This design comes from an exercise in tuning for small area on the open sky130 flow, not from production work.
Function was checked by simulation only, so behaviour that the tests miss may differ from the original.
Not every run is shown, and edits may drop behaviour that the tests do not exercise.
Power is estimated from default activity; no workload was simulated.

[design/flow/design.v]
`resetall
`timescale    1ns/100ps
module buft32 (q, d);
input  [31:0]   d;       
output [31:0]   q;       
assign q = d;
endmodule
`resetall
`timescale     1ns/100ps     
module count32 (
                a_clr,      
                s_clr,      
                clk,        
                en,         
                d           
                );
parameter               UDLY   = 1;
input          a_clr;
input          s_clr;
input          clk;
input          en;
output [31:0]  d;
reg    [7:0]   d_h;        
reg    [7:0]   d_l;        
reg            d_l_max;    
assign  d = {16'h0000, d_h, d_l};
always @( posedge clk or posedge a_clr )
    if (a_clr == 1'b1)
        d_l <= 8'h00;
    else if (s_clr)
        d_l <= 8'h00;
    else if (en)
        d_l <= d_l + 8'd1;
always @( posedge clk or posedge a_clr )
    if (a_clr == 1'b1)
        d_l_max <= 1'b0;
    else if (s_clr)
        d_l_max <= 1'b0;
    else if (en)
        d_l_max <= (d_l == 8'hfe);
always @( posedge clk or posedge a_clr )
    if (a_clr == 1'b1)
        d_h <= 8'h00;
    else if (s_clr)
        d_h <= 8'h00;
    else if (en & d_l_max)
        d_h <= d_h + 8'd1;
endmodule
module  cnt32_reg_inst
    (
    clks,
    reset,
    cpu_data_out,
    cpu_addr,
    its_addr,
    cnt_reg_inc,
    cnt_reg_clr
    );
localparam      UDLY         = 1;
parameter       ADDR_WIDTH   = 13;
input                       clks;
input                       reset;
output  [31:0]              cpu_data_out;
input   [(ADDR_WIDTH-1):0]  cpu_addr;
input   [(ADDR_WIDTH-1):0]  its_addr;
input                       cnt_reg_inc;
input                       cnt_reg_clr;
wire                        clks;
wire                        reset;
wire    [(ADDR_WIDTH-1):0]  cpu_addr;
wire    [(ADDR_WIDTH-1):0]  its_addr;
wire                        cnt_reg_inc;
wire                        cnt_reg_clr;
wire    [31:0]              dout;
wire    [31:0]              cpu_data_out;
count32  u_count32
    (
    .a_clr      ( reset         ),
    .s_clr      ( cnt_reg_clr   ),
    .clk        ( clks          ),
    .en         ( cnt_reg_inc   ),
    .d          ( dout          )
    );
buft32 u0_buft32
    (
    .q          ( cpu_data_out  ),
    .d          ( dout[31:0]    )
    );
endmodule
module  ro_reg_inst
    (
    cpu_data_out,
    cpu_addr,
    its_addr,
    din
    );
parameter       VLD_WIDTH   = 32;
parameter       ADDR_WIDTH  = 13;
localparam      UDLY        = 1;
output  [31:0]              cpu_data_out;
input   [(ADDR_WIDTH-1):0]  cpu_addr;
input   [(ADDR_WIDTH-1):0]  its_addr;
input   [(VLD_WIDTH-1):0]   din;
wire    [(ADDR_WIDTH-1):0]  cpu_addr;
wire    [(ADDR_WIDTH-1):0]  its_addr;
wire    [(VLD_WIDTH-1):0]   din;
wire                        addr_hit;
wire    [31:0]              cpu_data_out;
wire    [32:0]              temp_data;
assign  addr_hit    = (cpu_addr == its_addr) ? 1'b1 : 1'b0;
assign  temp_data   = { {(33-VLD_WIDTH){1'b0}},din };
buft32 u_buft32
    (
    .q      ( cpu_data_out      ),
    .d      ( temp_data[31:0]   )
    );
endmodule
module  rw_reg_inst
    (
    clks,
    reset,
    cpu_data_in,
    cpu_data_out,
    cpu_addr,
    cpu_wr,
    its_addr,
    dout
    );
parameter       VLD_WIDTH   = 32;
parameter       ADDR_WIDTH  = 13;
parameter       INIT_DATA   = 16'd0;
localparam      UDLY        = 1;
input                       clks;
input                       reset;
input   [31:0]              cpu_data_in;
output  [31:0]              cpu_data_out;
input   [(ADDR_WIDTH-1):0]  cpu_addr;
input                       cpu_wr;
input   [(ADDR_WIDTH-1):0]  its_addr;
output  [(VLD_WIDTH-1):0]   dout;
wire                        clks;
wire                        reset;
wire    [31:0]              cpu_data_in;
wire    [(ADDR_WIDTH-1):0]  cpu_addr;
wire                        cpu_wr;
wire    [(ADDR_WIDTH-1):0]  its_addr;
wire                        addr_hit;
reg     [(VLD_WIDTH-1):0]   rw_reg;
wire    [31:0]              cpu_data_out;
wire    [(VLD_WIDTH-1):0]   dout;
wire    [32:0]              temp_data;
assign  addr_hit    = (cpu_addr == its_addr) ? 1'b1 : 1'b0;
always @ ( posedge clks or posedge reset )
    if( reset == 1'b1 )
        rw_reg  <= INIT_DATA;
    else if( cpu_wr & addr_hit )
        rw_reg  <= cpu_data_in[(VLD_WIDTH-1):0];
assign  temp_data   = { {(33-VLD_WIDTH){1'b0}},rw_reg };
buft32 u_buft32
    (
    .q      ( cpu_data_out      ),
    .d      ( temp_data[31:0]   )
    );
assign  dout    = rw_reg;
endmodule
module  err_wc_reg_inst
    (
    clk,
    reset,
    cpu_data_out,
    cpu_data_in,
    cpu_addr,
    cpu_wr,
    its_addr,
    err_flag_in
    );
parameter       VLD_WIDTH   = 32;
parameter       ADDR_WIDTH  = 13;
localparam      UDLY        = 1;
input                       clk;
input                       reset;
output  [31:0]              cpu_data_out;
input   [31:0]              cpu_data_in;
input   [(ADDR_WIDTH-1):0]  cpu_addr;
input                       cpu_wr;
input   [(ADDR_WIDTH-1):0]  its_addr;
input   [(VLD_WIDTH-1):0]   err_flag_in;
wire                        clk;
wire                        reset;
wire    [31:0]              cpu_data_out;
wire    [31:0]              cpu_data_in;
wire    [(ADDR_WIDTH-1):0]  cpu_addr;
wire                        cpu_wr;
wire    [(ADDR_WIDTH-1):0]  its_addr;
wire    [(VLD_WIDTH-1):0]   err_flag_in;
wire                        addr_hit;
reg     [(VLD_WIDTH-1):0]   err_reg;
wire    [32:0]              temp_data;
assign  addr_hit    = (cpu_addr == its_addr) ? 1'b1 : 1'b0;
always @ ( posedge clk or posedge reset )
    if( reset == 1'b1 )
        err_reg     <= {VLD_WIDTH{1'b0}};
    else if((cpu_wr == 1'b1 ) & (addr_hit == 1'b1))
        err_reg     <= ((~cpu_data_in) & err_reg) | err_flag_in;
    else
        err_reg     <= err_reg | err_flag_in;
assign  temp_data   = { {(33-VLD_WIDTH){1'b0}},err_reg };
buft32 u_buft32
    (
    .q      ( cpu_data_out      ),
    .d      ( temp_data[31:0]   )
    );
endmodule
`resetall
`timescale 1ns / 100ps
module reg_smt_con #
                  (
                  parameter    A_WTH              =     24                    ,
                  parameter    D_WTH              =     32                    ,
                  parameter    MAX_DDR_NUM        =     4                     ,
                  parameter    DDR_NUM            =     4                     ,
                  parameter    REG_MMU_CONNECT_ID =     12'h001                
                  )
                 (
                 input                           clk_sys                     ,
                 input                           rst                         ,
                 input wire [31:0]               tx2ddr_cfifo_stat           ,
                 input wire [31:0]               tx2ddr_dfifo_stat           ,
                 input wire [31:0]               kernel2ddr_cfifo_stat       ,
                 input wire [31:0]               kernel2ddr_dfifo_stat       ,
                 input wire [31:0]               ddr_cfifo_stat              ,
                 input wire [31:0]               ddr_dfifo_stat              ,
                 input wire [31:0]               sel_cfifo_stat              ,
                 input wire [55:0]               fifo_state                  ,
                 input wire [32*MAX_DDR_NUM-1:0] reg_cont_rd_sta             ,
                 input wire [32*MAX_DDR_NUM-1:0] reg_cont_rd_err             ,
                 input wire [3:0]                axi4_s2m_rsp_ok_cnt_en      ,               
                 input wire [3:0]                axi4_s2m_rsp_exok_cnt_en    ,               
                 input wire [3:0]                axi4_s2m_rsp_slverr_cnt_en  ,               
                 input wire [3:0]                axi4_s2m_rsp_decerr_cnt_en  ,               
                 input wire [3:0]                tx2ddr_cfifo_cnt_en         ,               
                 input wire [3:0]                tx2ddr_dfifo_eop_cnt_en     ,               
                 input wire [3:0]                kernel2ddr_cfifo_cnt_en     ,               
                 input wire [3:0]                kernel2ddr_dfifo_eop_cnt_en ,               
                 input wire [3:0]                ddr2tx_bvalid_cnt_en        ,               
                 input wire [3:0]                ddr2kernel_bvalid_cnt_en    ,               
                 input wire [3:0]                pkt_fifo_rdata_sop_cnt_en   ,
                 input wire [MAX_DDR_NUM-1:0]    reg_cont_rcmd_en            , 
                 input wire [MAX_DDR_NUM-1:0]    reg_cont_rpkt_en            ,
                 input wire                      reg_axi4_sl_tran_cnt_en     , 
                 input wire                      reg_axi4_sl_frm_cnt_en      , 
                 input wire                      reg_axi4_sl_wr_cnt_en       , 
                 input wire [7:0]                reg_axi4_sl_fsm_state       , 
                 input                            cnt_reg_clr                 ,
                 input        [A_WTH -1:0]        cpu_addr                    ,
                 input        [D_WTH -1:0]        cpu_data_in                 ,
                 output  reg  [D_WTH -1:0]        cpu_data_out_pf             ,
                 input                            cpu_rd                      ,
                 input                            cpu_wr                       
                 );
reg        [31:0]           cpu_data_out_cfg_pf      ;
reg        [31:0]           cpu_data_out_err_pf      ;
reg        [31:0]           cpu_data_out_sts_pf      ;
reg        [31:0]           cpu_data_out_cnt_pf      ; 
wire       [31:0]           cpu_data_pf_out000       ;
wire       [31:0]           cpu_data_pf_out080       ;
wire       [31:0]           cpu_data_pf_out081       ;
wire       [31:0]           cpu_data_pf_out082       ;
wire       [31:0]           cpu_data_pf_out083       ;
wire       [31:0]           cpu_data_pf_out100       ;
wire       [31:0]           cpu_data_pf_out101       ;
wire       [31:0]           cpu_data_pf_out102       ;
wire       [31:0]           cpu_data_pf_out103       ;
wire       [31:0]           cpu_data_pf_out104       ;
wire       [31:0]           cpu_data_pf_out105       ;
wire       [31:0]           cpu_data_pf_out106       ;
wire       [31:0]           cpu_data_pf_out107       ;
wire       [31:0]           cpu_data_pf_out108       ;
wire       [31:0]           cpu_data_pf_out109       ;
wire       [31:0]           cpu_data_pf_out10a       ;
wire       [31:0]           cpu_data_pf_out10b       ;
wire       [31:0]           cpu_data_pf_out10c       ;
wire       [31:0]           cpu_data_pf_out10d       ;
wire       [31:0]           cpu_data_pf_out180       ;
wire       [31:0]           cpu_data_pf_out181       ;
wire       [31:0]           cpu_data_pf_out182       ;
wire       [31:0]           cpu_data_pf_out183       ;
wire       [31:0]           cpu_data_pf_out184       ;
wire       [31:0]           cpu_data_pf_out185       ;
wire       [31:0]           cpu_data_pf_out186       ;
wire       [31:0]           cpu_data_pf_out187       ;
wire       [31:0]           cpu_data_pf_out188       ;
wire       [31:0]           cpu_data_pf_out189       ;
wire       [31:0]           cpu_data_pf_out18a       ;
wire       [31:0]           cpu_data_pf_out18b       ;
wire       [31:0]           cpu_data_pf_out18c       ;
wire       [31:0]           cpu_data_pf_out18d       ;
wire       [31:0]           cpu_data_pf_out18e       ;
wire       [31:0]           cpu_data_pf_out18f       ;
wire       [31:0]           cpu_data_pf_out190       ;
wire       [31:0]           cpu_data_pf_out191       ;
wire       [31:0]           cpu_data_pf_out192       ;
wire       [31:0]           cpu_data_pf_out193       ;
wire       [31:0]           cpu_data_pf_out194       ;
wire       [31:0]           cpu_data_pf_out195       ;
wire       [31:0]           cpu_data_pf_out196       ;
wire       [31:0]           cpu_data_pf_out197       ;
wire       [31:0]           cpu_data_pf_out198       ;
wire       [31:0]           cpu_data_pf_out199       ;
wire       [31:0]           cpu_data_pf_out19a       ;
wire       [31:0]           cpu_data_pf_out19b       ;
wire       [31:0]           cpu_data_pf_out19c       ;
wire       [31:0]           cpu_data_pf_out19d       ;
wire       [31:0]           cpu_data_pf_out19e       ;
wire       [31:0]           cpu_data_pf_out19f       ;
wire       [31:0]           cpu_data_pf_out1a0       ;
wire       [31:0]           cpu_data_pf_out1a1       ;
wire       [31:0]           cpu_data_pf_out1a2       ;
wire       [31:0]           cpu_data_pf_out1a3       ;
wire       [31:0]           cpu_data_pf_out1a4       ;
wire       [31:0]           cpu_data_pf_out1a5       ;
wire       [31:0]           cpu_data_pf_out1a6       ;
wire       [31:0]           cpu_data_pf_out1a7       ;
wire       [31:0]           cpu_data_pf_out1a8       ;
wire       [31:0]           cpu_data_pf_out1a9       ;
wire       [31:0]           cpu_data_pf_out1aa       ;
wire       [31:0]           cpu_data_pf_out1ab       ;
wire       [31:0]           cpu_data_pf_out1ac       ;
wire       [31:0]           cpu_data_pf_out1ad       ;
wire       [31:0]           cpu_data_pf_out1ae       ;
wire       [31:0]           cpu_data_pf_out1af       ;
wire       [31:0]           cpu_data_pf_out1b0       ;
wire       [31:0]           cpu_data_pf_out1b1       ;
wire       [31:0]           cpu_data_pf_out1b2       ;
wire       [31:0]           cpu_data_pf_out1b3       ;
wire       [31:0]           cpu_data_pf_out1b4       ;
wire       [31:0]           cpu_data_pf_out1b5       ;
wire       [31:0]           cpu_data_pf_out1b6       ;
rw_reg_inst
    #(
    .ADDR_WIDTH(24),
    .VLD_WIDTH(32 ),                          
    .INIT_DATA(11'h180)                 
    )
    u_reg_bp_mux_cfg                      
    (
    .clks               ( clk_sys                   ),  
    .reset              ( rst                       ),  
    .cpu_data_in        ( cpu_data_in               ),  
    .cpu_data_out       ( cpu_data_pf_out000        ), 
    .cpu_addr           ( cpu_addr                  ),  
    .cpu_wr             ( cpu_wr                    ),  
    .its_addr           ( {REG_MMU_CONNECT_ID,3'd0,9'h000}),  
    .dout               (     )   
    );
err_wc_reg_inst
        #(
        .ADDR_WIDTH(24),
        .VLD_WIDTH(32)
         )
    inst_reg_bd0_sta_err                                      
     (
     .clk                ( clk_sys                  ),       
     .reset              ( rst                      ),       
     .cpu_data_out       ( cpu_data_pf_out080       ),       
     .cpu_data_in        ( cpu_data_in              ),       
     .cpu_addr           ( cpu_addr                 ),       
     .cpu_wr             ( cpu_wr                   ),       
     .its_addr           ( {REG_MMU_CONNECT_ID,3'd0,9'h080}),      
     .err_flag_in        ( reg_cont_rd_err[32*1-1:0])        
     );
err_wc_reg_inst
        #(
        .ADDR_WIDTH(24),
        .VLD_WIDTH(32)
         )
    inst_reg_bd1_sta_err                                      
     (
     .clk                ( clk_sys                  ),       
     .reset              ( rst                      ),       
     .cpu_data_out       ( cpu_data_pf_out081       ),       
     .cpu_data_in        ( cpu_data_in              ),       
     .cpu_addr           ( cpu_addr                 ),       
     .cpu_wr             ( cpu_wr                   ),       
     .its_addr           ( {REG_MMU_CONNECT_ID,3'd0,9'h081}),      
     .err_flag_in        ( reg_cont_rd_err[32*2-1:32*1])        
     );
err_wc_reg_inst
        #(
        .ADDR_WIDTH(24),
        .VLD_WIDTH(32)
         )
    inst_reg_bd2_sta_err                                      
     (
     .clk                ( clk_sys                  ),       
     .reset              ( rst                      ),       
     .cpu_data_out       ( cpu_data_pf_out082       ),       
     .cpu_data_in        ( cpu_data_in              ),       
     .cpu_addr           ( cpu_addr                 ),       
     .cpu_wr             ( cpu_wr                   ),       
     .its_addr           ( {REG_MMU_CONNECT_ID,3'd0,9'h082}),      
     .err_flag_in        ( reg_cont_rd_err[32*3-1:32*2])    
     );
err_wc_reg_inst
        #(
        .ADDR_WIDTH(24),
        .VLD_WIDTH(32)
         )
    inst_reg_bd3_sta_err                                      
     (
     .clk                ( clk_sys                  ),       
     .reset              ( rst                      ),       
     .cpu_data_out       ( cpu_data_pf_out083       ),       
     .cpu_data_in        ( cpu_data_in              ),       
     .cpu_addr           ( cpu_addr                 ),       
     .cpu_wr             ( cpu_wr                   ),       
     .its_addr           ( {REG_MMU_CONNECT_ID,3'd0,9'h083}),      
     .err_flag_in        ( reg_cont_rd_err[32*4-1:32*3])        
     );
ro_reg_inst
        #(
        .ADDR_WIDTH(24),
        .VLD_WIDTH(32)                                    
         )
     inst_reg_bd_sta                                     
     (
     .cpu_data_out       ( cpu_data_pf_out100       ),   
     .cpu_addr           ( cpu_addr                 ),   
     .its_addr           ( {REG_MMU_CONNECT_ID,3'd0,9'h100}),   
     .din                ( {2'd0,fifo_state[27:14],2'd0,fifo_state[13:0]}           )    
     );
ro_reg_inst
        #(
        .ADDR_WIDTH(24),
        .VLD_WIDTH(32)                                    
         )
     inst_reg_bd_sta1                                     
     (
     .cpu_data_out       ( cpu_data_pf_out101       ),   
     .cpu_addr           ( cpu_addr                 ),   
     .its_addr           ( {REG_MMU_CONNECT_ID,3'd0,9'h101}),   
     .din                ( {2'd0,fifo_state[55:42],2'd0,fifo_state[41:28]}           )    
     );
ro_reg_inst
        #(
        .ADDR_WIDTH(24),
        .VLD_WIDTH(32)                                    
         )
     inst_reg_cont_rd_sta3                                    
     (
     .cpu_data_out       ( cpu_data_pf_out102       ),   
     .cpu_addr           ( cpu_addr                 ),   
     .its_addr           ( {REG_MMU_CONNECT_ID,3'd0,9'h102}),   
     .din                ( tx2ddr_cfifo_stat           )    
     );
ro_reg_inst
        #(
        .ADDR_WIDTH(24),
        .VLD_WIDTH(32)                                    
         )
     inst_reg_cont_rd_sta4                                    
     (
     .cpu_data_out       ( cpu_data_pf_out103      ),   
     .cpu_addr           ( cpu_addr                 ),   
     .its_addr           ( {REG_MMU_CONNECT_ID,3'd0,9'h103}),   
     .din                ( tx2ddr_dfifo_stat           )    
     );
ro_reg_inst
        #(
        .ADDR_WIDTH(24),
        .VLD_WIDTH(32)                                    
         )
     inst_reg_cont_rd_sta5                                    
     (
     .cpu_data_out       ( cpu_data_pf_out104       ),   
     .cpu_addr           ( cpu_addr                 ),   
     .its_addr           ( {REG_MMU_CONNECT_ID,3'd0,9'h104}),   
     .din                ( kernel2ddr_cfifo_stat           )    
     );
ro_reg_inst
        #(
        .ADDR_WIDTH(24),
        .VLD_WIDTH(32)                                    
         )
     inst_reg_cont_rd_sta6                                    
     (
     .cpu_data_out       ( cpu_data_pf_out105      ),   
     .cpu_addr           ( cpu_addr                 ),   
     .its_addr           ( {REG_MMU_CONNECT_ID,3'd0,9'h105}),   
     .din                ( kernel2ddr_dfifo_stat           )    
     );
ro_reg_inst
        #(
        .ADDR_WIDTH(24),
        .VLD_WIDTH(32)                                    
         )
     inst_reg_cont_rd_sta7                                    
     (
     .cpu_data_out       ( cpu_data_pf_out106       ),   
     .cpu_addr           ( cpu_addr                 ),   
     .its_addr           ( {REG_MMU_CONNECT_ID,3'd0,9'h106}),   
     .din                ( ddr_cfifo_stat           )    
     );
ro_reg_inst
        #(
        .ADDR_WIDTH(24),
        .VLD_WIDTH(32)                                    
         )
     inst_reg_cont_rd_sta8                                     
     (
     .cpu_data_out       ( cpu_data_pf_out107      ),   
     .cpu_addr           ( cpu_addr                 ),   
     .its_addr           ( {REG_MMU_CONNECT_ID,3'd0,9'h107}),   
     .din                ( ddr_dfifo_stat           )    
     );
ro_reg_inst
        #(
        .ADDR_WIDTH(24),
        .VLD_WIDTH(32)                                    
         )
     inst_reg_cont_rd_sta9                                     
     (
     .cpu_data_out       ( cpu_data_pf_out108       ),   
     .cpu_addr           ( cpu_addr                 ),   
     .its_addr           ( {REG_MMU_CONNECT_ID,3'd0,9'h108}),   
     .din                ( sel_cfifo_stat           )    
     );
ro_reg_inst
        #(
        .ADDR_WIDTH(24),
        .VLD_WIDTH(8)                                    
         )
     inst_reg_axi4_sl_fsm_state                                     
     (
     .cpu_data_out       ( cpu_data_pf_out109      ),   
     .cpu_addr           ( cpu_addr                 ),   
     .its_addr           ( {REG_MMU_CONNECT_ID,3'd0,9'h109}),   
     .din                ( reg_axi4_sl_fsm_state           )    
     );
ro_reg_inst
        #(
        .ADDR_WIDTH(24),
        .VLD_WIDTH(32)                                    
         )
     inst_reg_cont0_rd_sta                                     
     (
     .cpu_data_out       ( cpu_data_pf_out10a       ),   
     .cpu_addr           ( cpu_addr                 ),   
     .its_addr           ( {REG_MMU_CONNECT_ID,3'd0,9'h10a}),   
     .din                ( reg_cont_rd_sta[32*1-1:32*0]  )    
     );
ro_reg_inst
        #(
        .ADDR_WIDTH(24),
        .VLD_WIDTH(32)                                    
         )
     inst_reg_cont1_rd_sta                                     
     (
     .cpu_data_out       ( cpu_data_pf_out10b      ),   
     .cpu_addr           ( cpu_addr                 ),   
     .its_addr           ( {REG_MMU_CONNECT_ID,3'd0,9'h10b}),   
     .din                ( reg_cont_rd_sta[32*2-1:32*1]  )    
     );
ro_reg_inst
        #(
        .ADDR_WIDTH(24),
        .VLD_WIDTH(32)                                    
         )
     inst_reg_cont2_rd_sta                                     
     (
     .cpu_data_out       ( cpu_data_pf_out10c       ),   
     .cpu_addr           ( cpu_addr                 ),   
     .its_addr           ( {REG_MMU_CONNECT_ID,3'd0,9'h10c}),   
     .din                ( reg_cont_rd_sta[32*3-1:32*2]  )    
     );
ro_reg_inst
        #(
        .ADDR_WIDTH(24),
        .VLD_WIDTH(32)                                    
         )
     inst_reg_cont3_rd_sta                                     
     (
     .cpu_data_out       ( cpu_data_pf_out10d      ),   
     .cpu_addr           ( cpu_addr                 ),   
     .its_addr           ( {REG_MMU_CONNECT_ID,3'd0,9'h10d}),   
     .din                ( reg_cont_rd_sta[32*4-1:32*3]  )    
     );
cnt32_reg_inst
         #(
         .ADDR_WIDTH(24)                                        
          )
axi4_s2m_rsp_ok_cnt_en0
     (
     .clks               ( clk_sys                  ),     
     .reset              ( rst                      ),     
     .cpu_data_out       ( cpu_data_pf_out180       ),     
     .cpu_addr           ( cpu_addr                 ),     
     .its_addr           ( {REG_MMU_CONNECT_ID,3'd0,9'h180}),     
     .cnt_reg_inc        (  axi4_s2m_rsp_ok_cnt_en[0]       ),     
     .cnt_reg_clr        ( cnt_reg_clr              )      
     );
cnt32_reg_inst
         #(
         .ADDR_WIDTH(24)                                        
          )
axi4_s2m_rsp_ok_cnt_en1
     (
     .clks               ( clk_sys                  ),     
     .reset              ( rst                      ),     
     .cpu_data_out       ( cpu_data_pf_out181       ),     
     .cpu_addr           ( cpu_addr                 ),     
     .its_addr           ( {REG_MMU_CONNECT_ID,3'd0,9'h181}),     
     .cnt_reg_inc        (  axi4_s2m_rsp_ok_cnt_en[1]       ),     
     .cnt_reg_clr        ( cnt_reg_clr              )      
     );
cnt32_reg_inst
         #(
         .ADDR_WIDTH(24)                                        
          )
axi4_s2m_rsp_ok_cnt_en2
     (
     .clks               ( clk_sys                  ),     
     .reset              ( rst                      ),     
     .cpu_data_out       ( cpu_data_pf_out182       ),     
     .cpu_addr           ( cpu_addr                 ),     
     .its_addr           ( {REG_MMU_CONNECT_ID,3'd0,9'h182}),     
     .cnt_reg_inc        (  axi4_s2m_rsp_ok_cnt_en[2]       ),     
     .cnt_reg_clr        ( cnt_reg_clr              )      
     );
cnt32_reg_inst
         #(
         .ADDR_WIDTH(24)                                        
          )
axi4_s2m_rsp_ok_cnt_en3
     (
     .clks               ( clk_sys                  ),     
     .reset              ( rst                      ),     
     .cpu_data_out       ( cpu_data_pf_out183       ),     
     .cpu_addr           ( cpu_addr                 ),     
     .its_addr           ( {REG_MMU_CONNECT_ID,3'd0,9'h183}),     
     .cnt_reg_inc        (  axi4_s2m_rsp_ok_cnt_en[3]       ),     
     .cnt_reg_clr        ( cnt_reg_clr              )      
     );
cnt32_reg_inst
         #(
         .ADDR_WIDTH(24)                                        
          )
axi4_s2m_rsp_exok_cnt_en0
     (
     .clks               ( clk_sys                  ),     
     .reset              ( rst                      ),     
     .cpu_data_out       ( cpu_data_pf_out184       ),     
     .cpu_addr           ( cpu_addr                 ),     
     .its_addr           ( {REG_MMU_CONNECT_ID,3'd0,9'h184}),     
     .cnt_reg_inc        (  axi4_s2m_rsp_exok_cnt_en[0]       ),     
     .cnt_reg_clr        ( cnt_reg_clr              )      
     );
cnt32_reg_inst
         #(
         .ADDR_WIDTH(24)                                        
          )
axi4_s2m_rsp_exok_cnt_en1
     (
     .clks               ( clk_sys                  ),     
     .reset              ( rst                      ),     
     .cpu_data_out       ( cpu_data_pf_out185       ),     
     .cpu_addr           ( cpu_addr                 ),     
     .its_addr           ( {REG_MMU_CONNECT_ID,3'd0,9'h185}),     
     .cnt_reg_inc        (  axi4_s2m_rsp_exok_cnt_en[1]       ),     
     .cnt_reg_clr        ( cnt_reg_clr              )      
     );
cnt32_reg_inst
         #(
         .ADDR_WIDTH(24)                                        
          )
axi4_s2m_rsp_exok_cnt_en2
     (
     .clks               ( clk_sys                  ),     
     .reset              ( rst                      ),     
     .cpu_data_out       ( cpu_data_pf_out186       ),     
     .cpu_addr           ( cpu_addr                 ),     
     .its_addr           ( {REG_MMU_CONNECT_ID,3'd0,9'h186}),     
     .cnt_reg_inc        (  axi4_s2m_rsp_exok_cnt_en[2]       ),     
     .cnt_reg_clr        ( cnt_reg_clr              )      
     );
cnt32_reg_inst
         #(
         .ADDR_WIDTH(24)                                        
          )
axi4_s2m_rsp_exok_cnt_en3
     (
     .clks               ( clk_sys                  ),     
     .reset              ( rst                      ),     
     .cpu_data_out       ( cpu_data_pf_out187       ),     
     .cpu_addr           ( cpu_addr                 ),     
     .its_addr           ( {REG_MMU_CONNECT_ID,3'd0,9'h187}),     
     .cnt_reg_inc        (  axi4_s2m_rsp_exok_cnt_en[3]       ),     
     .cnt_reg_clr        ( cnt_reg_clr              )      
     );
cnt32_reg_inst
         #(
         .ADDR_WIDTH(24)                                        
          )
axi4_s2m_rsp_slverr_en0
     (
     .clks               ( clk_sys                  ),     
     .reset              ( rst                      ),     
     .cpu_data_out       ( cpu_data_pf_out188       ),     
     .cpu_addr           ( cpu_addr                 ),     
     .its_addr           ( {REG_MMU_CONNECT_ID,3'd0,9'h188}),     
     .cnt_reg_inc        (  axi4_s2m_rsp_slverr_cnt_en[0]       ),     
     .cnt_reg_clr        ( cnt_reg_clr              )      
     );
cnt32_reg_inst
         #(
         .ADDR_WIDTH(24)                                        
          )
axi4_s2m_rsp_slverr_en1
     (
     .clks               ( clk_sys                  ),     
     .reset              ( rst                      ),     
     .cpu_data_out       ( cpu_data_pf_out189       ),     
     .cpu_addr           ( cpu_addr                 ),     
     .its_addr           ( {REG_MMU_CONNECT_ID,3'd0,9'h189}),     
     .cnt_reg_inc        (  axi4_s2m_rsp_slverr_cnt_en[1]       ),     
     .cnt_reg_clr        ( cnt_reg_clr              )      
     );
cnt32_reg_inst
         #(
         .ADDR_WIDTH(24)                                        
          )
axi4_s2m_rsp_slverr_en2
     (
     .clks               ( clk_sys                  ),     
     .reset              ( rst                      ),     
     .cpu_data_out       ( cpu_data_pf_out18a       ),     
     .cpu_addr           ( cpu_addr                 ),     
     .its_addr           ( {REG_MMU_CONNECT_ID,3'd0,9'h18a}),     
     .cnt_reg_inc        (  axi4_s2m_rsp_slverr_cnt_en[2]       ),     
     .cnt_reg_clr        ( cnt_reg_clr              )      
     );
cnt32_reg_inst
         #(
         .ADDR_WIDTH(24)                                        
          )
axi4_s2m_rsp_slverr_en3
     (
     .clks               ( clk_sys                  ),     
     .reset              ( rst                      ),     
     .cpu_data_out       ( cpu_data_pf_out18b       ),     
     .cpu_addr           ( cpu_addr                 ),     
     .its_addr           ( {REG_MMU_CONNECT_ID,3'd0,9'h18b}),     
     .cnt_reg_inc        (  axi4_s2m_rsp_slverr_cnt_en[3]       ),     
     .cnt_reg_clr        ( cnt_reg_clr              )      
     );
cnt32_reg_inst
         #(
         .ADDR_WIDTH(24)                                        
          )
axi4_s2m_rsp_decerr_en0
     (
     .clks               ( clk_sys                  ),     
     .reset              ( rst                      ),     
     .cpu_data_out       ( cpu_data_pf_out18c       ),     
     .cpu_addr           ( cpu_addr                 ),     
     .its_addr           ( {REG_MMU_CONNECT_ID,3'd0,9'h18c}),     
     .cnt_reg_inc        (  axi4_s2m_rsp_decerr_cnt_en[0]       ),     
     .cnt_reg_clr        ( cnt_reg_clr              )      
     );
cnt32_reg_inst
         #(
         .ADDR_WIDTH(24)                                        
          )
axi4_s2m_rsp_decerr_en1
     (
     .clks               ( clk_sys                  ),     
     .reset              ( rst                      ),     
     .cpu_data_out       ( cpu_data_pf_out18d       ),     
     .cpu_addr           ( cpu_addr                 ),     
     .its_addr           ( {REG_MMU_CONNECT_ID,3'd0,9'h18d}),     
     .cnt_reg_inc        (  axi4_s2m_rsp_decerr_cnt_en[1]       ),     
     .cnt_reg_clr        ( cnt_reg_clr              )      
     );
cnt32_reg_inst
         #(
         .ADDR_WIDTH(24)                                        
          )
axi4_s2m_rsp_decerr_en2
     (
     .clks               ( clk_sys                  ),     
     .reset              ( rst                      ),     
     .cpu_data_out       ( cpu_data_pf_out18e       ),     
     .cpu_addr           ( cpu_addr                 ),     
     .its_addr           ( {REG_MMU_CONNECT_ID,3'd0,9'h18e}),     
     .cnt_reg_inc        (  axi4_s2m_rsp_decerr_cnt_en[2]       ),     
     .cnt_reg_clr        ( cnt_reg_clr              )      
     );
cnt32_reg_inst
         #(
         .ADDR_WIDTH(24)                                        
          )
axi4_s2m_rsp_decerr_en3
     (
     .clks               ( clk_sys                  ),     
     .reset              ( rst                      ),     
     .cpu_data_out       ( cpu_data_pf_out18f       ),     
     .cpu_addr           ( cpu_addr                 ),     
     .its_addr           ( {REG_MMU_CONNECT_ID,3'd0,9'h18f}),     
     .cnt_reg_inc        (  axi4_s2m_rsp_decerr_cnt_en[3]       ),     
     .cnt_reg_clr        ( cnt_reg_clr              )      
     );
cnt32_reg_inst
         #(
         .ADDR_WIDTH(24)                                        
          )
tx2ddr_cfifo0
     (
     .clks               ( clk_sys                  ),     
     .reset              ( rst                      ),     
     .cpu_data_out       ( cpu_data_pf_out190       ),     
     .cpu_addr           ( cpu_addr                 ),     
     .its_addr           ( {REG_MMU_CONNECT_ID,3'd0,9'h190}),     
     .cnt_reg_inc        (  tx2ddr_cfifo_cnt_en[0]       ),     
     .cnt_reg_clr        ( cnt_reg_clr              )      
     );
cnt32_reg_inst
         #(
         .ADDR_WIDTH(24)                                        
          )
tx2ddr_cfifo_en1
     (
     .clks               ( clk_sys                  ),     
     .reset              ( rst                      ),     
     .cpu_data_out       ( cpu_data_pf_out191       ),     
     .cpu_addr           ( cpu_addr                 ),     
     .its_addr           ( {REG_MMU_CONNECT_ID,3'd0,9'h191}),     
     .cnt_reg_inc        (  tx2ddr_cfifo_cnt_en[1]       ),     
     .cnt_reg_clr        ( cnt_reg_clr              )      
     );
cnt32_reg_inst
         #(
         .ADDR_WIDTH(24)                                        
          )
tx2ddr_cfifo_en2
     (
     .clks               ( clk_sys                  ),     
     .reset              ( rst                      ),     
     .cpu_data_out       ( cpu_data_pf_out192       ),     
     .cpu_addr           ( cpu_addr                 ),     
     .its_addr           ( {REG_MMU_CONNECT_ID,3'd0,9'h192}),     
     .cnt_reg_inc        (  tx2ddr_cfifo_cnt_en[2]       ),     
     .cnt_reg_clr        ( cnt_reg_clr              )      
     );
cnt32_reg_inst
         #(
         .ADDR_WIDTH(24)                                        
          )
tx2ddr_cfifo_en3
     (
     .clks               ( clk_sys                  ),     
     .reset              ( rst                      ),     
     .cpu_data_out       ( cpu_data_pf_out193       ),     
     .cpu_addr           ( cpu_addr                 ),     
     .its_addr           ( {REG_MMU_CONNECT_ID,3'd0,9'h193}),     
     .cnt_reg_inc        (  tx2ddr_cfifo_cnt_en[3]       ),     
     .cnt_reg_clr        ( cnt_reg_clr              )      
     );
cnt32_reg_inst
         #(
         .ADDR_WIDTH(24)                                        
          )
tx2ddr_dfifo_eop_en0
     (
     .clks               ( clk_sys                  ),     
     .reset              ( rst                      ),     
     .cpu_data_out       ( cpu_data_pf_out194       ),     
     .cpu_addr           ( cpu_addr                 ),     
     .its_addr           ( {REG_MMU_CONNECT_ID,3'd0,9'h194}),     
     .cnt_reg_inc        (  tx2ddr_dfifo_eop_cnt_en[0]       ),     
     .cnt_reg_clr        ( cnt_reg_clr              )      
     );
cnt32_reg_inst
         #(
         .ADDR_WIDTH(24)                                        
          )
tx2ddr_dfifo_eop_en1
     (
     .clks               ( clk_sys                  ),     
     .reset              ( rst                      ),     
     .cpu_data_out       ( cpu_data_pf_out195       ),     
     .cpu_addr           ( cpu_addr                 ),     
     .its_addr           ( {REG_MMU_CONNECT_ID,3'd0,9'h195}),     
     .cnt_reg_inc        (  tx2ddr_dfifo_eop_cnt_en[1]       ),     
     .cnt_reg_clr        ( cnt_reg_clr              )      
     );
cnt32_reg_inst
         #(
         .ADDR_WIDTH(24)                                        
          )
tx2ddr_dfifo_eop_en2
     (
     .clks               ( clk_sys                  ),     
     .reset              ( rst                      ),     
     .cpu_data_out       ( cpu_data_pf_out196       ),     
     .cpu_addr           ( cpu_addr                 ),     
     .its_addr           ( {REG_MMU_CONNECT_ID,3'd0,9'h196}),     
     .cnt_reg_inc        (  tx2ddr_dfifo_eop_cnt_en[2]       ),     
     .cnt_reg_clr        ( cnt_reg_clr              )      
     );
cnt32_reg_inst
         #(
         .ADDR_WIDTH(24)                                        
          )
tx2ddr_dfifo_eop_en3
     (
     .clks               ( clk_sys                  ),     
     .reset              ( rst                      ),     
     .cpu_data_out       ( cpu_data_pf_out197       ),     
     .cpu_addr           ( cpu_addr                 ),     
     .its_addr           ( {REG_MMU_CONNECT_ID,3'd0,9'h197}),     
     .cnt_reg_inc        (  tx2ddr_dfifo_eop_cnt_en[3]       ),     
     .cnt_reg_clr        ( cnt_reg_clr              )      
     );
cnt32_reg_inst
         #(
         .ADDR_WIDTH(24)                                        
          )
kernel2ddr_cfifo_cnt_en0
     (
     .clks               ( clk_sys                  ),     
     .reset              ( rst                      ),     
     .cpu_data_out       ( cpu_data_pf_out198       ),     
     .cpu_addr           ( cpu_addr                 ),     
     .its_addr           ( {REG_MMU_CONNECT_ID,3'd0,9'h198}),     
     .cnt_reg_inc        (  kernel2ddr_cfifo_cnt_en[0]       ),     
     .cnt_reg_clr        ( cnt_reg_clr              )      
     );
cnt32_reg_inst
         #(
         .ADDR_WIDTH(24)                                        
          )
kernel2ddr_cfifo_cnt_en1
     (
     .clks               ( clk_sys                  ),     
     .reset              ( rst                      ),     
     .cpu_data_out       ( cpu_data_pf_out199       ),     
     .cpu_addr           ( cpu_addr                 ),     
     .its_addr           ( {REG_MMU_CONNECT_ID,3'd0,9'h199}),     
     .cnt_reg_inc        (  kernel2ddr_cfifo_cnt_en[1]       ),     
     .cnt_reg_clr        ( cnt_reg_clr              )      
     );
cnt32_reg_inst
         #(
         .ADDR_WIDTH(24)                                        
          )
kernel2ddr_cfifo_cnt_en2
     (
     .clks               ( clk_sys                  ),     
     .reset              ( rst                      ),     
     .cpu_data_out       ( cpu_data_pf_out19a       ),     
     .cpu_addr           ( cpu_addr                 ),     
     .its_addr           ( {REG_MMU_CONNECT_ID,3'd0,9'h19a}),     
     .cnt_reg_inc        (  kernel2ddr_cfifo_cnt_en[2]       ),     
     .cnt_reg_clr        ( cnt_reg_clr              )      
     );
cnt32_reg_inst
         #(
         .ADDR_WIDTH(24)                                        
          )
kernel2ddr_cfifo_cnt_en3
     (
     .clks               ( clk_sys                  ),     
     .reset              ( rst                      ),     
     .cpu_data_out       ( cpu_data_pf_out19b       ),     
     .cpu_addr           ( cpu_addr                 ),     
     .its_addr           ( {REG_MMU_CONNECT_ID,3'd0,9'h19b}),     
     .cnt_reg_inc        (  kernel2ddr_cfifo_cnt_en[3]       ),     
     .cnt_reg_clr        ( cnt_reg_clr              )      
     );
cnt32_reg_inst
         #(
         .ADDR_WIDTH(24)                                        
          )
kernel2ddr_dfifo_eop_en0
     (
     .clks               ( clk_sys                  ),     
     .reset              ( rst                      ),     
     .cpu_data_out       ( cpu_data_pf_out19c       ),     
     .cpu_addr           ( cpu_addr                 ),     
     .its_addr           ( {REG_MMU_CONNECT_ID,3'd0,9'h19c}),     
     .cnt_reg_inc        (  kernel2ddr_dfifo_eop_cnt_en[0]       ),     
     .cnt_reg_clr        ( cnt_reg_clr              )      
     );
cnt32_reg_inst
         #(
         .ADDR_WIDTH(24)                                        
          )
kernel2ddr_dfifo_eop_en1
     (
     .clks               ( clk_sys                  ),     
     .reset              ( rst                      ),     
     .cpu_data_out       ( cpu_data_pf_out19d       ),     
     .cpu_addr           ( cpu_addr                 ),     
     .its_addr           ( {REG_MMU_CONNECT_ID,3'd0,9'h19d}),     
     .cnt_reg_inc        (  kernel2ddr_dfifo_eop_cnt_en[1]       ),     
     .cnt_reg_clr        ( cnt_reg_clr              )      
     );
cnt32_reg_inst
         #(
         .ADDR_WIDTH(24)                                        
          )
kernel2ddr_dfifo_eop_en2
     (
     .clks               ( clk_sys                  ),     
     .reset              ( rst                      ),     
     .cpu_data_out       ( cpu_data_pf_out19e       ),     
     .cpu_addr           ( cpu_addr                 ),     
     .its_addr           ( {REG_MMU_CONNECT_ID,3'd0,9'h19e}),     
     .cnt_reg_inc        (  kernel2ddr_dfifo_eop_cnt_en[2]       ),     
     .cnt_reg_clr        ( cnt_reg_clr              )      
     );
cnt32_reg_inst
         #(
         .ADDR_WIDTH(24)                                        
          )
kernel2ddr_dfifo_eop_en3
     (
     .clks               ( clk_sys                  ),     
     .reset              ( rst                      ),     
     .cpu_data_out       ( cpu_data_pf_out19f       ),     
     .cpu_addr           ( cpu_addr                 ),     
     .its_addr           ( {REG_MMU_CONNECT_ID,3'd0,9'h19f}),     
     .cnt_reg_inc        (  kernel2ddr_dfifo_eop_cnt_en[3]       ),     
     .cnt_reg_clr        ( cnt_reg_clr              )      
     );
cnt32_reg_inst
         #(
         .ADDR_WIDTH(24)                                        
          )
ddr2tx_bvalid_en0
     (
     .clks               ( clk_sys                  ),     
     .reset              ( rst                      ),     
     .cpu_data_out       ( cpu_data_pf_out1a0       ),     
     .cpu_addr           ( cpu_addr                 ),     
     .its_addr           ( {REG_MMU_CONNECT_ID,3'd0,9'h1a0}),     
     .cnt_reg_inc        (  ddr2tx_bvalid_cnt_en[0]       ),     
     .cnt_reg_clr        ( cnt_reg_clr              )      
     );
cnt32_reg_inst
         #(
         .ADDR_WIDTH(24)                                        
          )
ddr2tx_bvalid_en1
     (
     .clks               ( clk_sys                  ),     
     .reset              ( rst                      ),     
     .cpu_data_out       ( cpu_data_pf_out1a1       ),     
     .cpu_addr           ( cpu_addr                 ),     
     .its_addr           ( {REG_MMU_CONNECT_ID,3'd0,9'h1a1}),     
     .cnt_reg_inc        (  ddr2tx_bvalid_cnt_en[1]       ),     
     .cnt_reg_clr        ( cnt_reg_clr              )      
     );
cnt32_reg_inst
         #(
         .ADDR_WIDTH(24)                                        
          )
ddr2tx_bvalid_en2
     (
     .clks               ( clk_sys                  ),     
     .reset              ( rst                      ),     
     .cpu_data_out       ( cpu_data_pf_out1a2       ),     
     .cpu_addr           ( cpu_addr                 ),     
     .its_addr           ( {REG_MMU_CONNECT_ID,3'd0,9'h1a2}),     
     .cnt_reg_inc        (  ddr2tx_bvalid_cnt_en[2]       ),     
     .cnt_reg_clr        ( cnt_reg_clr              )      
     );
cnt32_reg_inst
         #(
         .ADDR_WIDTH(24)                                        
          )
ddr2tx_bvalid_en3
     (
     .clks               ( clk_sys                  ),     
     .reset              ( rst                      ),     
     .cpu_data_out       ( cpu_data_pf_out1a3       ),     
     .cpu_addr           ( cpu_addr                 ),     
     .its_addr           ( {REG_MMU_CONNECT_ID,3'd0,9'h1a3}),     
     .cnt_reg_inc        (  ddr2tx_bvalid_cnt_en[3]       ),     
     .cnt_reg_clr        ( cnt_reg_clr              )      
     );
cnt32_reg_inst
         #(
         .ADDR_WIDTH(24)                                        
          )
ddr2kernel_bvalid_cnt_en0
     (
     .clks               ( clk_sys                  ),     
     .reset              ( rst                      ),     
     .cpu_data_out       ( cpu_data_pf_out1a4       ),     
     .cpu_addr           ( cpu_addr                 ),     
     .its_addr           ( {REG_MMU_CONNECT_ID,3'd0,9'h1a4}),     
     .cnt_reg_inc        (  ddr2kernel_bvalid_cnt_en[0]       ),     
     .cnt_reg_clr        ( cnt_reg_clr              )      
     );
cnt32_reg_inst
         #(
         .ADDR_WIDTH(24)                                        
          )
ddr2kernel_bvalid_cnt_en1
     (
     .clks               ( clk_sys                  ),     
     .reset              ( rst                      ),     
     .cpu_data_out       ( cpu_data_pf_out1a5       ),     
     .cpu_addr           ( cpu_addr                 ),     
     .its_addr           ( {REG_MMU_CONNECT_ID,3'd0,9'h1a5}),     
     .cnt_reg_inc        (  ddr2kernel_bvalid_cnt_en[1]       ),     
     .cnt_reg_clr        ( cnt_reg_clr              )      
     );
cnt32_reg_inst
         #(
         .ADDR_WIDTH(24)                                        
          )
ddr2kernel_bvalid_cnt_en2
     (
     .clks               ( clk_sys                  ),     
     .reset              ( rst                      ),     
     .cpu_data_out       ( cpu_data_pf_out1a6       ),     
     .cpu_addr           ( cpu_addr                 ),     
     .its_addr           ( {REG_MMU_CONNECT_ID,3'd0,9'h1a6}),     
     .cnt_reg_inc        (  ddr2kernel_bvalid_cnt_en[2]       ),     
     .cnt_reg_clr        ( cnt_reg_clr              )      
     );
cnt32_reg_inst
         #(
         .ADDR_WIDTH(24)                                        
          )
ddr2kernel_bvalid_cnt_en3
     (
     .clks               ( clk_sys                  ),     
     .reset              ( rst                      ),     
     .cpu_data_out       ( cpu_data_pf_out1a7       ),     
     .cpu_addr           ( cpu_addr                 ),     
     .its_addr           ( {REG_MMU_CONNECT_ID,3'd0,9'h1a7}),     
     .cnt_reg_inc        (  ddr2kernel_bvalid_cnt_en[3]       ),     
     .cnt_reg_clr        ( cnt_reg_clr              )      
     );
cnt32_reg_inst
         #(
         .ADDR_WIDTH(24)                                        
          )
pkt_fifo_rdata_sop_cnt_en0
     (
     .clks               ( clk_sys                  ),     
     .reset              ( rst                      ),     
     .cpu_data_out       ( cpu_data_pf_out1a8       ),     
     .cpu_addr           ( cpu_addr                 ),     
     .its_addr           ( {REG_MMU_CONNECT_ID,3'd0,9'h1a8}),     
     .cnt_reg_inc        (  pkt_fifo_rdata_sop_cnt_en[0]       ),     
     .cnt_reg_clr        ( cnt_reg_clr              )      
     );
cnt32_reg_inst
         #(
         .ADDR_WIDTH(24)                                        
          )
pkt_fifo_rdata_sop_cnt_en1
     (
     .clks               ( clk_sys                  ),     
     .reset              ( rst                      ),     
     .cpu_data_out       ( cpu_data_pf_out1a9       ),     
     .cpu_addr           ( cpu_addr                 ),     
     .its_addr           ( {REG_MMU_CONNECT_ID,3'd0,9'h1a9}),     
     .cnt_reg_inc        (  pkt_fifo_rdata_sop_cnt_en[1]       ),     
     .cnt_reg_clr        ( cnt_reg_clr              )      
     );
cnt32_reg_inst
         #(
         .ADDR_WIDTH(24)                                        
          )
pkt_fifo_rdata_sop_cnt_en2
     (
     .clks               ( clk_sys                  ),     
     .reset              ( rst                      ),     
     .cpu_data_out       ( cpu_data_pf_out1aa       ),     
     .cpu_addr           ( cpu_addr                 ),     
     .its_addr           ( {REG_MMU_CONNECT_ID,3'd0,9'h1aa}),     
     .cnt_reg_inc        (  pkt_fifo_rdata_sop_cnt_en[2]       ),     
     .cnt_reg_clr        ( cnt_reg_clr              )      
     );
cnt32_reg_inst
         #(
         .ADDR_WIDTH(24)                                        
          )
pkt_fifo_rdata_sop_cnt_en3
     (
     .clks               ( clk_sys                  ),     
     .reset              ( rst                      ),     
     .cpu_data_out       ( cpu_data_pf_out1ab       ),     
     .cpu_addr           ( cpu_addr                 ),     
     .its_addr           ( {REG_MMU_CONNECT_ID,3'd0,9'h1ab}),     
     .cnt_reg_inc        (  pkt_fifo_rdata_sop_cnt_en[3]       ),     
     .cnt_reg_clr        ( cnt_reg_clr              )      
     );
cnt32_reg_inst
         #(
         .ADDR_WIDTH(24)                                        
          )
inst_reg_cont0_rcmd_en
     (
     .clks               ( clk_sys                  ),     
     .reset              ( rst                      ),     
     .cpu_data_out       ( cpu_data_pf_out1ac       ),     
     .cpu_addr           ( cpu_addr                 ),     
     .its_addr           ( {REG_MMU_CONNECT_ID,3'd0,9'h1ac}),     
     .cnt_reg_inc        (  reg_cont_rcmd_en[0]       ),     
     .cnt_reg_clr        ( cnt_reg_clr              )      
     );
cnt32_reg_inst
         #(
         .ADDR_WIDTH(24)                                        
          )
inst_reg_cont1_rcmd_en
     (
     .clks               ( clk_sys                  ),     
     .reset              ( rst                      ),     
     .cpu_data_out       ( cpu_data_pf_out1ad       ),     
     .cpu_addr           ( cpu_addr                 ),     
     .its_addr           ( {REG_MMU_CONNECT_ID,3'd0,9'h1ad}),     
     .cnt_reg_inc        (  reg_cont_rcmd_en[1]     ),     
     .cnt_reg_clr        ( cnt_reg_clr              )      
     );
cnt32_reg_inst
         #(
         .ADDR_WIDTH(24)                                        
          )
inst_reg_cont2_rcmd_en
     (
     .clks               ( clk_sys                  ),     
     .reset              ( rst                      ),     
     .cpu_data_out       ( cpu_data_pf_out1ae       ),     
     .cpu_addr           ( cpu_addr                 ),     
     .its_addr           ( {REG_MMU_CONNECT_ID,3'd0,9'h1ae}),     
     .cnt_reg_inc        (  reg_cont_rcmd_en[2]       ),     
     .cnt_reg_clr        ( cnt_reg_clr              )      
     );
cnt32_reg_inst
         #(
         .ADDR_WIDTH(24)                                        
          )
inst_reg_cont3_rcmd_en
     (
     .clks               ( clk_sys                  ),     
     .reset              ( rst                      ),     
     .cpu_data_out       ( cpu_data_pf_out1af       ),     
     .cpu_addr           ( cpu_addr                 ),     
     .its_addr           ( {REG_MMU_CONNECT_ID,3'd0,9'h1af}),     
     .cnt_reg_inc        (  reg_cont_rcmd_en[3]     ),     
     .cnt_reg_clr        ( cnt_reg_clr              )      
     );
cnt32_reg_inst
         #(
         .ADDR_WIDTH(24)                                        
          )
inst_reg_cont0_rpkt_en
     (
     .clks               ( clk_sys                  ),     
     .reset              ( rst                      ),     
     .cpu_data_out       ( cpu_data_pf_out1b0       ),     
     .cpu_addr           ( cpu_addr                 ),     
     .its_addr           ( {REG_MMU_CONNECT_ID,3'd0,9'h1b0}),     
     .cnt_reg_inc        (  reg_cont_rpkt_en[0]     ),     
     .cnt_reg_clr        ( cnt_reg_clr              )      
     );
cnt32_reg_inst
         #(
         .ADDR_WIDTH(24)                                        
          )
inst_reg_cont1_rpkt_en
     (
     .clks               ( clk_sys                  ),     
     .reset              ( rst                      ),     
     .cpu_data_out       ( cpu_data_pf_out1b1       ),     
     .cpu_addr           ( cpu_addr                 ),     
     .its_addr           ( {REG_MMU_CONNECT_ID,3'd0,9'h1b1}),     
     .cnt_reg_inc        (  reg_cont_rpkt_en[1]     ),     
     .cnt_reg_clr        ( cnt_reg_clr              )      
     );
cnt32_reg_inst
         #(
         .ADDR_WIDTH(24)                                        
          )
inst_reg_cont2_rpkt_en
     (
     .clks               ( clk_sys                  ),     
     .reset              ( rst                      ),     
     .cpu_data_out       ( cpu_data_pf_out1b2       ),     
     .cpu_addr           ( cpu_addr                 ),     
     .its_addr           ( {REG_MMU_CONNECT_ID,3'd0,9'h1b2}),     
     .cnt_reg_inc        (  reg_cont_rpkt_en[2]     ),     
     .cnt_reg_clr        ( cnt_reg_clr              )      
     );
cnt32_reg_inst
         #(
         .ADDR_WIDTH(24)                                        
          )
inst_reg_cont3_rpkt_en
     (
     .clks               ( clk_sys                  ),     
     .reset              ( rst                      ),     
     .cpu_data_out       ( cpu_data_pf_out1b3       ),     
     .cpu_addr           ( cpu_addr                 ),     
     .its_addr           ( {REG_MMU_CONNECT_ID,3'd0,9'h1b3}),     
     .cnt_reg_inc        (  reg_cont_rpkt_en[3]     ),     
     .cnt_reg_clr        ( cnt_reg_clr              )      
     );
cnt32_reg_inst
         #(
         .ADDR_WIDTH(24)                                        
          )
inst_axi4_sl_tran_cnt_en
     (
     .clks               ( clk_sys                  ),     
     .reset              ( rst                      ),     
     .cpu_data_out       ( cpu_data_pf_out1b4       ),     
     .cpu_addr           ( cpu_addr                 ),     
     .its_addr           ( {REG_MMU_CONNECT_ID,3'd0,9'h1b4}),     
     .cnt_reg_inc        (  reg_axi4_sl_tran_cnt_en       ),     
     .cnt_reg_clr        ( cnt_reg_clr              )      
     );
cnt32_reg_inst
         #(
         .ADDR_WIDTH(24)                                        
          )
inst_axi4_sl_frm_cnt_en
     (
     .clks               ( clk_sys                  ),     
     .reset              ( rst                      ),     
     .cpu_data_out       ( cpu_data_pf_out1b5       ),     
     .cpu_addr           ( cpu_addr                 ),     
     .its_addr           ( {REG_MMU_CONNECT_ID,3'd0,9'h1b5}),     
     .cnt_reg_inc        (  reg_axi4_sl_frm_cnt_en       ),     
     .cnt_reg_clr        ( cnt_reg_clr              )      
     );
cnt32_reg_inst
         #(
         .ADDR_WIDTH(24)                                        
          )
inst_reg_axi4_sl_wr_cnt_en
     (
     .clks               ( clk_sys                  ),     
     .reset              ( rst                      ),     
     .cpu_data_out       ( cpu_data_pf_out1b6       ),     
     .cpu_addr           ( cpu_addr                 ),     
     .its_addr           ( {REG_MMU_CONNECT_ID,3'd0,9'h1b6}),     
     .cnt_reg_inc        (  reg_axi4_sl_wr_cnt_en       ),     
     .cnt_reg_clr        ( cnt_reg_clr              )      
     );  
always @ (posedge clk_sys or posedge rst)
begin
    if (rst == 1'b1)
        cpu_data_out_cfg_pf <=  32'd0;
    else
    begin
        casez (cpu_addr[6:0])
           7'h00: cpu_data_out_cfg_pf <= cpu_data_pf_out000;
         default: cpu_data_out_cfg_pf <= 32'd0;
        endcase
    end
end
always @ (posedge clk_sys or posedge rst)
begin
    if (rst == 1'b1) begin
        cpu_data_out_err_pf <=  32'd0;
    end
    else begin
        casez(cpu_addr[6:0])
           7'h00: cpu_data_out_err_pf <= cpu_data_pf_out080;
           7'h01: cpu_data_out_err_pf <= cpu_data_pf_out081;
           7'h02: cpu_data_out_err_pf <= cpu_data_pf_out082;
           7'h03: cpu_data_out_err_pf <= cpu_data_pf_out083;
         default: cpu_data_out_err_pf <= 32'd0;
        endcase
    end
end
always @ (posedge clk_sys or posedge rst)
begin
    if (rst == 1'b1) begin
        cpu_data_out_sts_pf <=  32'd0;
    end
    else begin
       casez(cpu_addr[6:0])
           7'h00: cpu_data_out_sts_pf <= cpu_data_pf_out100;
           7'h01: cpu_data_out_sts_pf <= cpu_data_pf_out101;
           7'h02: cpu_data_out_sts_pf <= cpu_data_pf_out102;
           7'h03: cpu_data_out_sts_pf <= cpu_data_pf_out103;
           7'h04: cpu_data_out_sts_pf <= cpu_data_pf_out104;
           7'h05: cpu_data_out_sts_pf <= cpu_data_pf_out105;
           7'h06: cpu_data_out_sts_pf <= cpu_data_pf_out106;
           7'h07: cpu_data_out_sts_pf <= cpu_data_pf_out107;
           7'h08: cpu_data_out_sts_pf <= cpu_data_pf_out108;
           7'h09: cpu_data_out_sts_pf <= cpu_data_pf_out109;
           7'h0a: cpu_data_out_sts_pf <= cpu_data_pf_out10a;
         default: cpu_data_out_sts_pf <= 32'd0;
       endcase
    end
end
always @ (posedge clk_sys or posedge rst)
begin
    if (rst == 1'b1) begin
        cpu_data_out_cnt_pf <=  32'd0;
    end
    else begin
       casez(cpu_addr[6:0])
           7'h00: cpu_data_out_cnt_pf <= cpu_data_pf_out180;
           7'h01: cpu_data_out_cnt_pf <= cpu_data_pf_out181;
           7'h02: cpu_data_out_cnt_pf <= cpu_data_pf_out182;
           7'h03: cpu_data_out_cnt_pf <= cpu_data_pf_out183;
           7'h04: cpu_data_out_cnt_pf <= cpu_data_pf_out184;
           7'h05: cpu_data_out_cnt_pf <= cpu_data_pf_out185;
           7'h06: cpu_data_out_cnt_pf <= cpu_data_pf_out186;
           7'h07: cpu_data_out_cnt_pf <= cpu_data_pf_out187;
           7'h08: cpu_data_out_cnt_pf <= cpu_data_pf_out188;
           7'h09: cpu_data_out_cnt_pf <= cpu_data_pf_out189;
           7'h0a: cpu_data_out_cnt_pf <= cpu_data_pf_out18a;
           7'h0b: cpu_data_out_cnt_pf <= cpu_data_pf_out18b;
           7'h0c: cpu_data_out_cnt_pf <= cpu_data_pf_out18c;
           7'h0d: cpu_data_out_cnt_pf <= cpu_data_pf_out18d;
           7'h0e: cpu_data_out_cnt_pf <= cpu_data_pf_out18e;
           7'h0f: cpu_data_out_cnt_pf <= cpu_data_pf_out18f;
           7'h10: cpu_data_out_cnt_pf <= cpu_data_pf_out190;
           7'h11: cpu_data_out_cnt_pf <= cpu_data_pf_out191;
           7'h12: cpu_data_out_cnt_pf <= cpu_data_pf_out192;
           7'h13: cpu_data_out_cnt_pf <= cpu_data_pf_out193;
           7'h14: cpu_data_out_cnt_pf <= cpu_data_pf_out194;
           7'h15: cpu_data_out_cnt_pf <= cpu_data_pf_out195;
           7'h16: cpu_data_out_cnt_pf <= cpu_data_pf_out196;
           7'h17: cpu_data_out_cnt_pf <= cpu_data_pf_out197;
           7'h18: cpu_data_out_cnt_pf <= cpu_data_pf_out198;
           7'h19: cpu_data_out_cnt_pf <= cpu_data_pf_out199;
           7'h1a: cpu_data_out_cnt_pf <= cpu_data_pf_out19a;
           7'h1b: cpu_data_out_cnt_pf <= cpu_data_pf_out19b;
           7'h1c: cpu_data_out_cnt_pf <= cpu_data_pf_out19c;
           7'h1d: cpu_data_out_cnt_pf <= cpu_data_pf_out19d;
           7'h1e: cpu_data_out_cnt_pf <= cpu_data_pf_out19e;
           7'h1f: cpu_data_out_cnt_pf <= cpu_data_pf_out19f;
           7'h20: cpu_data_out_cnt_pf <= cpu_data_pf_out1a0;
           7'h21: cpu_data_out_cnt_pf <= cpu_data_pf_out1a1;
           7'h22: cpu_data_out_cnt_pf <= cpu_data_pf_out1a2;
           7'h23: cpu_data_out_cnt_pf <= cpu_data_pf_out1a3;
           7'h24: cpu_data_out_cnt_pf <= cpu_data_pf_out1a4;
           7'h25: cpu_data_out_cnt_pf <= cpu_data_pf_out1a5;
           7'h26: cpu_data_out_cnt_pf <= cpu_data_pf_out1a6;
           7'h27: cpu_data_out_cnt_pf <= cpu_data_pf_out1a7;
           7'h28: cpu_data_out_cnt_pf <= cpu_data_pf_out1a8;
           7'h29: cpu_data_out_cnt_pf <= cpu_data_pf_out1a9;
           7'h2a: cpu_data_out_cnt_pf <= cpu_data_pf_out1aa;
           7'h2b: cpu_data_out_cnt_pf <= cpu_data_pf_out1ab;
           7'h2c: cpu_data_out_cnt_pf <= cpu_data_pf_out1ac;
           7'h2d: cpu_data_out_cnt_pf <= cpu_data_pf_out1ad;
           7'h2e: cpu_data_out_cnt_pf <= cpu_data_pf_out1ae;
           7'h2f: cpu_data_out_cnt_pf <= cpu_data_pf_out1af;
           7'h30: cpu_data_out_cnt_pf <= cpu_data_pf_out1b0;
           7'h31: cpu_data_out_cnt_pf <= cpu_data_pf_out1b1;
           7'h32: cpu_data_out_cnt_pf <= cpu_data_pf_out1b2;
           7'h33: cpu_data_out_cnt_pf <= cpu_data_pf_out1b3;
           7'h34: cpu_data_out_cnt_pf <= cpu_data_pf_out1b4;
           7'h35: cpu_data_out_cnt_pf <= cpu_data_pf_out1b5;
           7'h36: cpu_data_out_cnt_pf <= cpu_data_pf_out1b6;
         default: cpu_data_out_cnt_pf <= 32'd0;
       endcase
    end
end
always @ (posedge clk_sys or posedge rst)
begin
    if (rst == 1'b1) begin
        cpu_data_out_pf <=  32'd0;
    end
    else begin
        casez (cpu_addr[9:7])
            3'h0: cpu_data_out_pf <= cpu_data_out_cfg_pf;
            3'h1: cpu_data_out_pf <= cpu_data_out_err_pf;
            3'h2: cpu_data_out_pf <= cpu_data_out_sts_pf;
            3'h3: cpu_data_out_pf <= cpu_data_out_cnt_pf;
         default: cpu_data_out_pf <= 32'd0;
        endcase
    end
end
endmodule
[design/flow/config.mk]
export PLATFORM = sky130hd
export DESIGN_NAME = reg_smt_con
export DESIGN_NICKNAME = reg_smt_con
export VERILOG_FILES = /design/flow/design.v
export SDC_FILE = /design/flow/constraint.sdc
export NUM_CORES = 4
export LEC_CHECK = 0
export CAP_MARGIN = 20
export CORE_MARGIN = 2
export CORE_UTILIZATION = 40
export PLACE_DENSITY = 0.6
export SLEW_MARGIN = 20
[design/flow/constraint.sdc]
create_clock -name core_clock -period 5.0 [get_ports {clk_sys}]
set_input_delay 1.0000 -clock core_clock [delete_from_list [all_inputs] [get_ports {clk_sys}]]
set_output_delay 1.0000 -clock core_clock [all_outputs]
set_load 0.01 [all_outputs]
[design/flow/run.sh]
#!/bin/bash
# synth_recipe.tcl (not shown) runs the flow's synth.tcl, then flattens the netlist and writes it again
# the make line also repeats each setting of config.mk as NAME=value (left out here)
make -C /OpenROAD-flow-scripts/flow DESIGN_CONFIG=/design/flow/config.mk WORK_HOME=/design/flow/orfs CLKGATE_MAP_FILE= SYNTH_SCRIPT=/design/flow/synth_recipe.tcl finish
==> results.json, run 1 <==
{
  "result_of_the_run": "no timing/DRC/antenna violations",
  "top_signal_layer_used": "met5",
  "numCtsBuffers": 145,
  "netSwitchingPower_mw": 5.85,
  "post_synth_and_or_nand_nor_area_fraction": 0.193,
  "period_share": 0.792,
  "pnr_worst_setup_slack_ps": 1040,
  "post_cts_resized": 0,
  "post-cts-setup-buffers": 0,
  "max-slew-margin-rel": 0.144,
  "post_synth_instance_area_mm2": 0.0631,
  "crit_top_cell": "sky130_fd_sc_hd__buf_4",
  "design.final.nets": 7980,
  "critical_path.max_stage_delay_ps": 1030,
  "vias": 57500,
  "layout.cells.most_common_list": "1237 x sky130_fd_sc_hd__dfrtp_1, 915 x sky130_fd_sc_hd__nor2_1, 642 x sky130_fd_sc_hd__nand2_1, 585 x sky130_fd_sc_hd__clkdlybuf4s50_1, 489 x sky130_fd_sc_hd__a22oi_1",
  "whs_endpoint": "inst_reg_bd1_sta_err.err_reg[21]",
  "post_synthesis_share_of_cell_area_spent_on_full_adders_half_adders_and_majority_gates": 0.0327,
  "worst-path-buf-inv": 4,
  "cts-root-buf": "sky130_fd_sc_hd__clkbuf_16",
  "tritoncts": "built",
  "leakagePower_nw": 33.0,
  "pwr-share-comb": 0.074,
  "worst_ep_arrival_time_ps": 4660,
  "first_global_vias": 53500,
  "peakVddDrop_mv": 0.359,
  "max_capacitance_violation_count": 0,
  "reg_to_reg_endpoint": "cpu_data_out_cnt_pf[0]",
  "drt_first_pass_iters": 8,
  "power.clock.fraction": 0.476,
  "drt_first_iter_violations": 7901,
  "met1Wirelength_mm": 132,
  "yosys_register_bits": 1239,
  "synth.area.top_cells": "sky130_fd_sc_hd__dfrtp_1 49%, sky130_fd_sc_hd__xor2_1 6.6%, sky130_fd_sc_hd__a22oi_1 5.8%",
  "synth_compound_area_frac": 0.136,
  "fillCellCount": 14600,
  "final_common_cell": "sky130_fd_sc_hd__dfrtp_1",
  "power.density_mw_per_mm2": 297,
  "met2WireLength_mm": 138,
  "crit_path_start_kind": "primary input",
  "clock_sink_count": 1239,
  "main_combinational_cell_family_by_area_after_synthesis": "simple AND/OR/NAND/NOR gates",
  "cts.hold.buffers_added": 0,
  "layout-drive-gt1-share": 0.0856,
  "synth_enable_flop_cells": 0,
  "synth-seq-area-share": 0.492,
  "finalHoldViolCount": 0,
  "critical_path.cell_chain": "clkdlybuf4s50_1, buf_4, or3b_2, nor2_1, buf_4, a22oi_1, nand4_1, nor3_1, buf_4, nand3_1",
  "routed_wl_mm": 326,
  "netlist_instances": 6499,
  "worst_pin_slew_ps": 1280,
  "routabilityCongestion": 1.07,
  "synth.largest_area_cell": "sky130_fd_sc_hd__dfrtp_1",
  "p_sw_frac": 0.253,
  "netlist.area_leader.share": 0.491,
  "postSynthAreaPerCell_um2": 9.70,
  "floorplan.initialDensity": 0.403,
  "postSynth.asyncResetShare": 1.00
}
## run 1: how the worst max path moves through the flow
stage | slack (ps) | to | start | depth (start not counted)
CTS | 1250 | cpu_data_out_cnt_pf[5] | cpu_addr[5] | 9
detailed placement | 400 | cpu_data_out_cnt_pf[5] | cpu_addr[5] | 9
finish | 1040 | cpu_data_out_cnt_pf[4] | cpu_addr[5] | 10
global route | 1060 | inst_reg_bd0_sta_err.err_reg[22] | cpu_addr[13] | 8
global placement | 490 | cpu_data_out_cnt_pf[1] | cpu_addr[5] | 9
floorplan | -13120 | axi4_s2m_rsp_decerr_en0.u_count32.d_h[0] | rst | 1
## run 1: metal layers
layer | up-vias | GRT usage
met5 | - | 0
met4 | 30 | 0.248
met3 | 691 | 0.0856
met2 | 3183 | 0.581
met1 | 29200 | 0.539
li1 | 24400 | -
## run 1: kinds of logic after synthesis
logic type	count (synthesis)
buffers and inverters	467
DFF	1239
muxes	141
and+or+nand+nor	2614
xor gates and xnor gates	636
adders and majority gates	165
AOI/OAI and AO/OA	1237
## run 1: worst reg2reg max path: cells and delay by family, from the launching register on
kind | cells | cell delay (ps)
mux | 1 | 580
flops | 1 | 440
compound gates | 1 | 230
simple gates | 4 | 1420
## run 1: synth_stat cells (all sizes together), types with 127 or more instances
cell type  count
ha           165
a21oi        241
nand2        642
a22oi        489
a21o         128
o21ai        136
and3         127
nand4        267
xor2         474
dfrtp       1237
nor2         931
clkbuf       264
xnor2        162
nand3        260
or3          143
## run 1: power groups by stage
stage | logic (mW) | clock network, mW | registers (mW)
floorplan | 0.691 | 0 | 10.5
global placement | 1.67 | 0 | 10.6
detailed placement | 1.68 | 0 | 10.6
CTS | 1.69 | 11.1 | 10.4
global route | 1.81 | 11.5 | 10.4
finish | 1.71 | 11.0 | 10.4
## run 1: stage by stage
| stage | util | power, mW | instances | area, um^2 |
|---|---|---|---|---|
| after floorplan | - | 11.2 | 6499 | 63100 |
| after global placement | 0.465 | 12.2 | 9065 | 72700 |
| after detailed placement | 0.465 | 12.2 | 9065 | 72700 |
| after CTS | 0.496 | 23.2 | 9331 | 77600 |
| after global routing | 0.496 | 23.7 | 9346 | 77600 |
| final | 0.497 | 23.1 | 9356 | 77700 |
## run 1: layout make-up
| type | instances | area (um^2) | area share |
|---|---|---|---|
| Tap cell | 2058 | 2570 | 0.0332 |
| Clock buffer | 209 | 4250 | 0.0548 |
| Multi-Input combinational cell | 4793 | 30300 | 0.390 |
| Inverter | 98 | 372 | 0.00478 |
| Timing Repair Buffer | 878 | 8480 | 0.109 |
| Antenna cell | 24 | 60.1 | 0.000773 |
| Clock inverter | 57 | 621 | 0.00799 |
| Sequential cell | 1239 | 31000 | 0.399 |
Run 1, clock network drawn from the DEF:
Bar = 100 um.
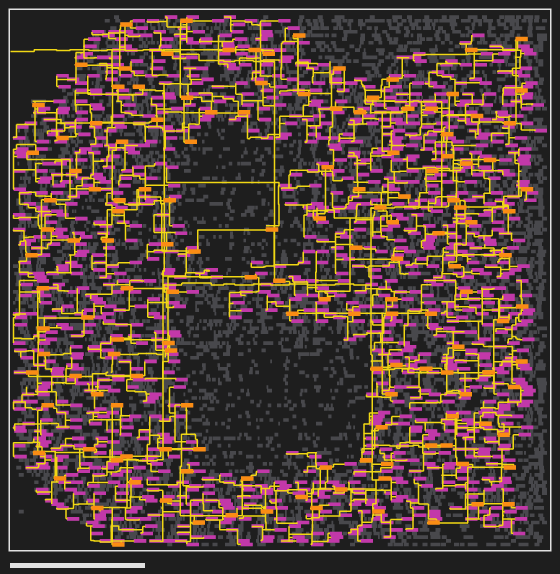
orange -> clock-net drivers  # count 145
magenta -> flip-flops  # count 1239
yellow -> clock wires  # length 17700 um
flops lie = all over the die
routed clock nets = 146

Run 1, zoomed window:
Bar = 10 um. Window x 85 to 115, y 85 to 115 um. Cells in gray, sequential cells in the stronger gray; small squares are vias.
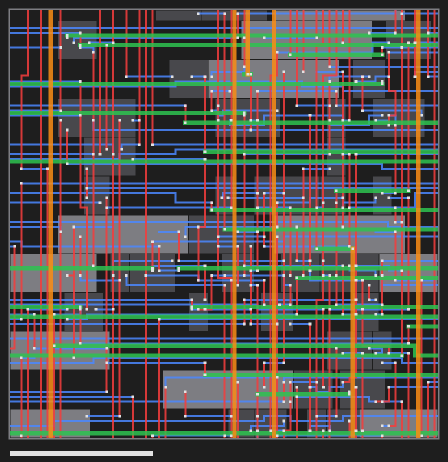
green -> M3
orange -> M4
red -> M2
blue -> M1
sequential cells in the window = 9
most frequent = dfrtp_1 (9), nor2_1 (6)
cells with their middle in the window = 44
netlist names of flops here include = pkt_fifo_rdata_sop_cnt_en1.u_count32.d_l (5), inst_reg_cont2_rcmd_en.u_count32.d_l (2)

Run 1, pin placement:
Pins as bars across the die edge, other pins in gray.
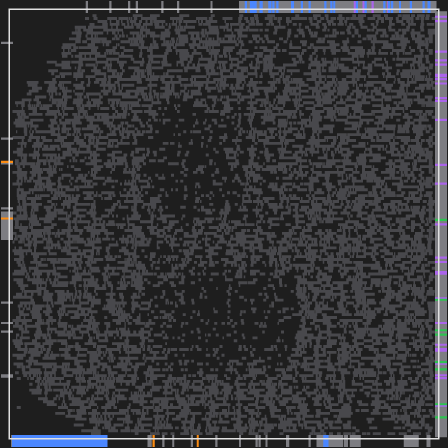
purple -> cpu_data_in  # pins 32, direction input, edge 28 right, 4 top
orange -> tx2ddr_cfifo_cnt_en  # pins 4, direction input, edge 2 bottom, 2 left
blue -> reg_cont_rd_sta  # pins 128, direction input, edge 99 bottom, 29 top
green -> reg_axi4_sl_fsm_state  # pins 8, direction input, edge right
all pins by edge = 293 right, 207 top, 163 bottom, 29 left
Die Y: 401 um
PortBufs: 594
Horiz. Die Dim: 401 um

==> run 2: a larger rewrite; changed files in full <==
removed: design/flow/run.sh
==> design/flow/design.v <==
`resetall
`timescale    1ns/100ps
module buft32 (q, d);
input  [31:0]   d;       
output [31:0]   q;       
assign q = d;
endmodule
`resetall
`timescale     1ns/100ps     
module count32 (
                a_clr,      
                s_clr,      
                clk,        
                en,         
                d           
                );
parameter               UDLY   = 1;
input          a_clr;
input          s_clr;
input          clk;
input          en;
output [31:0]  d;
reg    [7:0]   d_h;        
reg    [7:0]   d_l;        
reg            d_l_max;    
assign  d = {16'h0000, d_h, d_l};
always @( posedge clk or posedge a_clr )
    if (a_clr == 1'b1)
        d_l <= 8'h00;
    else if (s_clr)
        d_l <= 8'h00;
    else if (en)
        d_l <= d_l + 8'd1;
always @( posedge clk or posedge a_clr )
    if (a_clr == 1'b1)
        d_l_max <= 1'b0;
    else if (s_clr)
        d_l_max <= 1'b0;
    else if (en)
        d_l_max <= (d_l == 8'hfe);
always @( posedge clk or posedge a_clr )
    if (a_clr == 1'b1)
        d_h <= 8'h00;
    else if (s_clr)
        d_h <= 8'h00;
    else if (en & d_l_max)
        d_h <= d_h + 8'd1;
endmodule
module  cnt32_reg_inst
    (
    clks,
    reset,
    cpu_data_out,
    cpu_addr,
    its_addr,
    cnt_reg_inc,
    cnt_reg_clr
    );
localparam      UDLY         = 1;
parameter       ADDR_WIDTH   = 13;
input                       clks;
input                       reset;
output  [31:0]              cpu_data_out;
input   [(ADDR_WIDTH-1):0]  cpu_addr;
input   [(ADDR_WIDTH-1):0]  its_addr;
input                       cnt_reg_inc;
input                       cnt_reg_clr;
wire                        clks;
wire                        reset;
wire    [(ADDR_WIDTH-1):0]  cpu_addr;
wire    [(ADDR_WIDTH-1):0]  its_addr;
wire                        cnt_reg_inc;
wire                        cnt_reg_clr;
wire    [31:0]              dout;
wire    [31:0]              cpu_data_out;
count32  u_count32
    (
    .a_clr      ( reset         ),
    .s_clr      ( cnt_reg_clr   ),
    .clk        ( clks          ),
    .en         ( cnt_reg_inc   ),
    .d          ( dout          )
    );
buft32 u0_buft32
    (
    .q          ( cpu_data_out  ),
    .d          ( dout[31:0]    )
    );
endmodule
module  ro_reg_inst
    (
    cpu_data_out,
    cpu_addr,
    its_addr,
    din
    );
parameter       VLD_WIDTH   = 32;
parameter       ADDR_WIDTH  = 13;
localparam      UDLY        = 1;
output  [31:0]              cpu_data_out;
input   [(ADDR_WIDTH-1):0]  cpu_addr;
input   [(ADDR_WIDTH-1):0]  its_addr;
input   [(VLD_WIDTH-1):0]   din;
wire    [(ADDR_WIDTH-1):0]  cpu_addr;
wire    [(ADDR_WIDTH-1):0]  its_addr;
wire    [(VLD_WIDTH-1):0]   din;
wire                        addr_hit;
wire    [31:0]              cpu_data_out;
wire    [32:0]              temp_data;
assign  addr_hit    = (cpu_addr == its_addr) ? 1'b1 : 1'b0;
assign  temp_data   = { {(33-VLD_WIDTH){1'b0}},din };
buft32 u_buft32
    (
    .q      ( cpu_data_out      ),
    .d      ( temp_data[31:0]   )
    );
endmodule
module  rw_reg_inst
    (
    clks,
    reset,
    cpu_data_in,
    cpu_data_out,
    cpu_addr,
    cpu_wr,
    its_addr,
    dout
    );
parameter       VLD_WIDTH   = 32;
parameter       ADDR_WIDTH  = 13;
parameter       INIT_DATA   = 16'd0;
localparam      UDLY        = 1;
input                       clks;
input                       reset;
input   [31:0]              cpu_data_in;
output  [31:0]              cpu_data_out;
input   [(ADDR_WIDTH-1):0]  cpu_addr;
input                       cpu_wr;
input   [(ADDR_WIDTH-1):0]  its_addr;
output  [(VLD_WIDTH-1):0]   dout;
wire                        clks;
wire                        reset;
wire    [31:0]              cpu_data_in;
wire    [(ADDR_WIDTH-1):0]  cpu_addr;
wire                        cpu_wr;
wire    [(ADDR_WIDTH-1):0]  its_addr;
wire                        addr_hit;
reg     [(VLD_WIDTH-1):0]   rw_reg;
wire    [31:0]              cpu_data_out;
wire    [(VLD_WIDTH-1):0]   dout;
wire    [32:0]              temp_data;
assign  addr_hit    = (cpu_addr == its_addr) ? 1'b1 : 1'b0;
always @ ( posedge clks or posedge reset )
    if( reset == 1'b1 )
        rw_reg  <= INIT_DATA;
    else if( cpu_wr & addr_hit )
        rw_reg  <= cpu_data_in[(VLD_WIDTH-1):0];
assign  temp_data   = { {(33-VLD_WIDTH){1'b0}},rw_reg };
buft32 u_buft32
    (
    .q      ( cpu_data_out      ),
    .d      ( temp_data[31:0]   )
    );
assign  dout    = rw_reg;
endmodule
module  err_wc_reg_inst
    (
    clk,
    reset,
    cpu_data_out,
    cpu_data_in,
    cpu_addr,
    cpu_wr,
    its_addr,
    err_flag_in
    );
parameter       VLD_WIDTH   = 32;
parameter       ADDR_WIDTH  = 13;
localparam      UDLY        = 1;
input                       clk;
input                       reset;
output  [31:0]              cpu_data_out;
input   [31:0]              cpu_data_in;
input   [(ADDR_WIDTH-1):0]  cpu_addr;
input                       cpu_wr;
input   [(ADDR_WIDTH-1):0]  its_addr;
input   [(VLD_WIDTH-1):0]   err_flag_in;
wire                        clk;
wire                        reset;
wire    [31:0]              cpu_data_out;
wire    [31:0]              cpu_data_in;
wire    [(ADDR_WIDTH-1):0]  cpu_addr;
wire                        cpu_wr;
wire    [(ADDR_WIDTH-1):0]  its_addr;
wire    [(VLD_WIDTH-1):0]   err_flag_in;
wire                        addr_hit;
reg     [(VLD_WIDTH-1):0]   err_reg;
wire    [32:0]              temp_data;
assign  addr_hit    = (cpu_addr == its_addr) ? 1'b1 : 1'b0;
always @ ( posedge clk or posedge reset )
    if( reset == 1'b1 )
        err_reg     <= {VLD_WIDTH{1'b0}};
    else if((cpu_wr == 1'b1 ) & (addr_hit == 1'b1))
        err_reg     <= ((~cpu_data_in) & err_reg) | err_flag_in;
    else
        err_reg     <= err_reg | err_flag_in;
assign  temp_data   = { {(33-VLD_WIDTH){1'b0}},err_reg };
buft32 u_buft32
    (
    .q      ( cpu_data_out      ),
    .d      ( temp_data[31:0]   )
    );
endmodule
`resetall
`timescale 1ns / 100ps
module reg_smt_con #
                  (
                  parameter    A_WTH              =     24                    ,
                  parameter    D_WTH              =     32                    ,
                  parameter    MAX_DDR_NUM        =     4                     ,
                  parameter    DDR_NUM            =     4                     ,
                  parameter    REG_MMU_CONNECT_ID =     12'h001
                  )
                 (
                 input                           clk_sys                     ,
                 input                           rst                         ,
                 input wire [31:0]               tx2ddr_cfifo_stat           ,
                 input wire [31:0]               tx2ddr_dfifo_stat           ,
                 input wire [31:0]               kernel2ddr_cfifo_stat       ,
                 input wire [31:0]               kernel2ddr_dfifo_stat       ,
                 input wire [31:0]               ddr_cfifo_stat              ,
                 input wire [31:0]               ddr_dfifo_stat              ,
                 input wire [31:0]               sel_cfifo_stat              ,
                 input wire [55:0]               fifo_state                  ,
                 input wire [32*MAX_DDR_NUM-1:0] reg_cont_rd_sta             ,
                 input wire [32*MAX_DDR_NUM-1:0] reg_cont_rd_err             ,
                 input wire [3:0]                axi4_s2m_rsp_ok_cnt_en      ,
                 input wire [3:0]                axi4_s2m_rsp_exok_cnt_en    ,
                 input wire [3:0]                axi4_s2m_rsp_slverr_cnt_en  ,
                 input wire [3:0]                axi4_s2m_rsp_decerr_cnt_en  ,
                 input wire [3:0]                tx2ddr_cfifo_cnt_en         ,
                 input wire [3:0]                tx2ddr_dfifo_eop_cnt_en     ,
                 input wire [3:0]                kernel2ddr_cfifo_cnt_en     ,
                 input wire [3:0]                kernel2ddr_dfifo_eop_cnt_en ,
                 input wire [3:0]                ddr2tx_bvalid_cnt_en        ,
                 input wire [3:0]                ddr2kernel_bvalid_cnt_en    ,
                 input wire [3:0]                pkt_fifo_rdata_sop_cnt_en   ,
                 input wire [MAX_DDR_NUM-1:0]    reg_cont_rcmd_en            ,
                 input wire [MAX_DDR_NUM-1:0]    reg_cont_rpkt_en            ,
                 input wire                      reg_axi4_sl_tran_cnt_en     ,
                 input wire                      reg_axi4_sl_frm_cnt_en      ,
                 input wire                      reg_axi4_sl_wr_cnt_en       ,
                 input wire [7:0]                reg_axi4_sl_fsm_state       ,
                 input                            cnt_reg_clr                 ,
                 input        [A_WTH -1:0]        cpu_addr                    ,
                 input        [D_WTH -1:0]        cpu_data_in                 ,
                 output  reg  [D_WTH -1:0]        cpu_data_out_pf             ,
                 input                            cpu_rd                      ,
                 input                            cpu_wr
                 );
wire [6:0] a = cpu_addr[6:0];
reg  [31:0] cfg;
always @(posedge clk_sys or posedge rst)
    if (rst)
        cfg <= 32'h0000_0180;
    else if (cpu_wr && cpu_addr == {REG_MMU_CONNECT_ID, 12'h000})
        cfg <= cpu_data_in;
wire        err_wr = cpu_wr && cpu_addr[23:2] == {REG_MMU_CONNECT_ID, 3'd0, 7'h20};
reg  [31:0] err [0:3];
genvar k;
generate
for (k = 0; k < 4; k = k + 1) begin : g_err
    wire hit = err_wr && cpu_addr[1:0] == k;
    always @(posedge clk_sys)
        if (rst)
            err[k] <= 32'd0;
        else
            err[k] <= (hit ? (~cpu_data_in & err[k]) : err[k]) | reg_cont_rd_err[32*k+31:32*k];
end
endgenerate
wire [54:0] ev = {reg_axi4_sl_wr_cnt_en, reg_axi4_sl_frm_cnt_en, reg_axi4_sl_tran_cnt_en,
                  reg_cont_rpkt_en, reg_cont_rcmd_en, pkt_fifo_rdata_sop_cnt_en,
                  ddr2kernel_bvalid_cnt_en, ddr2tx_bvalid_cnt_en,
                  kernel2ddr_dfifo_eop_cnt_en, kernel2ddr_cfifo_cnt_en,
                  tx2ddr_dfifo_eop_cnt_en, tx2ddr_cfifo_cnt_en,
                  axi4_s2m_rsp_decerr_cnt_en, axi4_s2m_rsp_slverr_cnt_en,
                  axi4_s2m_rsp_exok_cnt_en, axi4_s2m_rsp_ok_cnt_en};
wire        clr = cnt_reg_clr | rst;
wire [15:0] cnt_rd [0:54];
genvar i, b;
generate
for (i = 0; i < 55; i = i + 1) begin : g_cnt
    reg  [15:0] q;
    wire [16:0] t;
    assign t[0] = ev[i];
    for (b = 0; b < 16; b = b + 1) begin : g_t
        assign t[b+1] = t[b] & q[b];
    end
    always @(posedge clk_sys)
        if (clr)
            q <= 16'd0;
        else
            q <= q ^ t[15:0];
    assign cnt_rd[i] = (a == i) ? q : 16'd0;
end
endgenerate
wire [31:0] sts [0:10];
assign sts[0]  = {2'b0, fifo_state[27:14], 2'b0, fifo_state[13:0]};
assign sts[1]  = {2'b0, fifo_state[55:42], 2'b0, fifo_state[41:28]};
assign sts[2]  = tx2ddr_cfifo_stat;
assign sts[3]  = tx2ddr_dfifo_stat;
assign sts[4]  = kernel2ddr_cfifo_stat;
assign sts[5]  = kernel2ddr_dfifo_stat;
assign sts[6]  = ddr_cfifo_stat;
assign sts[7]  = ddr_dfifo_stat;
assign sts[8]  = sel_cfifo_stat;
assign sts[9]  = {24'b0, reg_axi4_sl_fsm_state};
assign sts[10] = reg_cont_rd_sta[31:0];
reg  [31:0] cfg_pf, err_pf, sts_pf;
reg  [15:0] cnt_pf;
reg  [15:0] cnt_mux;
reg  [31:0] sts_mux, err_mux;
integer n;
always @* begin
    cnt_mux = 16'd0;
    for (n = 0; n < 55; n = n + 1)
        cnt_mux = cnt_mux | cnt_rd[n];
    sts_mux = 32'd0;
    for (n = 0; n < 11; n = n + 1)
        if (a == n)
            sts_mux = sts_mux | sts[n];
    err_mux = 32'd0;
    for (n = 0; n < 4; n = n + 1)
        if (a == n)
            err_mux = err_mux | err[n];
end
always @(posedge clk_sys) begin
    if (rst) begin
        cfg_pf <= 32'd0;
        err_pf <= 32'd0;
        sts_pf <= 32'd0;
        cnt_pf <= 16'd0;
    end else begin
        cfg_pf <= (a == 7'd0) ? cfg : 32'd0;
        err_pf <= err_mux;
        sts_pf <= sts_mux;
        cnt_pf <= cnt_mux;
    end
end
always @(posedge clk_sys or posedge rst)
    if (rst)
        cpu_data_out_pf <= 32'd0;
    else
        case (cpu_addr[9:7])
            3'd0:    cpu_data_out_pf <= cfg_pf;
            3'd1:    cpu_data_out_pf <= err_pf;
            3'd2:    cpu_data_out_pf <= sts_pf;
            3'd3:    cpu_data_out_pf <= {16'd0, cnt_pf};
            default: cpu_data_out_pf <= 32'd0;
        endcase
endmodule
==> design/flow/flow/run.sh <==
#!/bin/bash
# Own layout flow: the standard flow (standard synthesis unchanged) with
# smaller port buffers and a clock tree without dummy loads.
set -euo pipefail
cd "$(dirname "$0")/.."
CTS="-sink_clustering_enable -repair_clock_nets -dont_use_dummy_load -buf_list {sky130_fd_sc_hd__clkbuf_4 sky130_fd_sc_hd__clkbuf_8}"
bash standard.sh synth > synth.log 2>&1
bash standard.sh "BUFFER_PORTS_ARGS=-buffer_cell sky130_fd_sc_hd__buf_1" "CTS_ARGS=$CTS" finish > layout.log 2>&1
==> design/flow/standard.sh <==
#!/bin/bash
# synth_recipe.tcl (not shown) runs the flow's synth.tcl, then flattens the netlist and writes it again
# the make line also repeats each setting of config.mk as NAME=value (left out here)
make -C /OpenROAD-flow-scripts/flow DESIGN_CONFIG=/design/flow/config.mk WORK_HOME=/design/flow/orfs CLKGATE_MAP_FILE= SYNTH_SCRIPT=/design/flow/synth_recipe.tcl "${@:-finish}"
==> design/flow/config.mk <==
export PLATFORM = sky130hd
export DESIGN_NAME = reg_smt_con
export DESIGN_NICKNAME = reg_smt_con
export VERILOG_FILES = /design/flow/design.v
export SDC_FILE = /design/flow/constraint.sdc
export NUM_CORES = 4
export LEC_CHECK = 0
export CAP_MARGIN = 20
export CORE_MARGIN = 2
export CORE_UTILIZATION = 55
export PLACE_DENSITY = 0.7
export SLEW_MARGIN = 20
==> results.json, run 2 <==
{
  "result_of_the_run": "no timing/DRC/antenna violations",
  "max-slew-margin-rel": 0.129,
  "critical_path.cell_chain": "ha_1, ha_1, ha_1, ha_1, ha_1, ha_1, ha_1, ha_1, ha_1, ha_1, ha_1, ha_1, ha_1, ha_1, ha_1, xnor2_1, nor2_1",
  "layout-drive-gt1-share": 0.0988,
  "crit_top_cell": "sky130_fd_sc_hd__ha_1",
  "cts-root-buf": "sky130_fd_sc_hd__clkbuf_8",
  "peakVddDrop_mv": 0.272,
  "synth.largest_area_cell": "sky130_fd_sc_hd__dfxtp_1",
  "routed_wl_mm": 225,
  "finalHoldViolCount": 0,
  "routabilityCongestion": 1.09,
  "clock_tree.htree_level_count": 4,
  "drt_first_pass_iters": 7,
  "synth-seq-area-share": 0.454,
  "power.density_mw_per_mm2": 290,
  "grt_use_total": 0.445,
  "pnr_worst_setup_slack_ps": 989,
  "critical_path.max_stage_delay_ps": 430,
  "netlist.area_leader.share": 0.424,
  "vias": 43000,
  "leakagePower_nw": 28.3,
  "synth_warnings": 2,
  "max_capacitance_violation_count": 0,
  "first_global_vias": 41500,
  "period_share": 0.802,
  "cp.required_ps": 5740,
  "yosys_register_bits": 1184,
  "layout.cells.most_common_list": "1120 x sky130_fd_sc_hd__dfxtp_1, 835 x sky130_fd_sc_hd__and2_1, 825 x sky130_fd_sc_hd__ha_1, 584 x sky130_fd_sc_hd__buf_1, 487 x sky130_fd_sc_hd__a22oi_1",
  "drt_first_iter_violations": 5566,
  "most_frequent_cell_after_synthesis": "sky130_fd_sc_hd__dfxtp_1",
  "synthFlopType": "sky130_fd_sc_hd__dfxtp_1",
  "synth.area.top_cells": "sky130_fd_sc_hd__dfxtp_1 42%, sky130_fd_sc_hd__ha_1 20%, sky130_fd_sc_hd__and2_1 9.9%",
  "floorplan.initialDensity": 0.556,
  "post_synth_instance_area_mm2": 0.0529,
  "worst_ep_arrival_time_ps": 4750,
  "crit_path_start_kind": "flop",
  "largest_register_ffs": 880,
  "netlist_instances": 4954,
  "port_buffers": 594,
  "ctsLongestPathBuffers": 3,
  "tritoncts": "built",
  "yosys-top-cells-count": "1120 x sky130_fd_sc_hd__dfxtp_1, 836 x sky130_fd_sc_hd__and2_1, 825 x sky130_fd_sc_hd__ha_1, 487 x sky130_fd_sc_hd__a22oi_1, 274 x sky130_fd_sc_hd__nor2_1",
  "numCtsBuffers": 191,
  "post_cts_resized": 0,
  "fin_skew_ps": 54.4,
  "worst_pin_slew_ps": 1300,
  "postSynthAreaPerCell_um2": 10.7,
  "clock_sink_count": 1184,
  "postSynth.asyncResetShare": 0.0541,
  "post-cts-setup-buffers": 0,
  "design.final.nets": 7157
}
-- run 2: critical path: cells and delay by family, from the launching register on --
kind                     cells  cell delay, ps
XOR/XNOR                     1             140
AND/OR/NAND/NOR              1              50
adder cells (fa/ha/maj)     15            3360
flip-flops                   1             320
-- run 2: cell type report --
| cell class | count | area (um^2) |
|---|---|---|
| antenna | 30 | 75.1 |
| clock buffer | 191 | 2630 |
| fill | 8012 | 34900 |
| inverter | 4 | 17.5 |
| multi-input combinational | 3471 | 27600 |
| sequential | 1184 | 24000 |
| tap | 1265 | 1580 |
| timing repair buffer | 820 | 4280 |
-- run 2: routing by layer --
metal  up-vias  routed length [um]  track usage
li1      19100                   -            -
met1     20400               80000        0.499
met2      2581               95100        0.665
met3       867               21100        0.112
met4        10               28400        0.473
met5         -                  68      0.00435
-- run 2: kinds of logic (layout without fill, tap and decap cells) --
kind of cell,after synthesis,in the layout,synth area share
and+or+nand+nor,1573,1573,0.167
other,0,30,0
muxes,120,120,0.0301
xor gates and xnor gates,55,55,0.00911
buffers and inverters,299,1015,0.0252
AOI/OAI and AO/OA,898,898,0.119
DFF,1184,1184,0.454
adders and majority gates,825,825,0.195
-- run 2: power breakdown --
part           internal [mW]  switching [mW]
Sequential              9.56          0.0723
Combinational          0.278           0.652
Clock                   3.35            3.55
Total                   13.2            4.27
-- run 2: path summary, 6_finish.rpt --
path / start / to / slack, ps / cells after the start
max in group asynchronous: rst / cfg[29] / 3700 / 3
min in group asynchronous: rst / cfg[31] / 610 / 2
worst max-delay path: g_cnt[32].q[0] / g_cnt[32].q[15] / 990 / 17
worst max register to register: g_cnt[32].q[0] / g_cnt[32].q[15] / 990 / 17
worst min-delay path: reg_cont_rd_err[16] / err[0][16] / 320 / 3
worst min register to register: err_pf[17] / cpu_data_out_pf[17] / 470 / 2
-- run 2: metrics by stage --
step,area (um^2),util,power (mW),instances
CTS,60100,0.632,17.5,6934
finish,60200,0.633,17.5,6965
global placement,57500,0.604,10.7,6743
detailed placement,57500,0.604,10.7,6743
global route,60200,0.633,17.9,6949
floorplan,52900,-,10.2,4954
Run 2, pin placement:
Pins as bars across the die edge, other pins in gray.
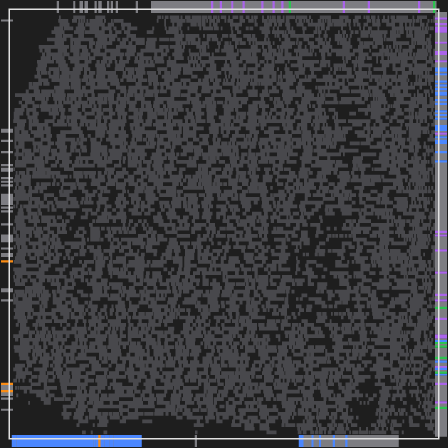
Die Y: 314 um
Horiz. Die Dim: 314 um

Run 2, zoomed window:
Bar = 10 um. Window x 64 to 94, y 64 to 94 um. Cells in gray, sequential cells in the stronger gray; small squares are vias.
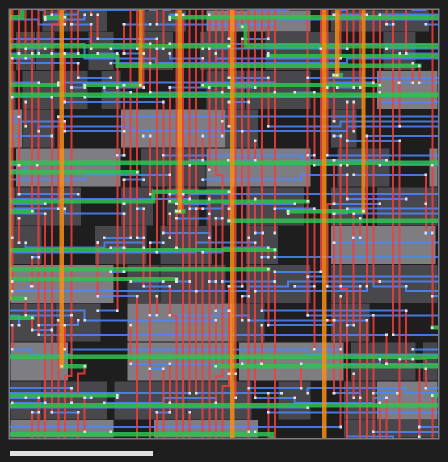

==> run 3: changes to the inputs <==
==> design/flow/run.sh (new file) <==
#!/bin/bash
# synth_recipe.tcl (not shown) runs the flow's synth.tcl, then flattens the netlist and writes it again
# the make line also repeats each setting of config.mk as NAME=value (left out here)
make -C /OpenROAD-flow-scripts/flow DESIGN_CONFIG=/design/flow/config.mk WORK_HOME=/design/flow/orfs CLKGATE_MAP_FILE= SYNTH_SCRIPT=/design/flow/synth_recipe.tcl finish
--- a/design/flow/config.mk
+++ b/design/flow/config.mk
@@ -7,6 +7,6 @@
 export LEC_CHECK = 0
 export CAP_MARGIN = 20
 export CORE_MARGIN = 2
-export CORE_UTILIZATION = 55
-export PLACE_DENSITY = 0.7
+export CORE_UTILIZATION = 40
+export PLACE_DENSITY = 0.6
 export SLEW_MARGIN = 20
removed: design/flow/flow/run.sh
removed: design/flow/standard.sh
==> results.json, run 3 <==
{
  "peakVddDrop_mv": 0.316,
  "reg_to_reg_endpoint": "g_cnt[32].q[14]",
  "crit_path_start_kind": "primary input",
  "final_cell_area_mm2": 0.0663,
  "wl_met3_mm": 20.5,
  "multi_input_comb_area_mm2": 0.0276,
  "postSynth.asyncResetShare": 0.0541,
  "design.final.nets": 7107,
  "layout-drive-gt1-share": 0.101,
  "critical_path.startpoint": "ddr2tx_bvalid_cnt_en[0]",
  "cp.required_ps": 5680,
  "critical_path.max_stage_delay_ps": 450,
  "max_capacitance_violation_count": 0,
  "yosys-top-cells-count": "1120 x sky130_fd_sc_hd__dfxtp_1, 836 x sky130_fd_sc_hd__and2_1, 825 x sky130_fd_sc_hd__ha_1, 487 x sky130_fd_sc_hd__a22oi_1, 274 x sky130_fd_sc_hd__nor2_1",
  "leakagePower_nw": 30.7,
  "most_frequent_cell_after_synthesis": "sky130_fd_sc_hd__dfxtp_1",
  "cts.hold.buffers_added": 0,
  "floorplan.initialDensity": 0.403,
  "largest_register_ffs": 880,
  "timing.hold.worst.start": "err_pf[17]",
  "final_common_cell": "sky130_fd_sc_hd__dfxtp_1",
  "met1Wirelength_mm": 95.8,
  "routed_wl_mm": 252,
  "die_y_um": 368,
  "synth_enable_flop_cells": 0,
  "synth.largest_area_cell": "sky130_fd_sc_hd__dfxtp_1",
  "finalHoldViolCount": 0,
  "post-cts-setup-buffers": 0,
  "numCtsBuffers": 133,
  "synthFlopType": "sky130_fd_sc_hd__dfxtp_1",
  "vias": 42400,
  "reg2reg_from": "g_cnt[32].q[0]",
  "port_buffers": 594,
  "worst_r2r_path_depth": 16,
  "grt_use_total": 0.363,
  "pnr_worst_setup_slack_ps": 530,
  "yosys_register_bits": 1184,
  "top_signal_layer_used": "met5",
  "clock_sink_count": 1184,
  "worst_pin_slew_ps": 1150,
  "netlist_instances": 4954,
  "fin_skew_ps": 35.5,
  "synth_warnings": 2,
  "drt_first_iter_violations": 4800,
  "first_global_vias": 40900,
  "power.density_mw_per_mm2": 314,
  "reg2reg_setup_slack_ps": 870,
  "worst_ep_arrival_time_ps": 5150,
  "result_of_the_run": "no timing/DRC/antenna violations",
  "cts-root-buf": "sky130_fd_sc_hd__clkbuf_16",
  "synth-seq-area-share": 0.454,
  "ctsLongestPathBuffers": 3,
  "tritoncts": "built",
  "met2WireLength_mm": 112
}
-- run 3: cell count changes in the layout (fill, tap and decap cells not counted), moves of 5 or more --
cell / change
sky130_fd_sc_hd__buf_1: -584
sky130_fd_sc_hd__buf_2: +8
sky130_fd_sc_hd__buf_4: +10
sky130_fd_sc_hd__bufinv_16: +6
sky130_fd_sc_hd__clkbuf_1: +34
sky130_fd_sc_hd__clkbuf_16: +136
sky130_fd_sc_hd__clkbuf_2: -9
sky130_fd_sc_hd__clkbuf_8: -160
sky130_fd_sc_hd__clkdlybuf4s50_1: +585
sky130_fd_sc_hd__clkinv_2: +14
sky130_fd_sc_hd__clkinv_8: +5
sky130_fd_sc_hd__diode_2: -10
sky130_fd_sc_hd__inv_6: +7
-- run 3: cell type report --
cell class,instances,share of cell area
clock inverters,35,0.00629
inverters,4,0.000264
well taps,1755,0.0331
flip-flops and latches,1184,0.363
diodes,20,0.000755
repair buffers,828,0.120
clock buffers,200,0.0595
multi-input cells,3471,0.417
-- run 3: per-layer routing --
metal  vias up  GRT usage
met5         -          0
met4        28      0.301
met3       650     0.0774
met1     20400      0.428
met2      2166      0.566
li1      19200          -
-- run 3: worst min-delay path by stage --
stage | end | slack [ps] | cells past startpoint
after floorplan | cpu_data_out_pf[16] | 440 | 2
after global placement | cpu_data_out_pf[22] | 460 | 2
after detailed placement | cpu_data_out_pf[17] | 460 | 2
after CTS | cpu_data_out_pf[19] | 470 | 2
after global routing | cpu_data_out_pf[19] | 490 | 2
final | cpu_data_out_pf[17] | 470 | 2
-- run 3: logic make-up (layout without fill, tap and decap cells) --
kind of cell / Yosys count / in the layout / synth area share
AOI/OAI and AO/OA: 898 / 898 / 0.119
other: 0 / 20 / 0
adders and majority gates: 825 / 825 / 0.195
buffers and inverters: 299 / 1067 / 0.0252
muxes: 120 / 120 / 0.0301
xor gates and xnor gates: 55 / 55 / 0.00911
and+or+nand+nor: 1573 / 1573 / 0.167
DFF: 1184 / 1184 / 0.454
-- run 3: stage by stage --
stage	utilization	hold WS (ps)	total power, mW	cells
floorplan	-	441	10.2	4954
global placement	0.471	455	11.1	7240
detailed placement	0.471	458	11.1	7241
CTS	0.504	473	20.9	7476
global route	0.504	494	21.3	7486
finish	0.505	471	20.8	7497
-- run 3: power breakdown --
group	switching (mW)	total (mW)	internal, mW
registers	0.0771	9.63	9.55
logic	0.700	1.26	0.559
clock network	4.15	9.92	5.77
-- run 3: worst max-delay path: cells and delay by family --
family | cells | cell delay (ps)
and+or+nand+nor | 1 | 130
buffers and inverters | 1 | 420
adders and majority gates | 15 | 3580
Run 3, zoomed window:
Bar = 10 um. Window x 77 to 107, y 77 to 107 um. Cells in gray, sequential cells in the stronger gray; small squares are vias.
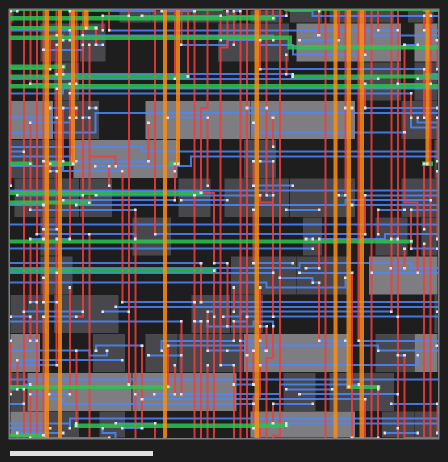
blue -> M1
orange -> M4
green -> M3
red -> M2
most frequent = and2_1 (10), ha_1 (9), dfxtp_1 (9)
netlist names of flops here include = g_cnt.q (9)
sequential cells in the window = 9
cells with their middle in the window = 48

Run 3, cells colored by class:
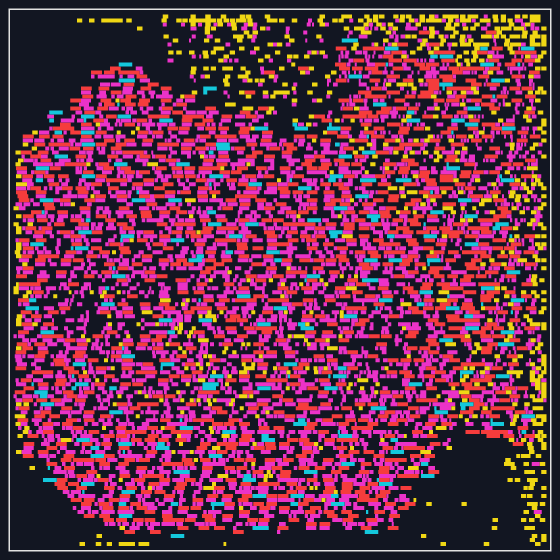
magenta -> remaining logic cells  # cells 3475
red -> registers  # cells 1184
yellow -> remaining buffers and delay cells  # cells 828
cyan -> clock drivers and dummy loads  # cells 235
Cell Rows: 133
sequential share of cell area: 0.363

==> run 4: changes to the inputs <==
--- a/design/flow/design.v
+++ b/design/flow/design.v
@@ -290,18 +290,22 @@
 genvar i, b;
 generate
 for (i = 0; i < 55; i = i + 1) begin : g_cnt
-    reg  [15:0] q;
-    wire [16:0] t;
-    assign t[0] = ev[i];
-    for (b = 0; b < 16; b = b + 1) begin : g_t
-        assign t[b+1] = t[b] & q[b];
+    reg  [15:0] s;
+    wire [16:0] c;     
+    wire [15:0] d;
+    assign c[0] = ev[i];
+    for (b = 0; b < 16; b = b + 1) begin : g_b
+        if (b % 2 == 0) begin : g_even
+            assign c[b+1] = ~(s[b] & c[b]);
+            assign d[b]   = (s[b] | c[b]) & c[b+1] & ~clr;
+        end else begin : g_odd
+            assign c[b+1] = ~(s[b] | c[b]);
+            assign d[b]   = (s[b] & c[b]) | c[b+1] | clr;
+        end
     end
     always @(posedge clk_sys)
-        if (clr)
-            q <= 16'd0;
-        else
-            q <= q ^ t[15:0];
-    assign cnt_rd[i] = (a == i) ? q : 16'd0;
+        s <= d;
+    assign cnt_rd[i] = s ^ 16'haaaa;
 end
 endgenerate
 wire [31:0] sts [0:10];
@@ -316,6 +320,7 @@
 assign sts[8]  = sel_cfifo_stat;
 assign sts[9]  = {24'b0, reg_axi4_sl_fsm_state};
 assign sts[10] = reg_cont_rd_sta[31:0];
+wire        nr = ~rst;
 reg  [31:0] cfg_pf, err_pf, sts_pf;
 reg  [15:0] cnt_pf;
 reg  [15:0] cnt_mux;
@@ -324,28 +329,19 @@
 always @* begin
     cnt_mux = 16'd0;
     for (n = 0; n < 55; n = n + 1)
-        cnt_mux = cnt_mux | cnt_rd[n];
+        cnt_mux = cnt_mux | ({16{nr && a == n}} & cnt_rd[n]);
     sts_mux = 32'd0;
     for (n = 0; n < 11; n = n + 1)
-        if (a == n)
-            sts_mux = sts_mux | sts[n];
+        sts_mux = sts_mux | ({32{nr && a == n}} & sts[n]);
     err_mux = 32'd0;
     for (n = 0; n < 4; n = n + 1)
-        if (a == n)
-            err_mux = err_mux | err[n];
+        err_mux = err_mux | ({32{nr && a == n}} & err[n]);
 end
 always @(posedge clk_sys) begin
-    if (rst) begin
-        cfg_pf <= 32'd0;
-        err_pf <= 32'd0;
-        sts_pf <= 32'd0;
-        cnt_pf <= 16'd0;
-    end else begin
-        cfg_pf <= (a == 7'd0) ? cfg : 32'd0;
-        err_pf <= err_mux;
-        sts_pf <= sts_mux;
-        cnt_pf <= cnt_mux;
-    end
+    cfg_pf <= {32{nr && a == 7'd0}} & cfg;
+    err_pf <= err_mux;
+    sts_pf <= sts_mux;
+    cnt_pf <= cnt_mux;
 end
 always @(posedge clk_sys or posedge rst)
     if (rst)
==> design/flow/flow/run.sh (new file) <==
#!/bin/bash
# Own layout flow: the standard synthesis, then flow/remap.py re-maps the
# event counters' next-state logic (flip-flops untouched), then the standard flow's
# standard layout with buf_1 port buffers and a clock tree without dummy loads.
set -euo pipefail
cd "$(dirname "$0")/.."
R=orfs/results/sky130hd/reg_smt_con/base
CTS="-sink_clustering_enable -repair_clock_nets -dont_use_dummy_load -buf_list {sky130_fd_sc_hd__clkbuf_8} -sink_clustering_size 15 -sink_clustering_max_diameter 50"
bash standard.sh synth > synth.log 2>&1
cp $R/1_2_yosys.v $R/1_2_yosys_std.v
python3 flow/remap.py $R/1_2_yosys_std.v $R/1_2_yosys.v > remap.log 2>&1
rm -f $R/1_synth.odb $R/1_synth.sdc
bash standard.sh synth > synth_odb.log 2>&1
bash standard.sh "BUFFER_PORTS_ARGS=-buffer_cell sky130_fd_sc_hd__buf_1" "CTS_ARGS=$CTS" finish > layout.log 2>&1
==> design/flow/flow/remap.py (new file) <==
#!/usr/bin/env python3
"""Re-map the event counters' next-state logic in the synthesized netlist.

Usage: remap.py NETLIST_IN NETLIST_OUT

The RTL keeps each counter g_cnt[i].s with its odd bits inverted, so the carry
chain alternates polarity. Yosys/ABC map that chain to half adders plus an AND
per bit; here the logic feeding each counter flip-flop's D pin is removed and
replaced with, per bit pair:
  even bit b (true carry c in, stored true):
      c' = nand2(s, c)                 (inverted carry out)
      d  = o211a(s, c, c', ~clr)       = ~clr & (s ^ c)
  odd bit b (inverted carry nc in, stored inverted):
      c' = nor2(s, nc)                 (true carry out)
      d  = a211o(s, nc, c', clr)       = clr | ~(s ^ nc)
which is the same function as the RTL. Flip-flops keep their names and cells.
"""
import re
import sys

OUT_PINS = {"X", "Y", "Q", "Q_N", "SUM", "COUT", "HI", "LO"}
EV = (["axi4_s2m_rsp_ok_cnt_en", "axi4_s2m_rsp_exok_cnt_en", "axi4_s2m_rsp_slverr_cnt_en",
       "axi4_s2m_rsp_decerr_cnt_en", "tx2ddr_cfifo_cnt_en", "tx2ddr_dfifo_eop_cnt_en",
       "kernel2ddr_cfifo_cnt_en", "kernel2ddr_dfifo_eop_cnt_en", "ddr2tx_bvalid_cnt_en",
       "ddr2kernel_bvalid_cnt_en", "pkt_fifo_rdata_sop_cnt_en", "reg_cont_rcmd_en",
       "reg_cont_rpkt_en"])


def ev_net(i):
    if i < 52:
        return "%s[%d]" % (EV[i // 4], i % 4)
    return ["reg_axi4_sl_tran_cnt_en", "reg_axi4_sl_frm_cnt_en", "reg_axi4_sl_wr_cnt_en"][i - 52]


def norm(n):
    return n.strip()


def fmt(n):
    return n + " " if n.startswith("\\") else n


src = open(sys.argv[1]).read()
m = re.search(r"^module\s+reg_smt_con\b.*?;\n", src, re.S | re.M)
head_end = m.end()
end = src.rindex("endmodule")
body = src[head_end:end]

# split body into statements
stmts = []
cell_re = re.compile(r"^\s*(sky130_fd_sc_hd__\w+)\s+(\\\S+|\w+)\s*\((.*?)\);\s*$", re.S)
pin_re = re.compile(r"\.(\w+)\s*\(\s*(.*?)\s*\)\s*(?:,|$)", re.S)
cells = {}
order = []
other = []
for st in re.split(r"(?<=;)\n", body):
    if not st.strip():
        continue
    cm = cell_re.match(st)
    if cm:
        typ, name, pins = cm.group(1), cm.group(2), cm.group(3)
        pd = {}
        for pm in pin_re.finditer(pins.strip()):
            pd[pm.group(1)] = norm(pm.group(2))
        cells[name] = [typ, pd]
        order.append(name)
    else:
        other.append(st)

# output port nets must be kept
ports_out = set()
for st in other:
    mm = re.match(r"\s*output\s+(\[\d+:\d+\]\s*)?(\S+)\s*;", st)
    if mm:
        ports_out.add(mm.group(2))
assigns = [st for st in other if st.strip().startswith("assign")]
assign_nets = set()
for st in assigns:
    for tok in re.findall(r"\\\S+|[A-Za-z_][\w\[\]]*", st.replace("assign", "", 1)):
        assign_nets.add(tok)

# find counter flops
flop_re = re.compile(r"^\\g_cnt\[(\d+)\]\.s\[(\d+)\]\$_DFF_P_$")
flops = {}
for name, (typ, pd) in cells.items():
    fm = flop_re.match(name)
    if fm:
        flops[(int(fm.group(1)), int(fm.group(2)))] = name
assert len(flops) == 55 * 16, len(flops)

# disconnect D pins
for (i, b), name in flops.items():
    cells[name][1]["D"] = "cntd_%d_%d" % (i, b)

# dead logic removal
def loads_map():
    lm = {}
    for name, (typ, pd) in cells.items():
        for p, n in pd.items():
            if p not in OUT_PINS:
                lm[n] = lm.get(n, 0) + 1
    return lm

removed = 0
while True:
    lm = loads_map()
    dead = []
    for name, (typ, pd) in cells.items():
        if "__df" in typ:
            continue
        outs = [n for p, n in pd.items() if p in OUT_PINS]
        if outs and all(lm.get(n, 0) == 0 and n.split("[")[0] not in ports_out
                        and n not in assign_nets for n in outs):
            dead.append(name)
    if not dead:
        break
    for d in dead:
        del cells[d]
        order.remove(d)
    removed += len(dead)

# new logic
new_cells = []
new_wires = ["cnt_clr", "cnt_nclr"]
new_cells.append(("sky130_fd_sc_hd__or2_1", "cnt_clr_or", {"A": "cnt_reg_clr", "B": "rst", "X": "cnt_clr"}))
new_cells.append(("sky130_fd_sc_hd__nor2_1", "cnt_nclr_nor", {"A": "cnt_reg_clr", "B": "rst", "Y": "cnt_nclr"}))
for i in range(55):
    c = ev_net(i)
    for b in range(16):
        q = cells[flops[(i, b)]][1]["Q"]
        co = "cntc_%d_%d" % (i, b + 1)
        d = "cntd_%d_%d" % (i, b)
        new_wires += [co, d]
        if b % 2 == 0:
            new_cells.append(("sky130_fd_sc_hd__nand2_1", "cntg_%d_%d_c" % (i, b), {"A": q, "B": c, "Y": co}))
            new_cells.append(("sky130_fd_sc_hd__o211a_1", "cntg_%d_%d_d" % (i, b),
                              {"A1": q, "A2": c, "B1": co, "C1": "cnt_nclr", "X": d}))
        else:
            new_cells.append(("sky130_fd_sc_hd__nor2_1", "cntg_%d_%d_c" % (i, b), {"A": q, "B": c, "Y": co}))
            new_cells.append(("sky130_fd_sc_hd__a211o_1", "cntg_%d_%d_d" % (i, b),
                              {"A1": q, "A2": c, "B1": co, "C1": "cnt_clr", "X": d}))
        c = co

out = [src[:head_end]]
for w in new_wires:
    out.append("  wire %s;\n" % w)
for st in other:
    out.append(st + "\n")
for name in order:
    typ, pd = cells[name]
    out.append("  %s %s (\n%s\n  );\n" % (typ, fmt(name), ",\n".join("    .%s(%s)" % (p, fmt(n)) for p, n in pd.items())))
for typ, name, pd in new_cells:
    out.append("  %s %s (\n%s\n  );\n" % (typ, name, ",\n".join("    .%s(%s)" % (p, fmt(n)) for p, n in pd.items())))
out.append(src[end:])
open(sys.argv[2], "w").write("".join(out))
print("remap: removed %d cells, added %d" % (removed, len(new_cells)), file=sys.stderr)
==> design/flow/standard.sh (new file) <==
#!/bin/bash
# synth_recipe.tcl (not shown) runs the flow's synth.tcl, then flattens the netlist and writes it again
# the make line also repeats each setting of config.mk as NAME=value (left out here)
make -C /OpenROAD-flow-scripts/flow DESIGN_CONFIG=/design/flow/config.mk WORK_HOME=/design/flow/orfs CLKGATE_MAP_FILE= SYNTH_SCRIPT=/design/flow/synth_recipe.tcl "${@:-finish}"
--- a/design/flow/config.mk
+++ b/design/flow/config.mk
@@ -7,6 +7,6 @@
 export LEC_CHECK = 0
 export CAP_MARGIN = 20
 export CORE_MARGIN = 2
-export CORE_UTILIZATION = 40
-export PLACE_DENSITY = 0.6
+export CORE_UTILIZATION = 55
+export PLACE_DENSITY = 0.7
 export SLEW_MARGIN = 20
removed: design/flow/run.sh
==> results.json, run 4 <==
{
  "design.final.nets": 6372,
  "cp.required_ps": 5760,
  "port_buffers": 594,
  "reg2reg_setup_slack_ps": 1300,
  "final_common_cell": "sky130_fd_sc_hd__dfxtp_1",
  "post_synth_instance_area_mm2": 0.0480,
  "layout.cells.most_common_list": "1120 x sky130_fd_sc_hd__dfxtp_1, 647 x sky130_fd_sc_hd__nand2_1, 586 x sky130_fd_sc_hd__buf_1, 534 x sky130_fd_sc_hd__nor2_1, 441 x sky130_fd_sc_hd__a211o_1",
  "reg_to_reg_endpoint": "g_cnt[4].s[15]",
  "crit_path_start_kind": "primary input",
  "post_cts_resized": 0,
  "max-slew-margin-rel": 0.0944,
  "result_of_the_run": "no timing/DRC/antenna violations",
  "final_cell_area_mm2": 0.0543,
  "dpl-instance-area_mm2": 0.0527,
  "drt_first_pass_iters": 9,
  "worst_r2r_path_depth": 16,
  "layout.area.seq_mm2": 0.0240,
  "numCtsBuffers": 113,
  "die_y_um": 300,
  "synth_warnings": 2,
  "floorplan.initialDensity": 0.555,
  "routed_wl_mm": 217,
  "fillCellCount": 7540,
  "drt_first_iter_violations": 6693,
  "multi_input_comb_area_mm2": 0.0225,
  "fin_skew_ps": 116,
  "reg2reg_from": "g_cnt[4].s[0]",
  "clock_tree.htree_level_count": 3,
  "holdPathStages": 3,
  "worst_pin_slew_ps": 1350,
  "clock_sink_count": 1184,
  "power.density_mw_per_mm2": 289,
  "inst_count_dp": 6752,
  "report.power.total_mw": 15.7,
  "postSynthAreaPerCell_um2": 9.64,
  "tritoncts": "built",
  "finalHoldViolCount": 0
}
run 4: cell types whose count changed in the layout (fill, tap and decap cells not counted), sizes merged, moves of 440 or more:
cell,before,now
a211o,0,441
and2,838,2
o211a,0,440
ha,825,0
buf,242,779
clkdlybuf4s50,585,0
run 4: worst max path at each step:
stage	slack, ps	to	start
2_1_floorplan	-960	g_cnt[0].s[0]	rst
3_3_place_gp	410	cnt_pf[5]	rst
3_5_place_dp	340	cnt_pf[5]	cpu_addr[0]
4_1_cts	1160	cnt_pf[5]	cpu_addr[3]
5_1_grt	960	cnt_pf[5]	cpu_addr[3]
6_report	770	cnt_pf[5]	cpu_addr[0]
run 4: critical path: stages:
cell and delay, ps:
sky130_fd_sc_hd__clkbuf_4 430, sky130_fd_sc_hd__buf_4 450, sky130_fd_sc_hd__nor2b_2 1060, sky130_fd_sc_hd__nand3_1 800, sky130_fd_sc_hd__o22ai_1 420, sky130_fd_sc_hd__a221o_1 150, sky130_fd_sc_hd__nor3_1 70, sky130_fd_sc_hd__nand4_1 350
sky130_fd_sc_hd__buf_4 180
run 4: where the power goes:
group          total, mW  internal (mW)  switching [mW]  leakage (nW)
Combinational      0.960          0.273           0.687          12.1
Sequential          9.61           9.54          0.0648          9.98
Clock               5.14           2.00            3.14         0.813
run 4: cell type report:
cell class,count,share of cell area
Inverter,215,0.0149
Sequential cell,1184,0.442
Antenna cell,29,0.00134
Multi-Input combinational cell,3411,0.415
Clock buffer,113,0.0286
Timing Repair Buffer,787,0.0719
Tap cell,1155,0.0266
run 4: per-layer routing:
layer	track usage	part of all wire	up-vias
met5	0	0.00067	-
met4	0.373	0.095	24
met3	0.132	0.13	762
met2	0.687	0.42	3356
met1	0.573	0.36	22800
li1	-	-	20400
Run 4, zoomed window:
Bar = 10 um. Window x 60 to 90, y 60 to 90 um. Cells in gray, sequential cells in the stronger gray; small squares are vias.
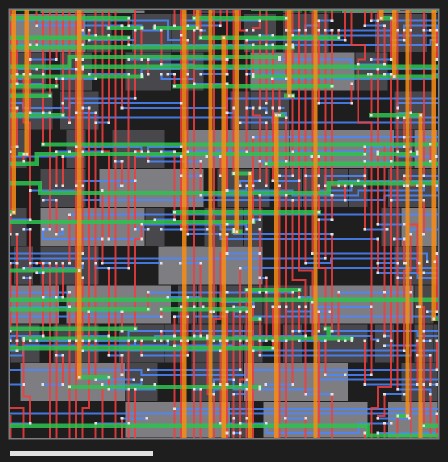
red -> M2
green -> M3
blue -> M1
orange -> M4
cells with their middle in the window = 66
netlist names of flops here include = g_cnt.s (13)
sequential cells in the window = 13
most frequent = dfxtp_1 (13), nand2_1 (9)

Run 4, cells colored by class:
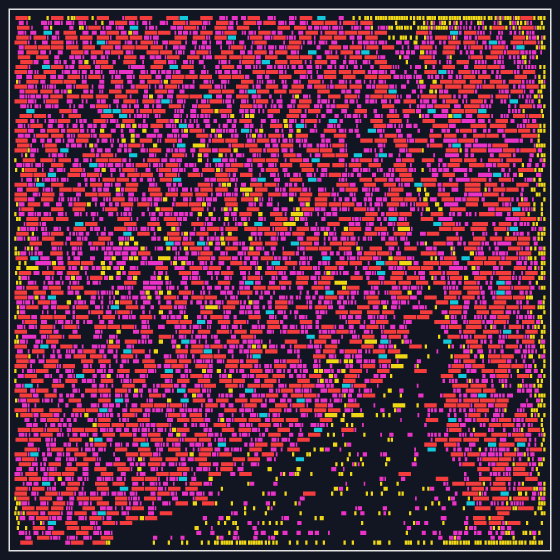
yellow -> remaining buffers and delay cells  # cells 787
magenta -> remaining logic cells  # cells 3626
cyan -> clock-net drivers  # cells 113
red -> registers  # cells 1184
Cell Rows: 108
core area: 0.0866 mm^2


## Gallery

Clock network drawn from the DEF.
Bar = 100 um.
(a)
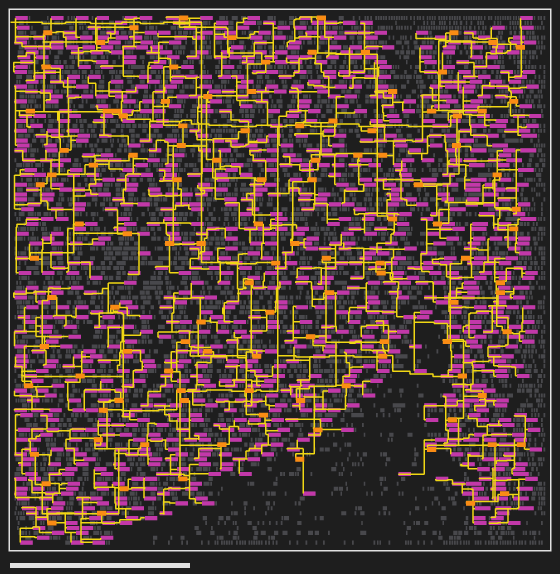
(b)
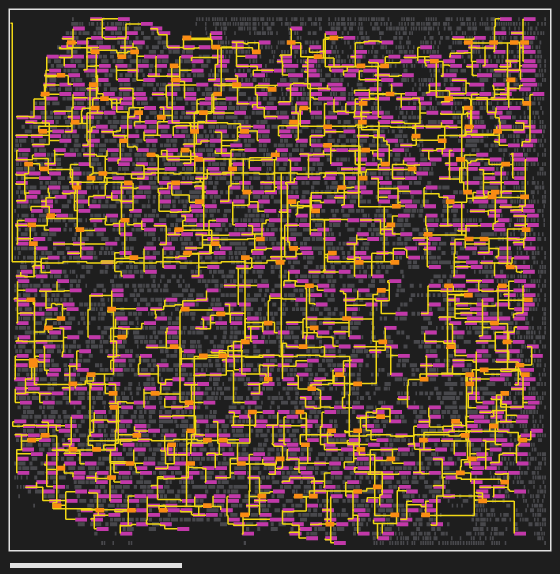
(c)
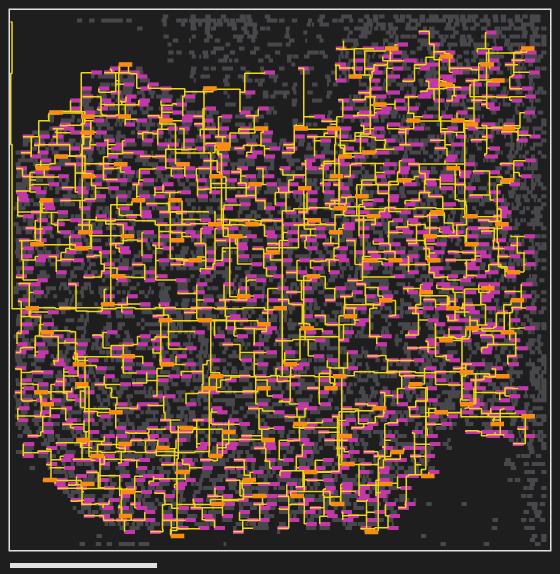
The one with the largest die is (c).
(b) -> run 2
(c) -> run 3
(a) -> run 4

## re-timing with driven ports
How much do the figures lean on ideal ports? The routed layouts below were timed once more, with nothing changed but the port constraints.
Step 1: set_driving_cell puts a clkbuf_16 on clk_sys and a buf_2 on each other input, an assumption about the parent block.
Step 2 also shifts input and output timing later by t, the mid clock arrival at the registers, as if the neighbouring blocks saw the same clock.
Three values: ideal ports, drivers, drivers and shift; two values: the first two.
run | t, ns | setup slack, ns | hold WS [ns] | worst setup path at the end | clock arrival spread, ns
run 1 | 0.893 | 1.039 / 1.102 / 0.210 | 0.475 / 0.475 / 0.475 | input to register | 0.049 / 0.049
run 2 | 0.941 | 0.989 / 0.989 / 0.175 | 0.322 / 0.273 / 0.471 | input to register | 0.056 / 0.055
run 3 | 0.857 | 0.530 / 0.588 / -0.268 | 0.471 / 0.450 / 0.471 | input to register | 0.036 / 0.037
run 4 | 0.842 | 0.770 / 0.815 / -0.027 | 0.400 / 0.351 / 0.424 | input to register | 0.139 / 0.139
Met with ideal ports but missed after step 2: setup timing in run 3 and run 4. The setup slack of run 1, which loses most, moves by +0.063 ns with the drivers and by -0.829 ns with both steps.
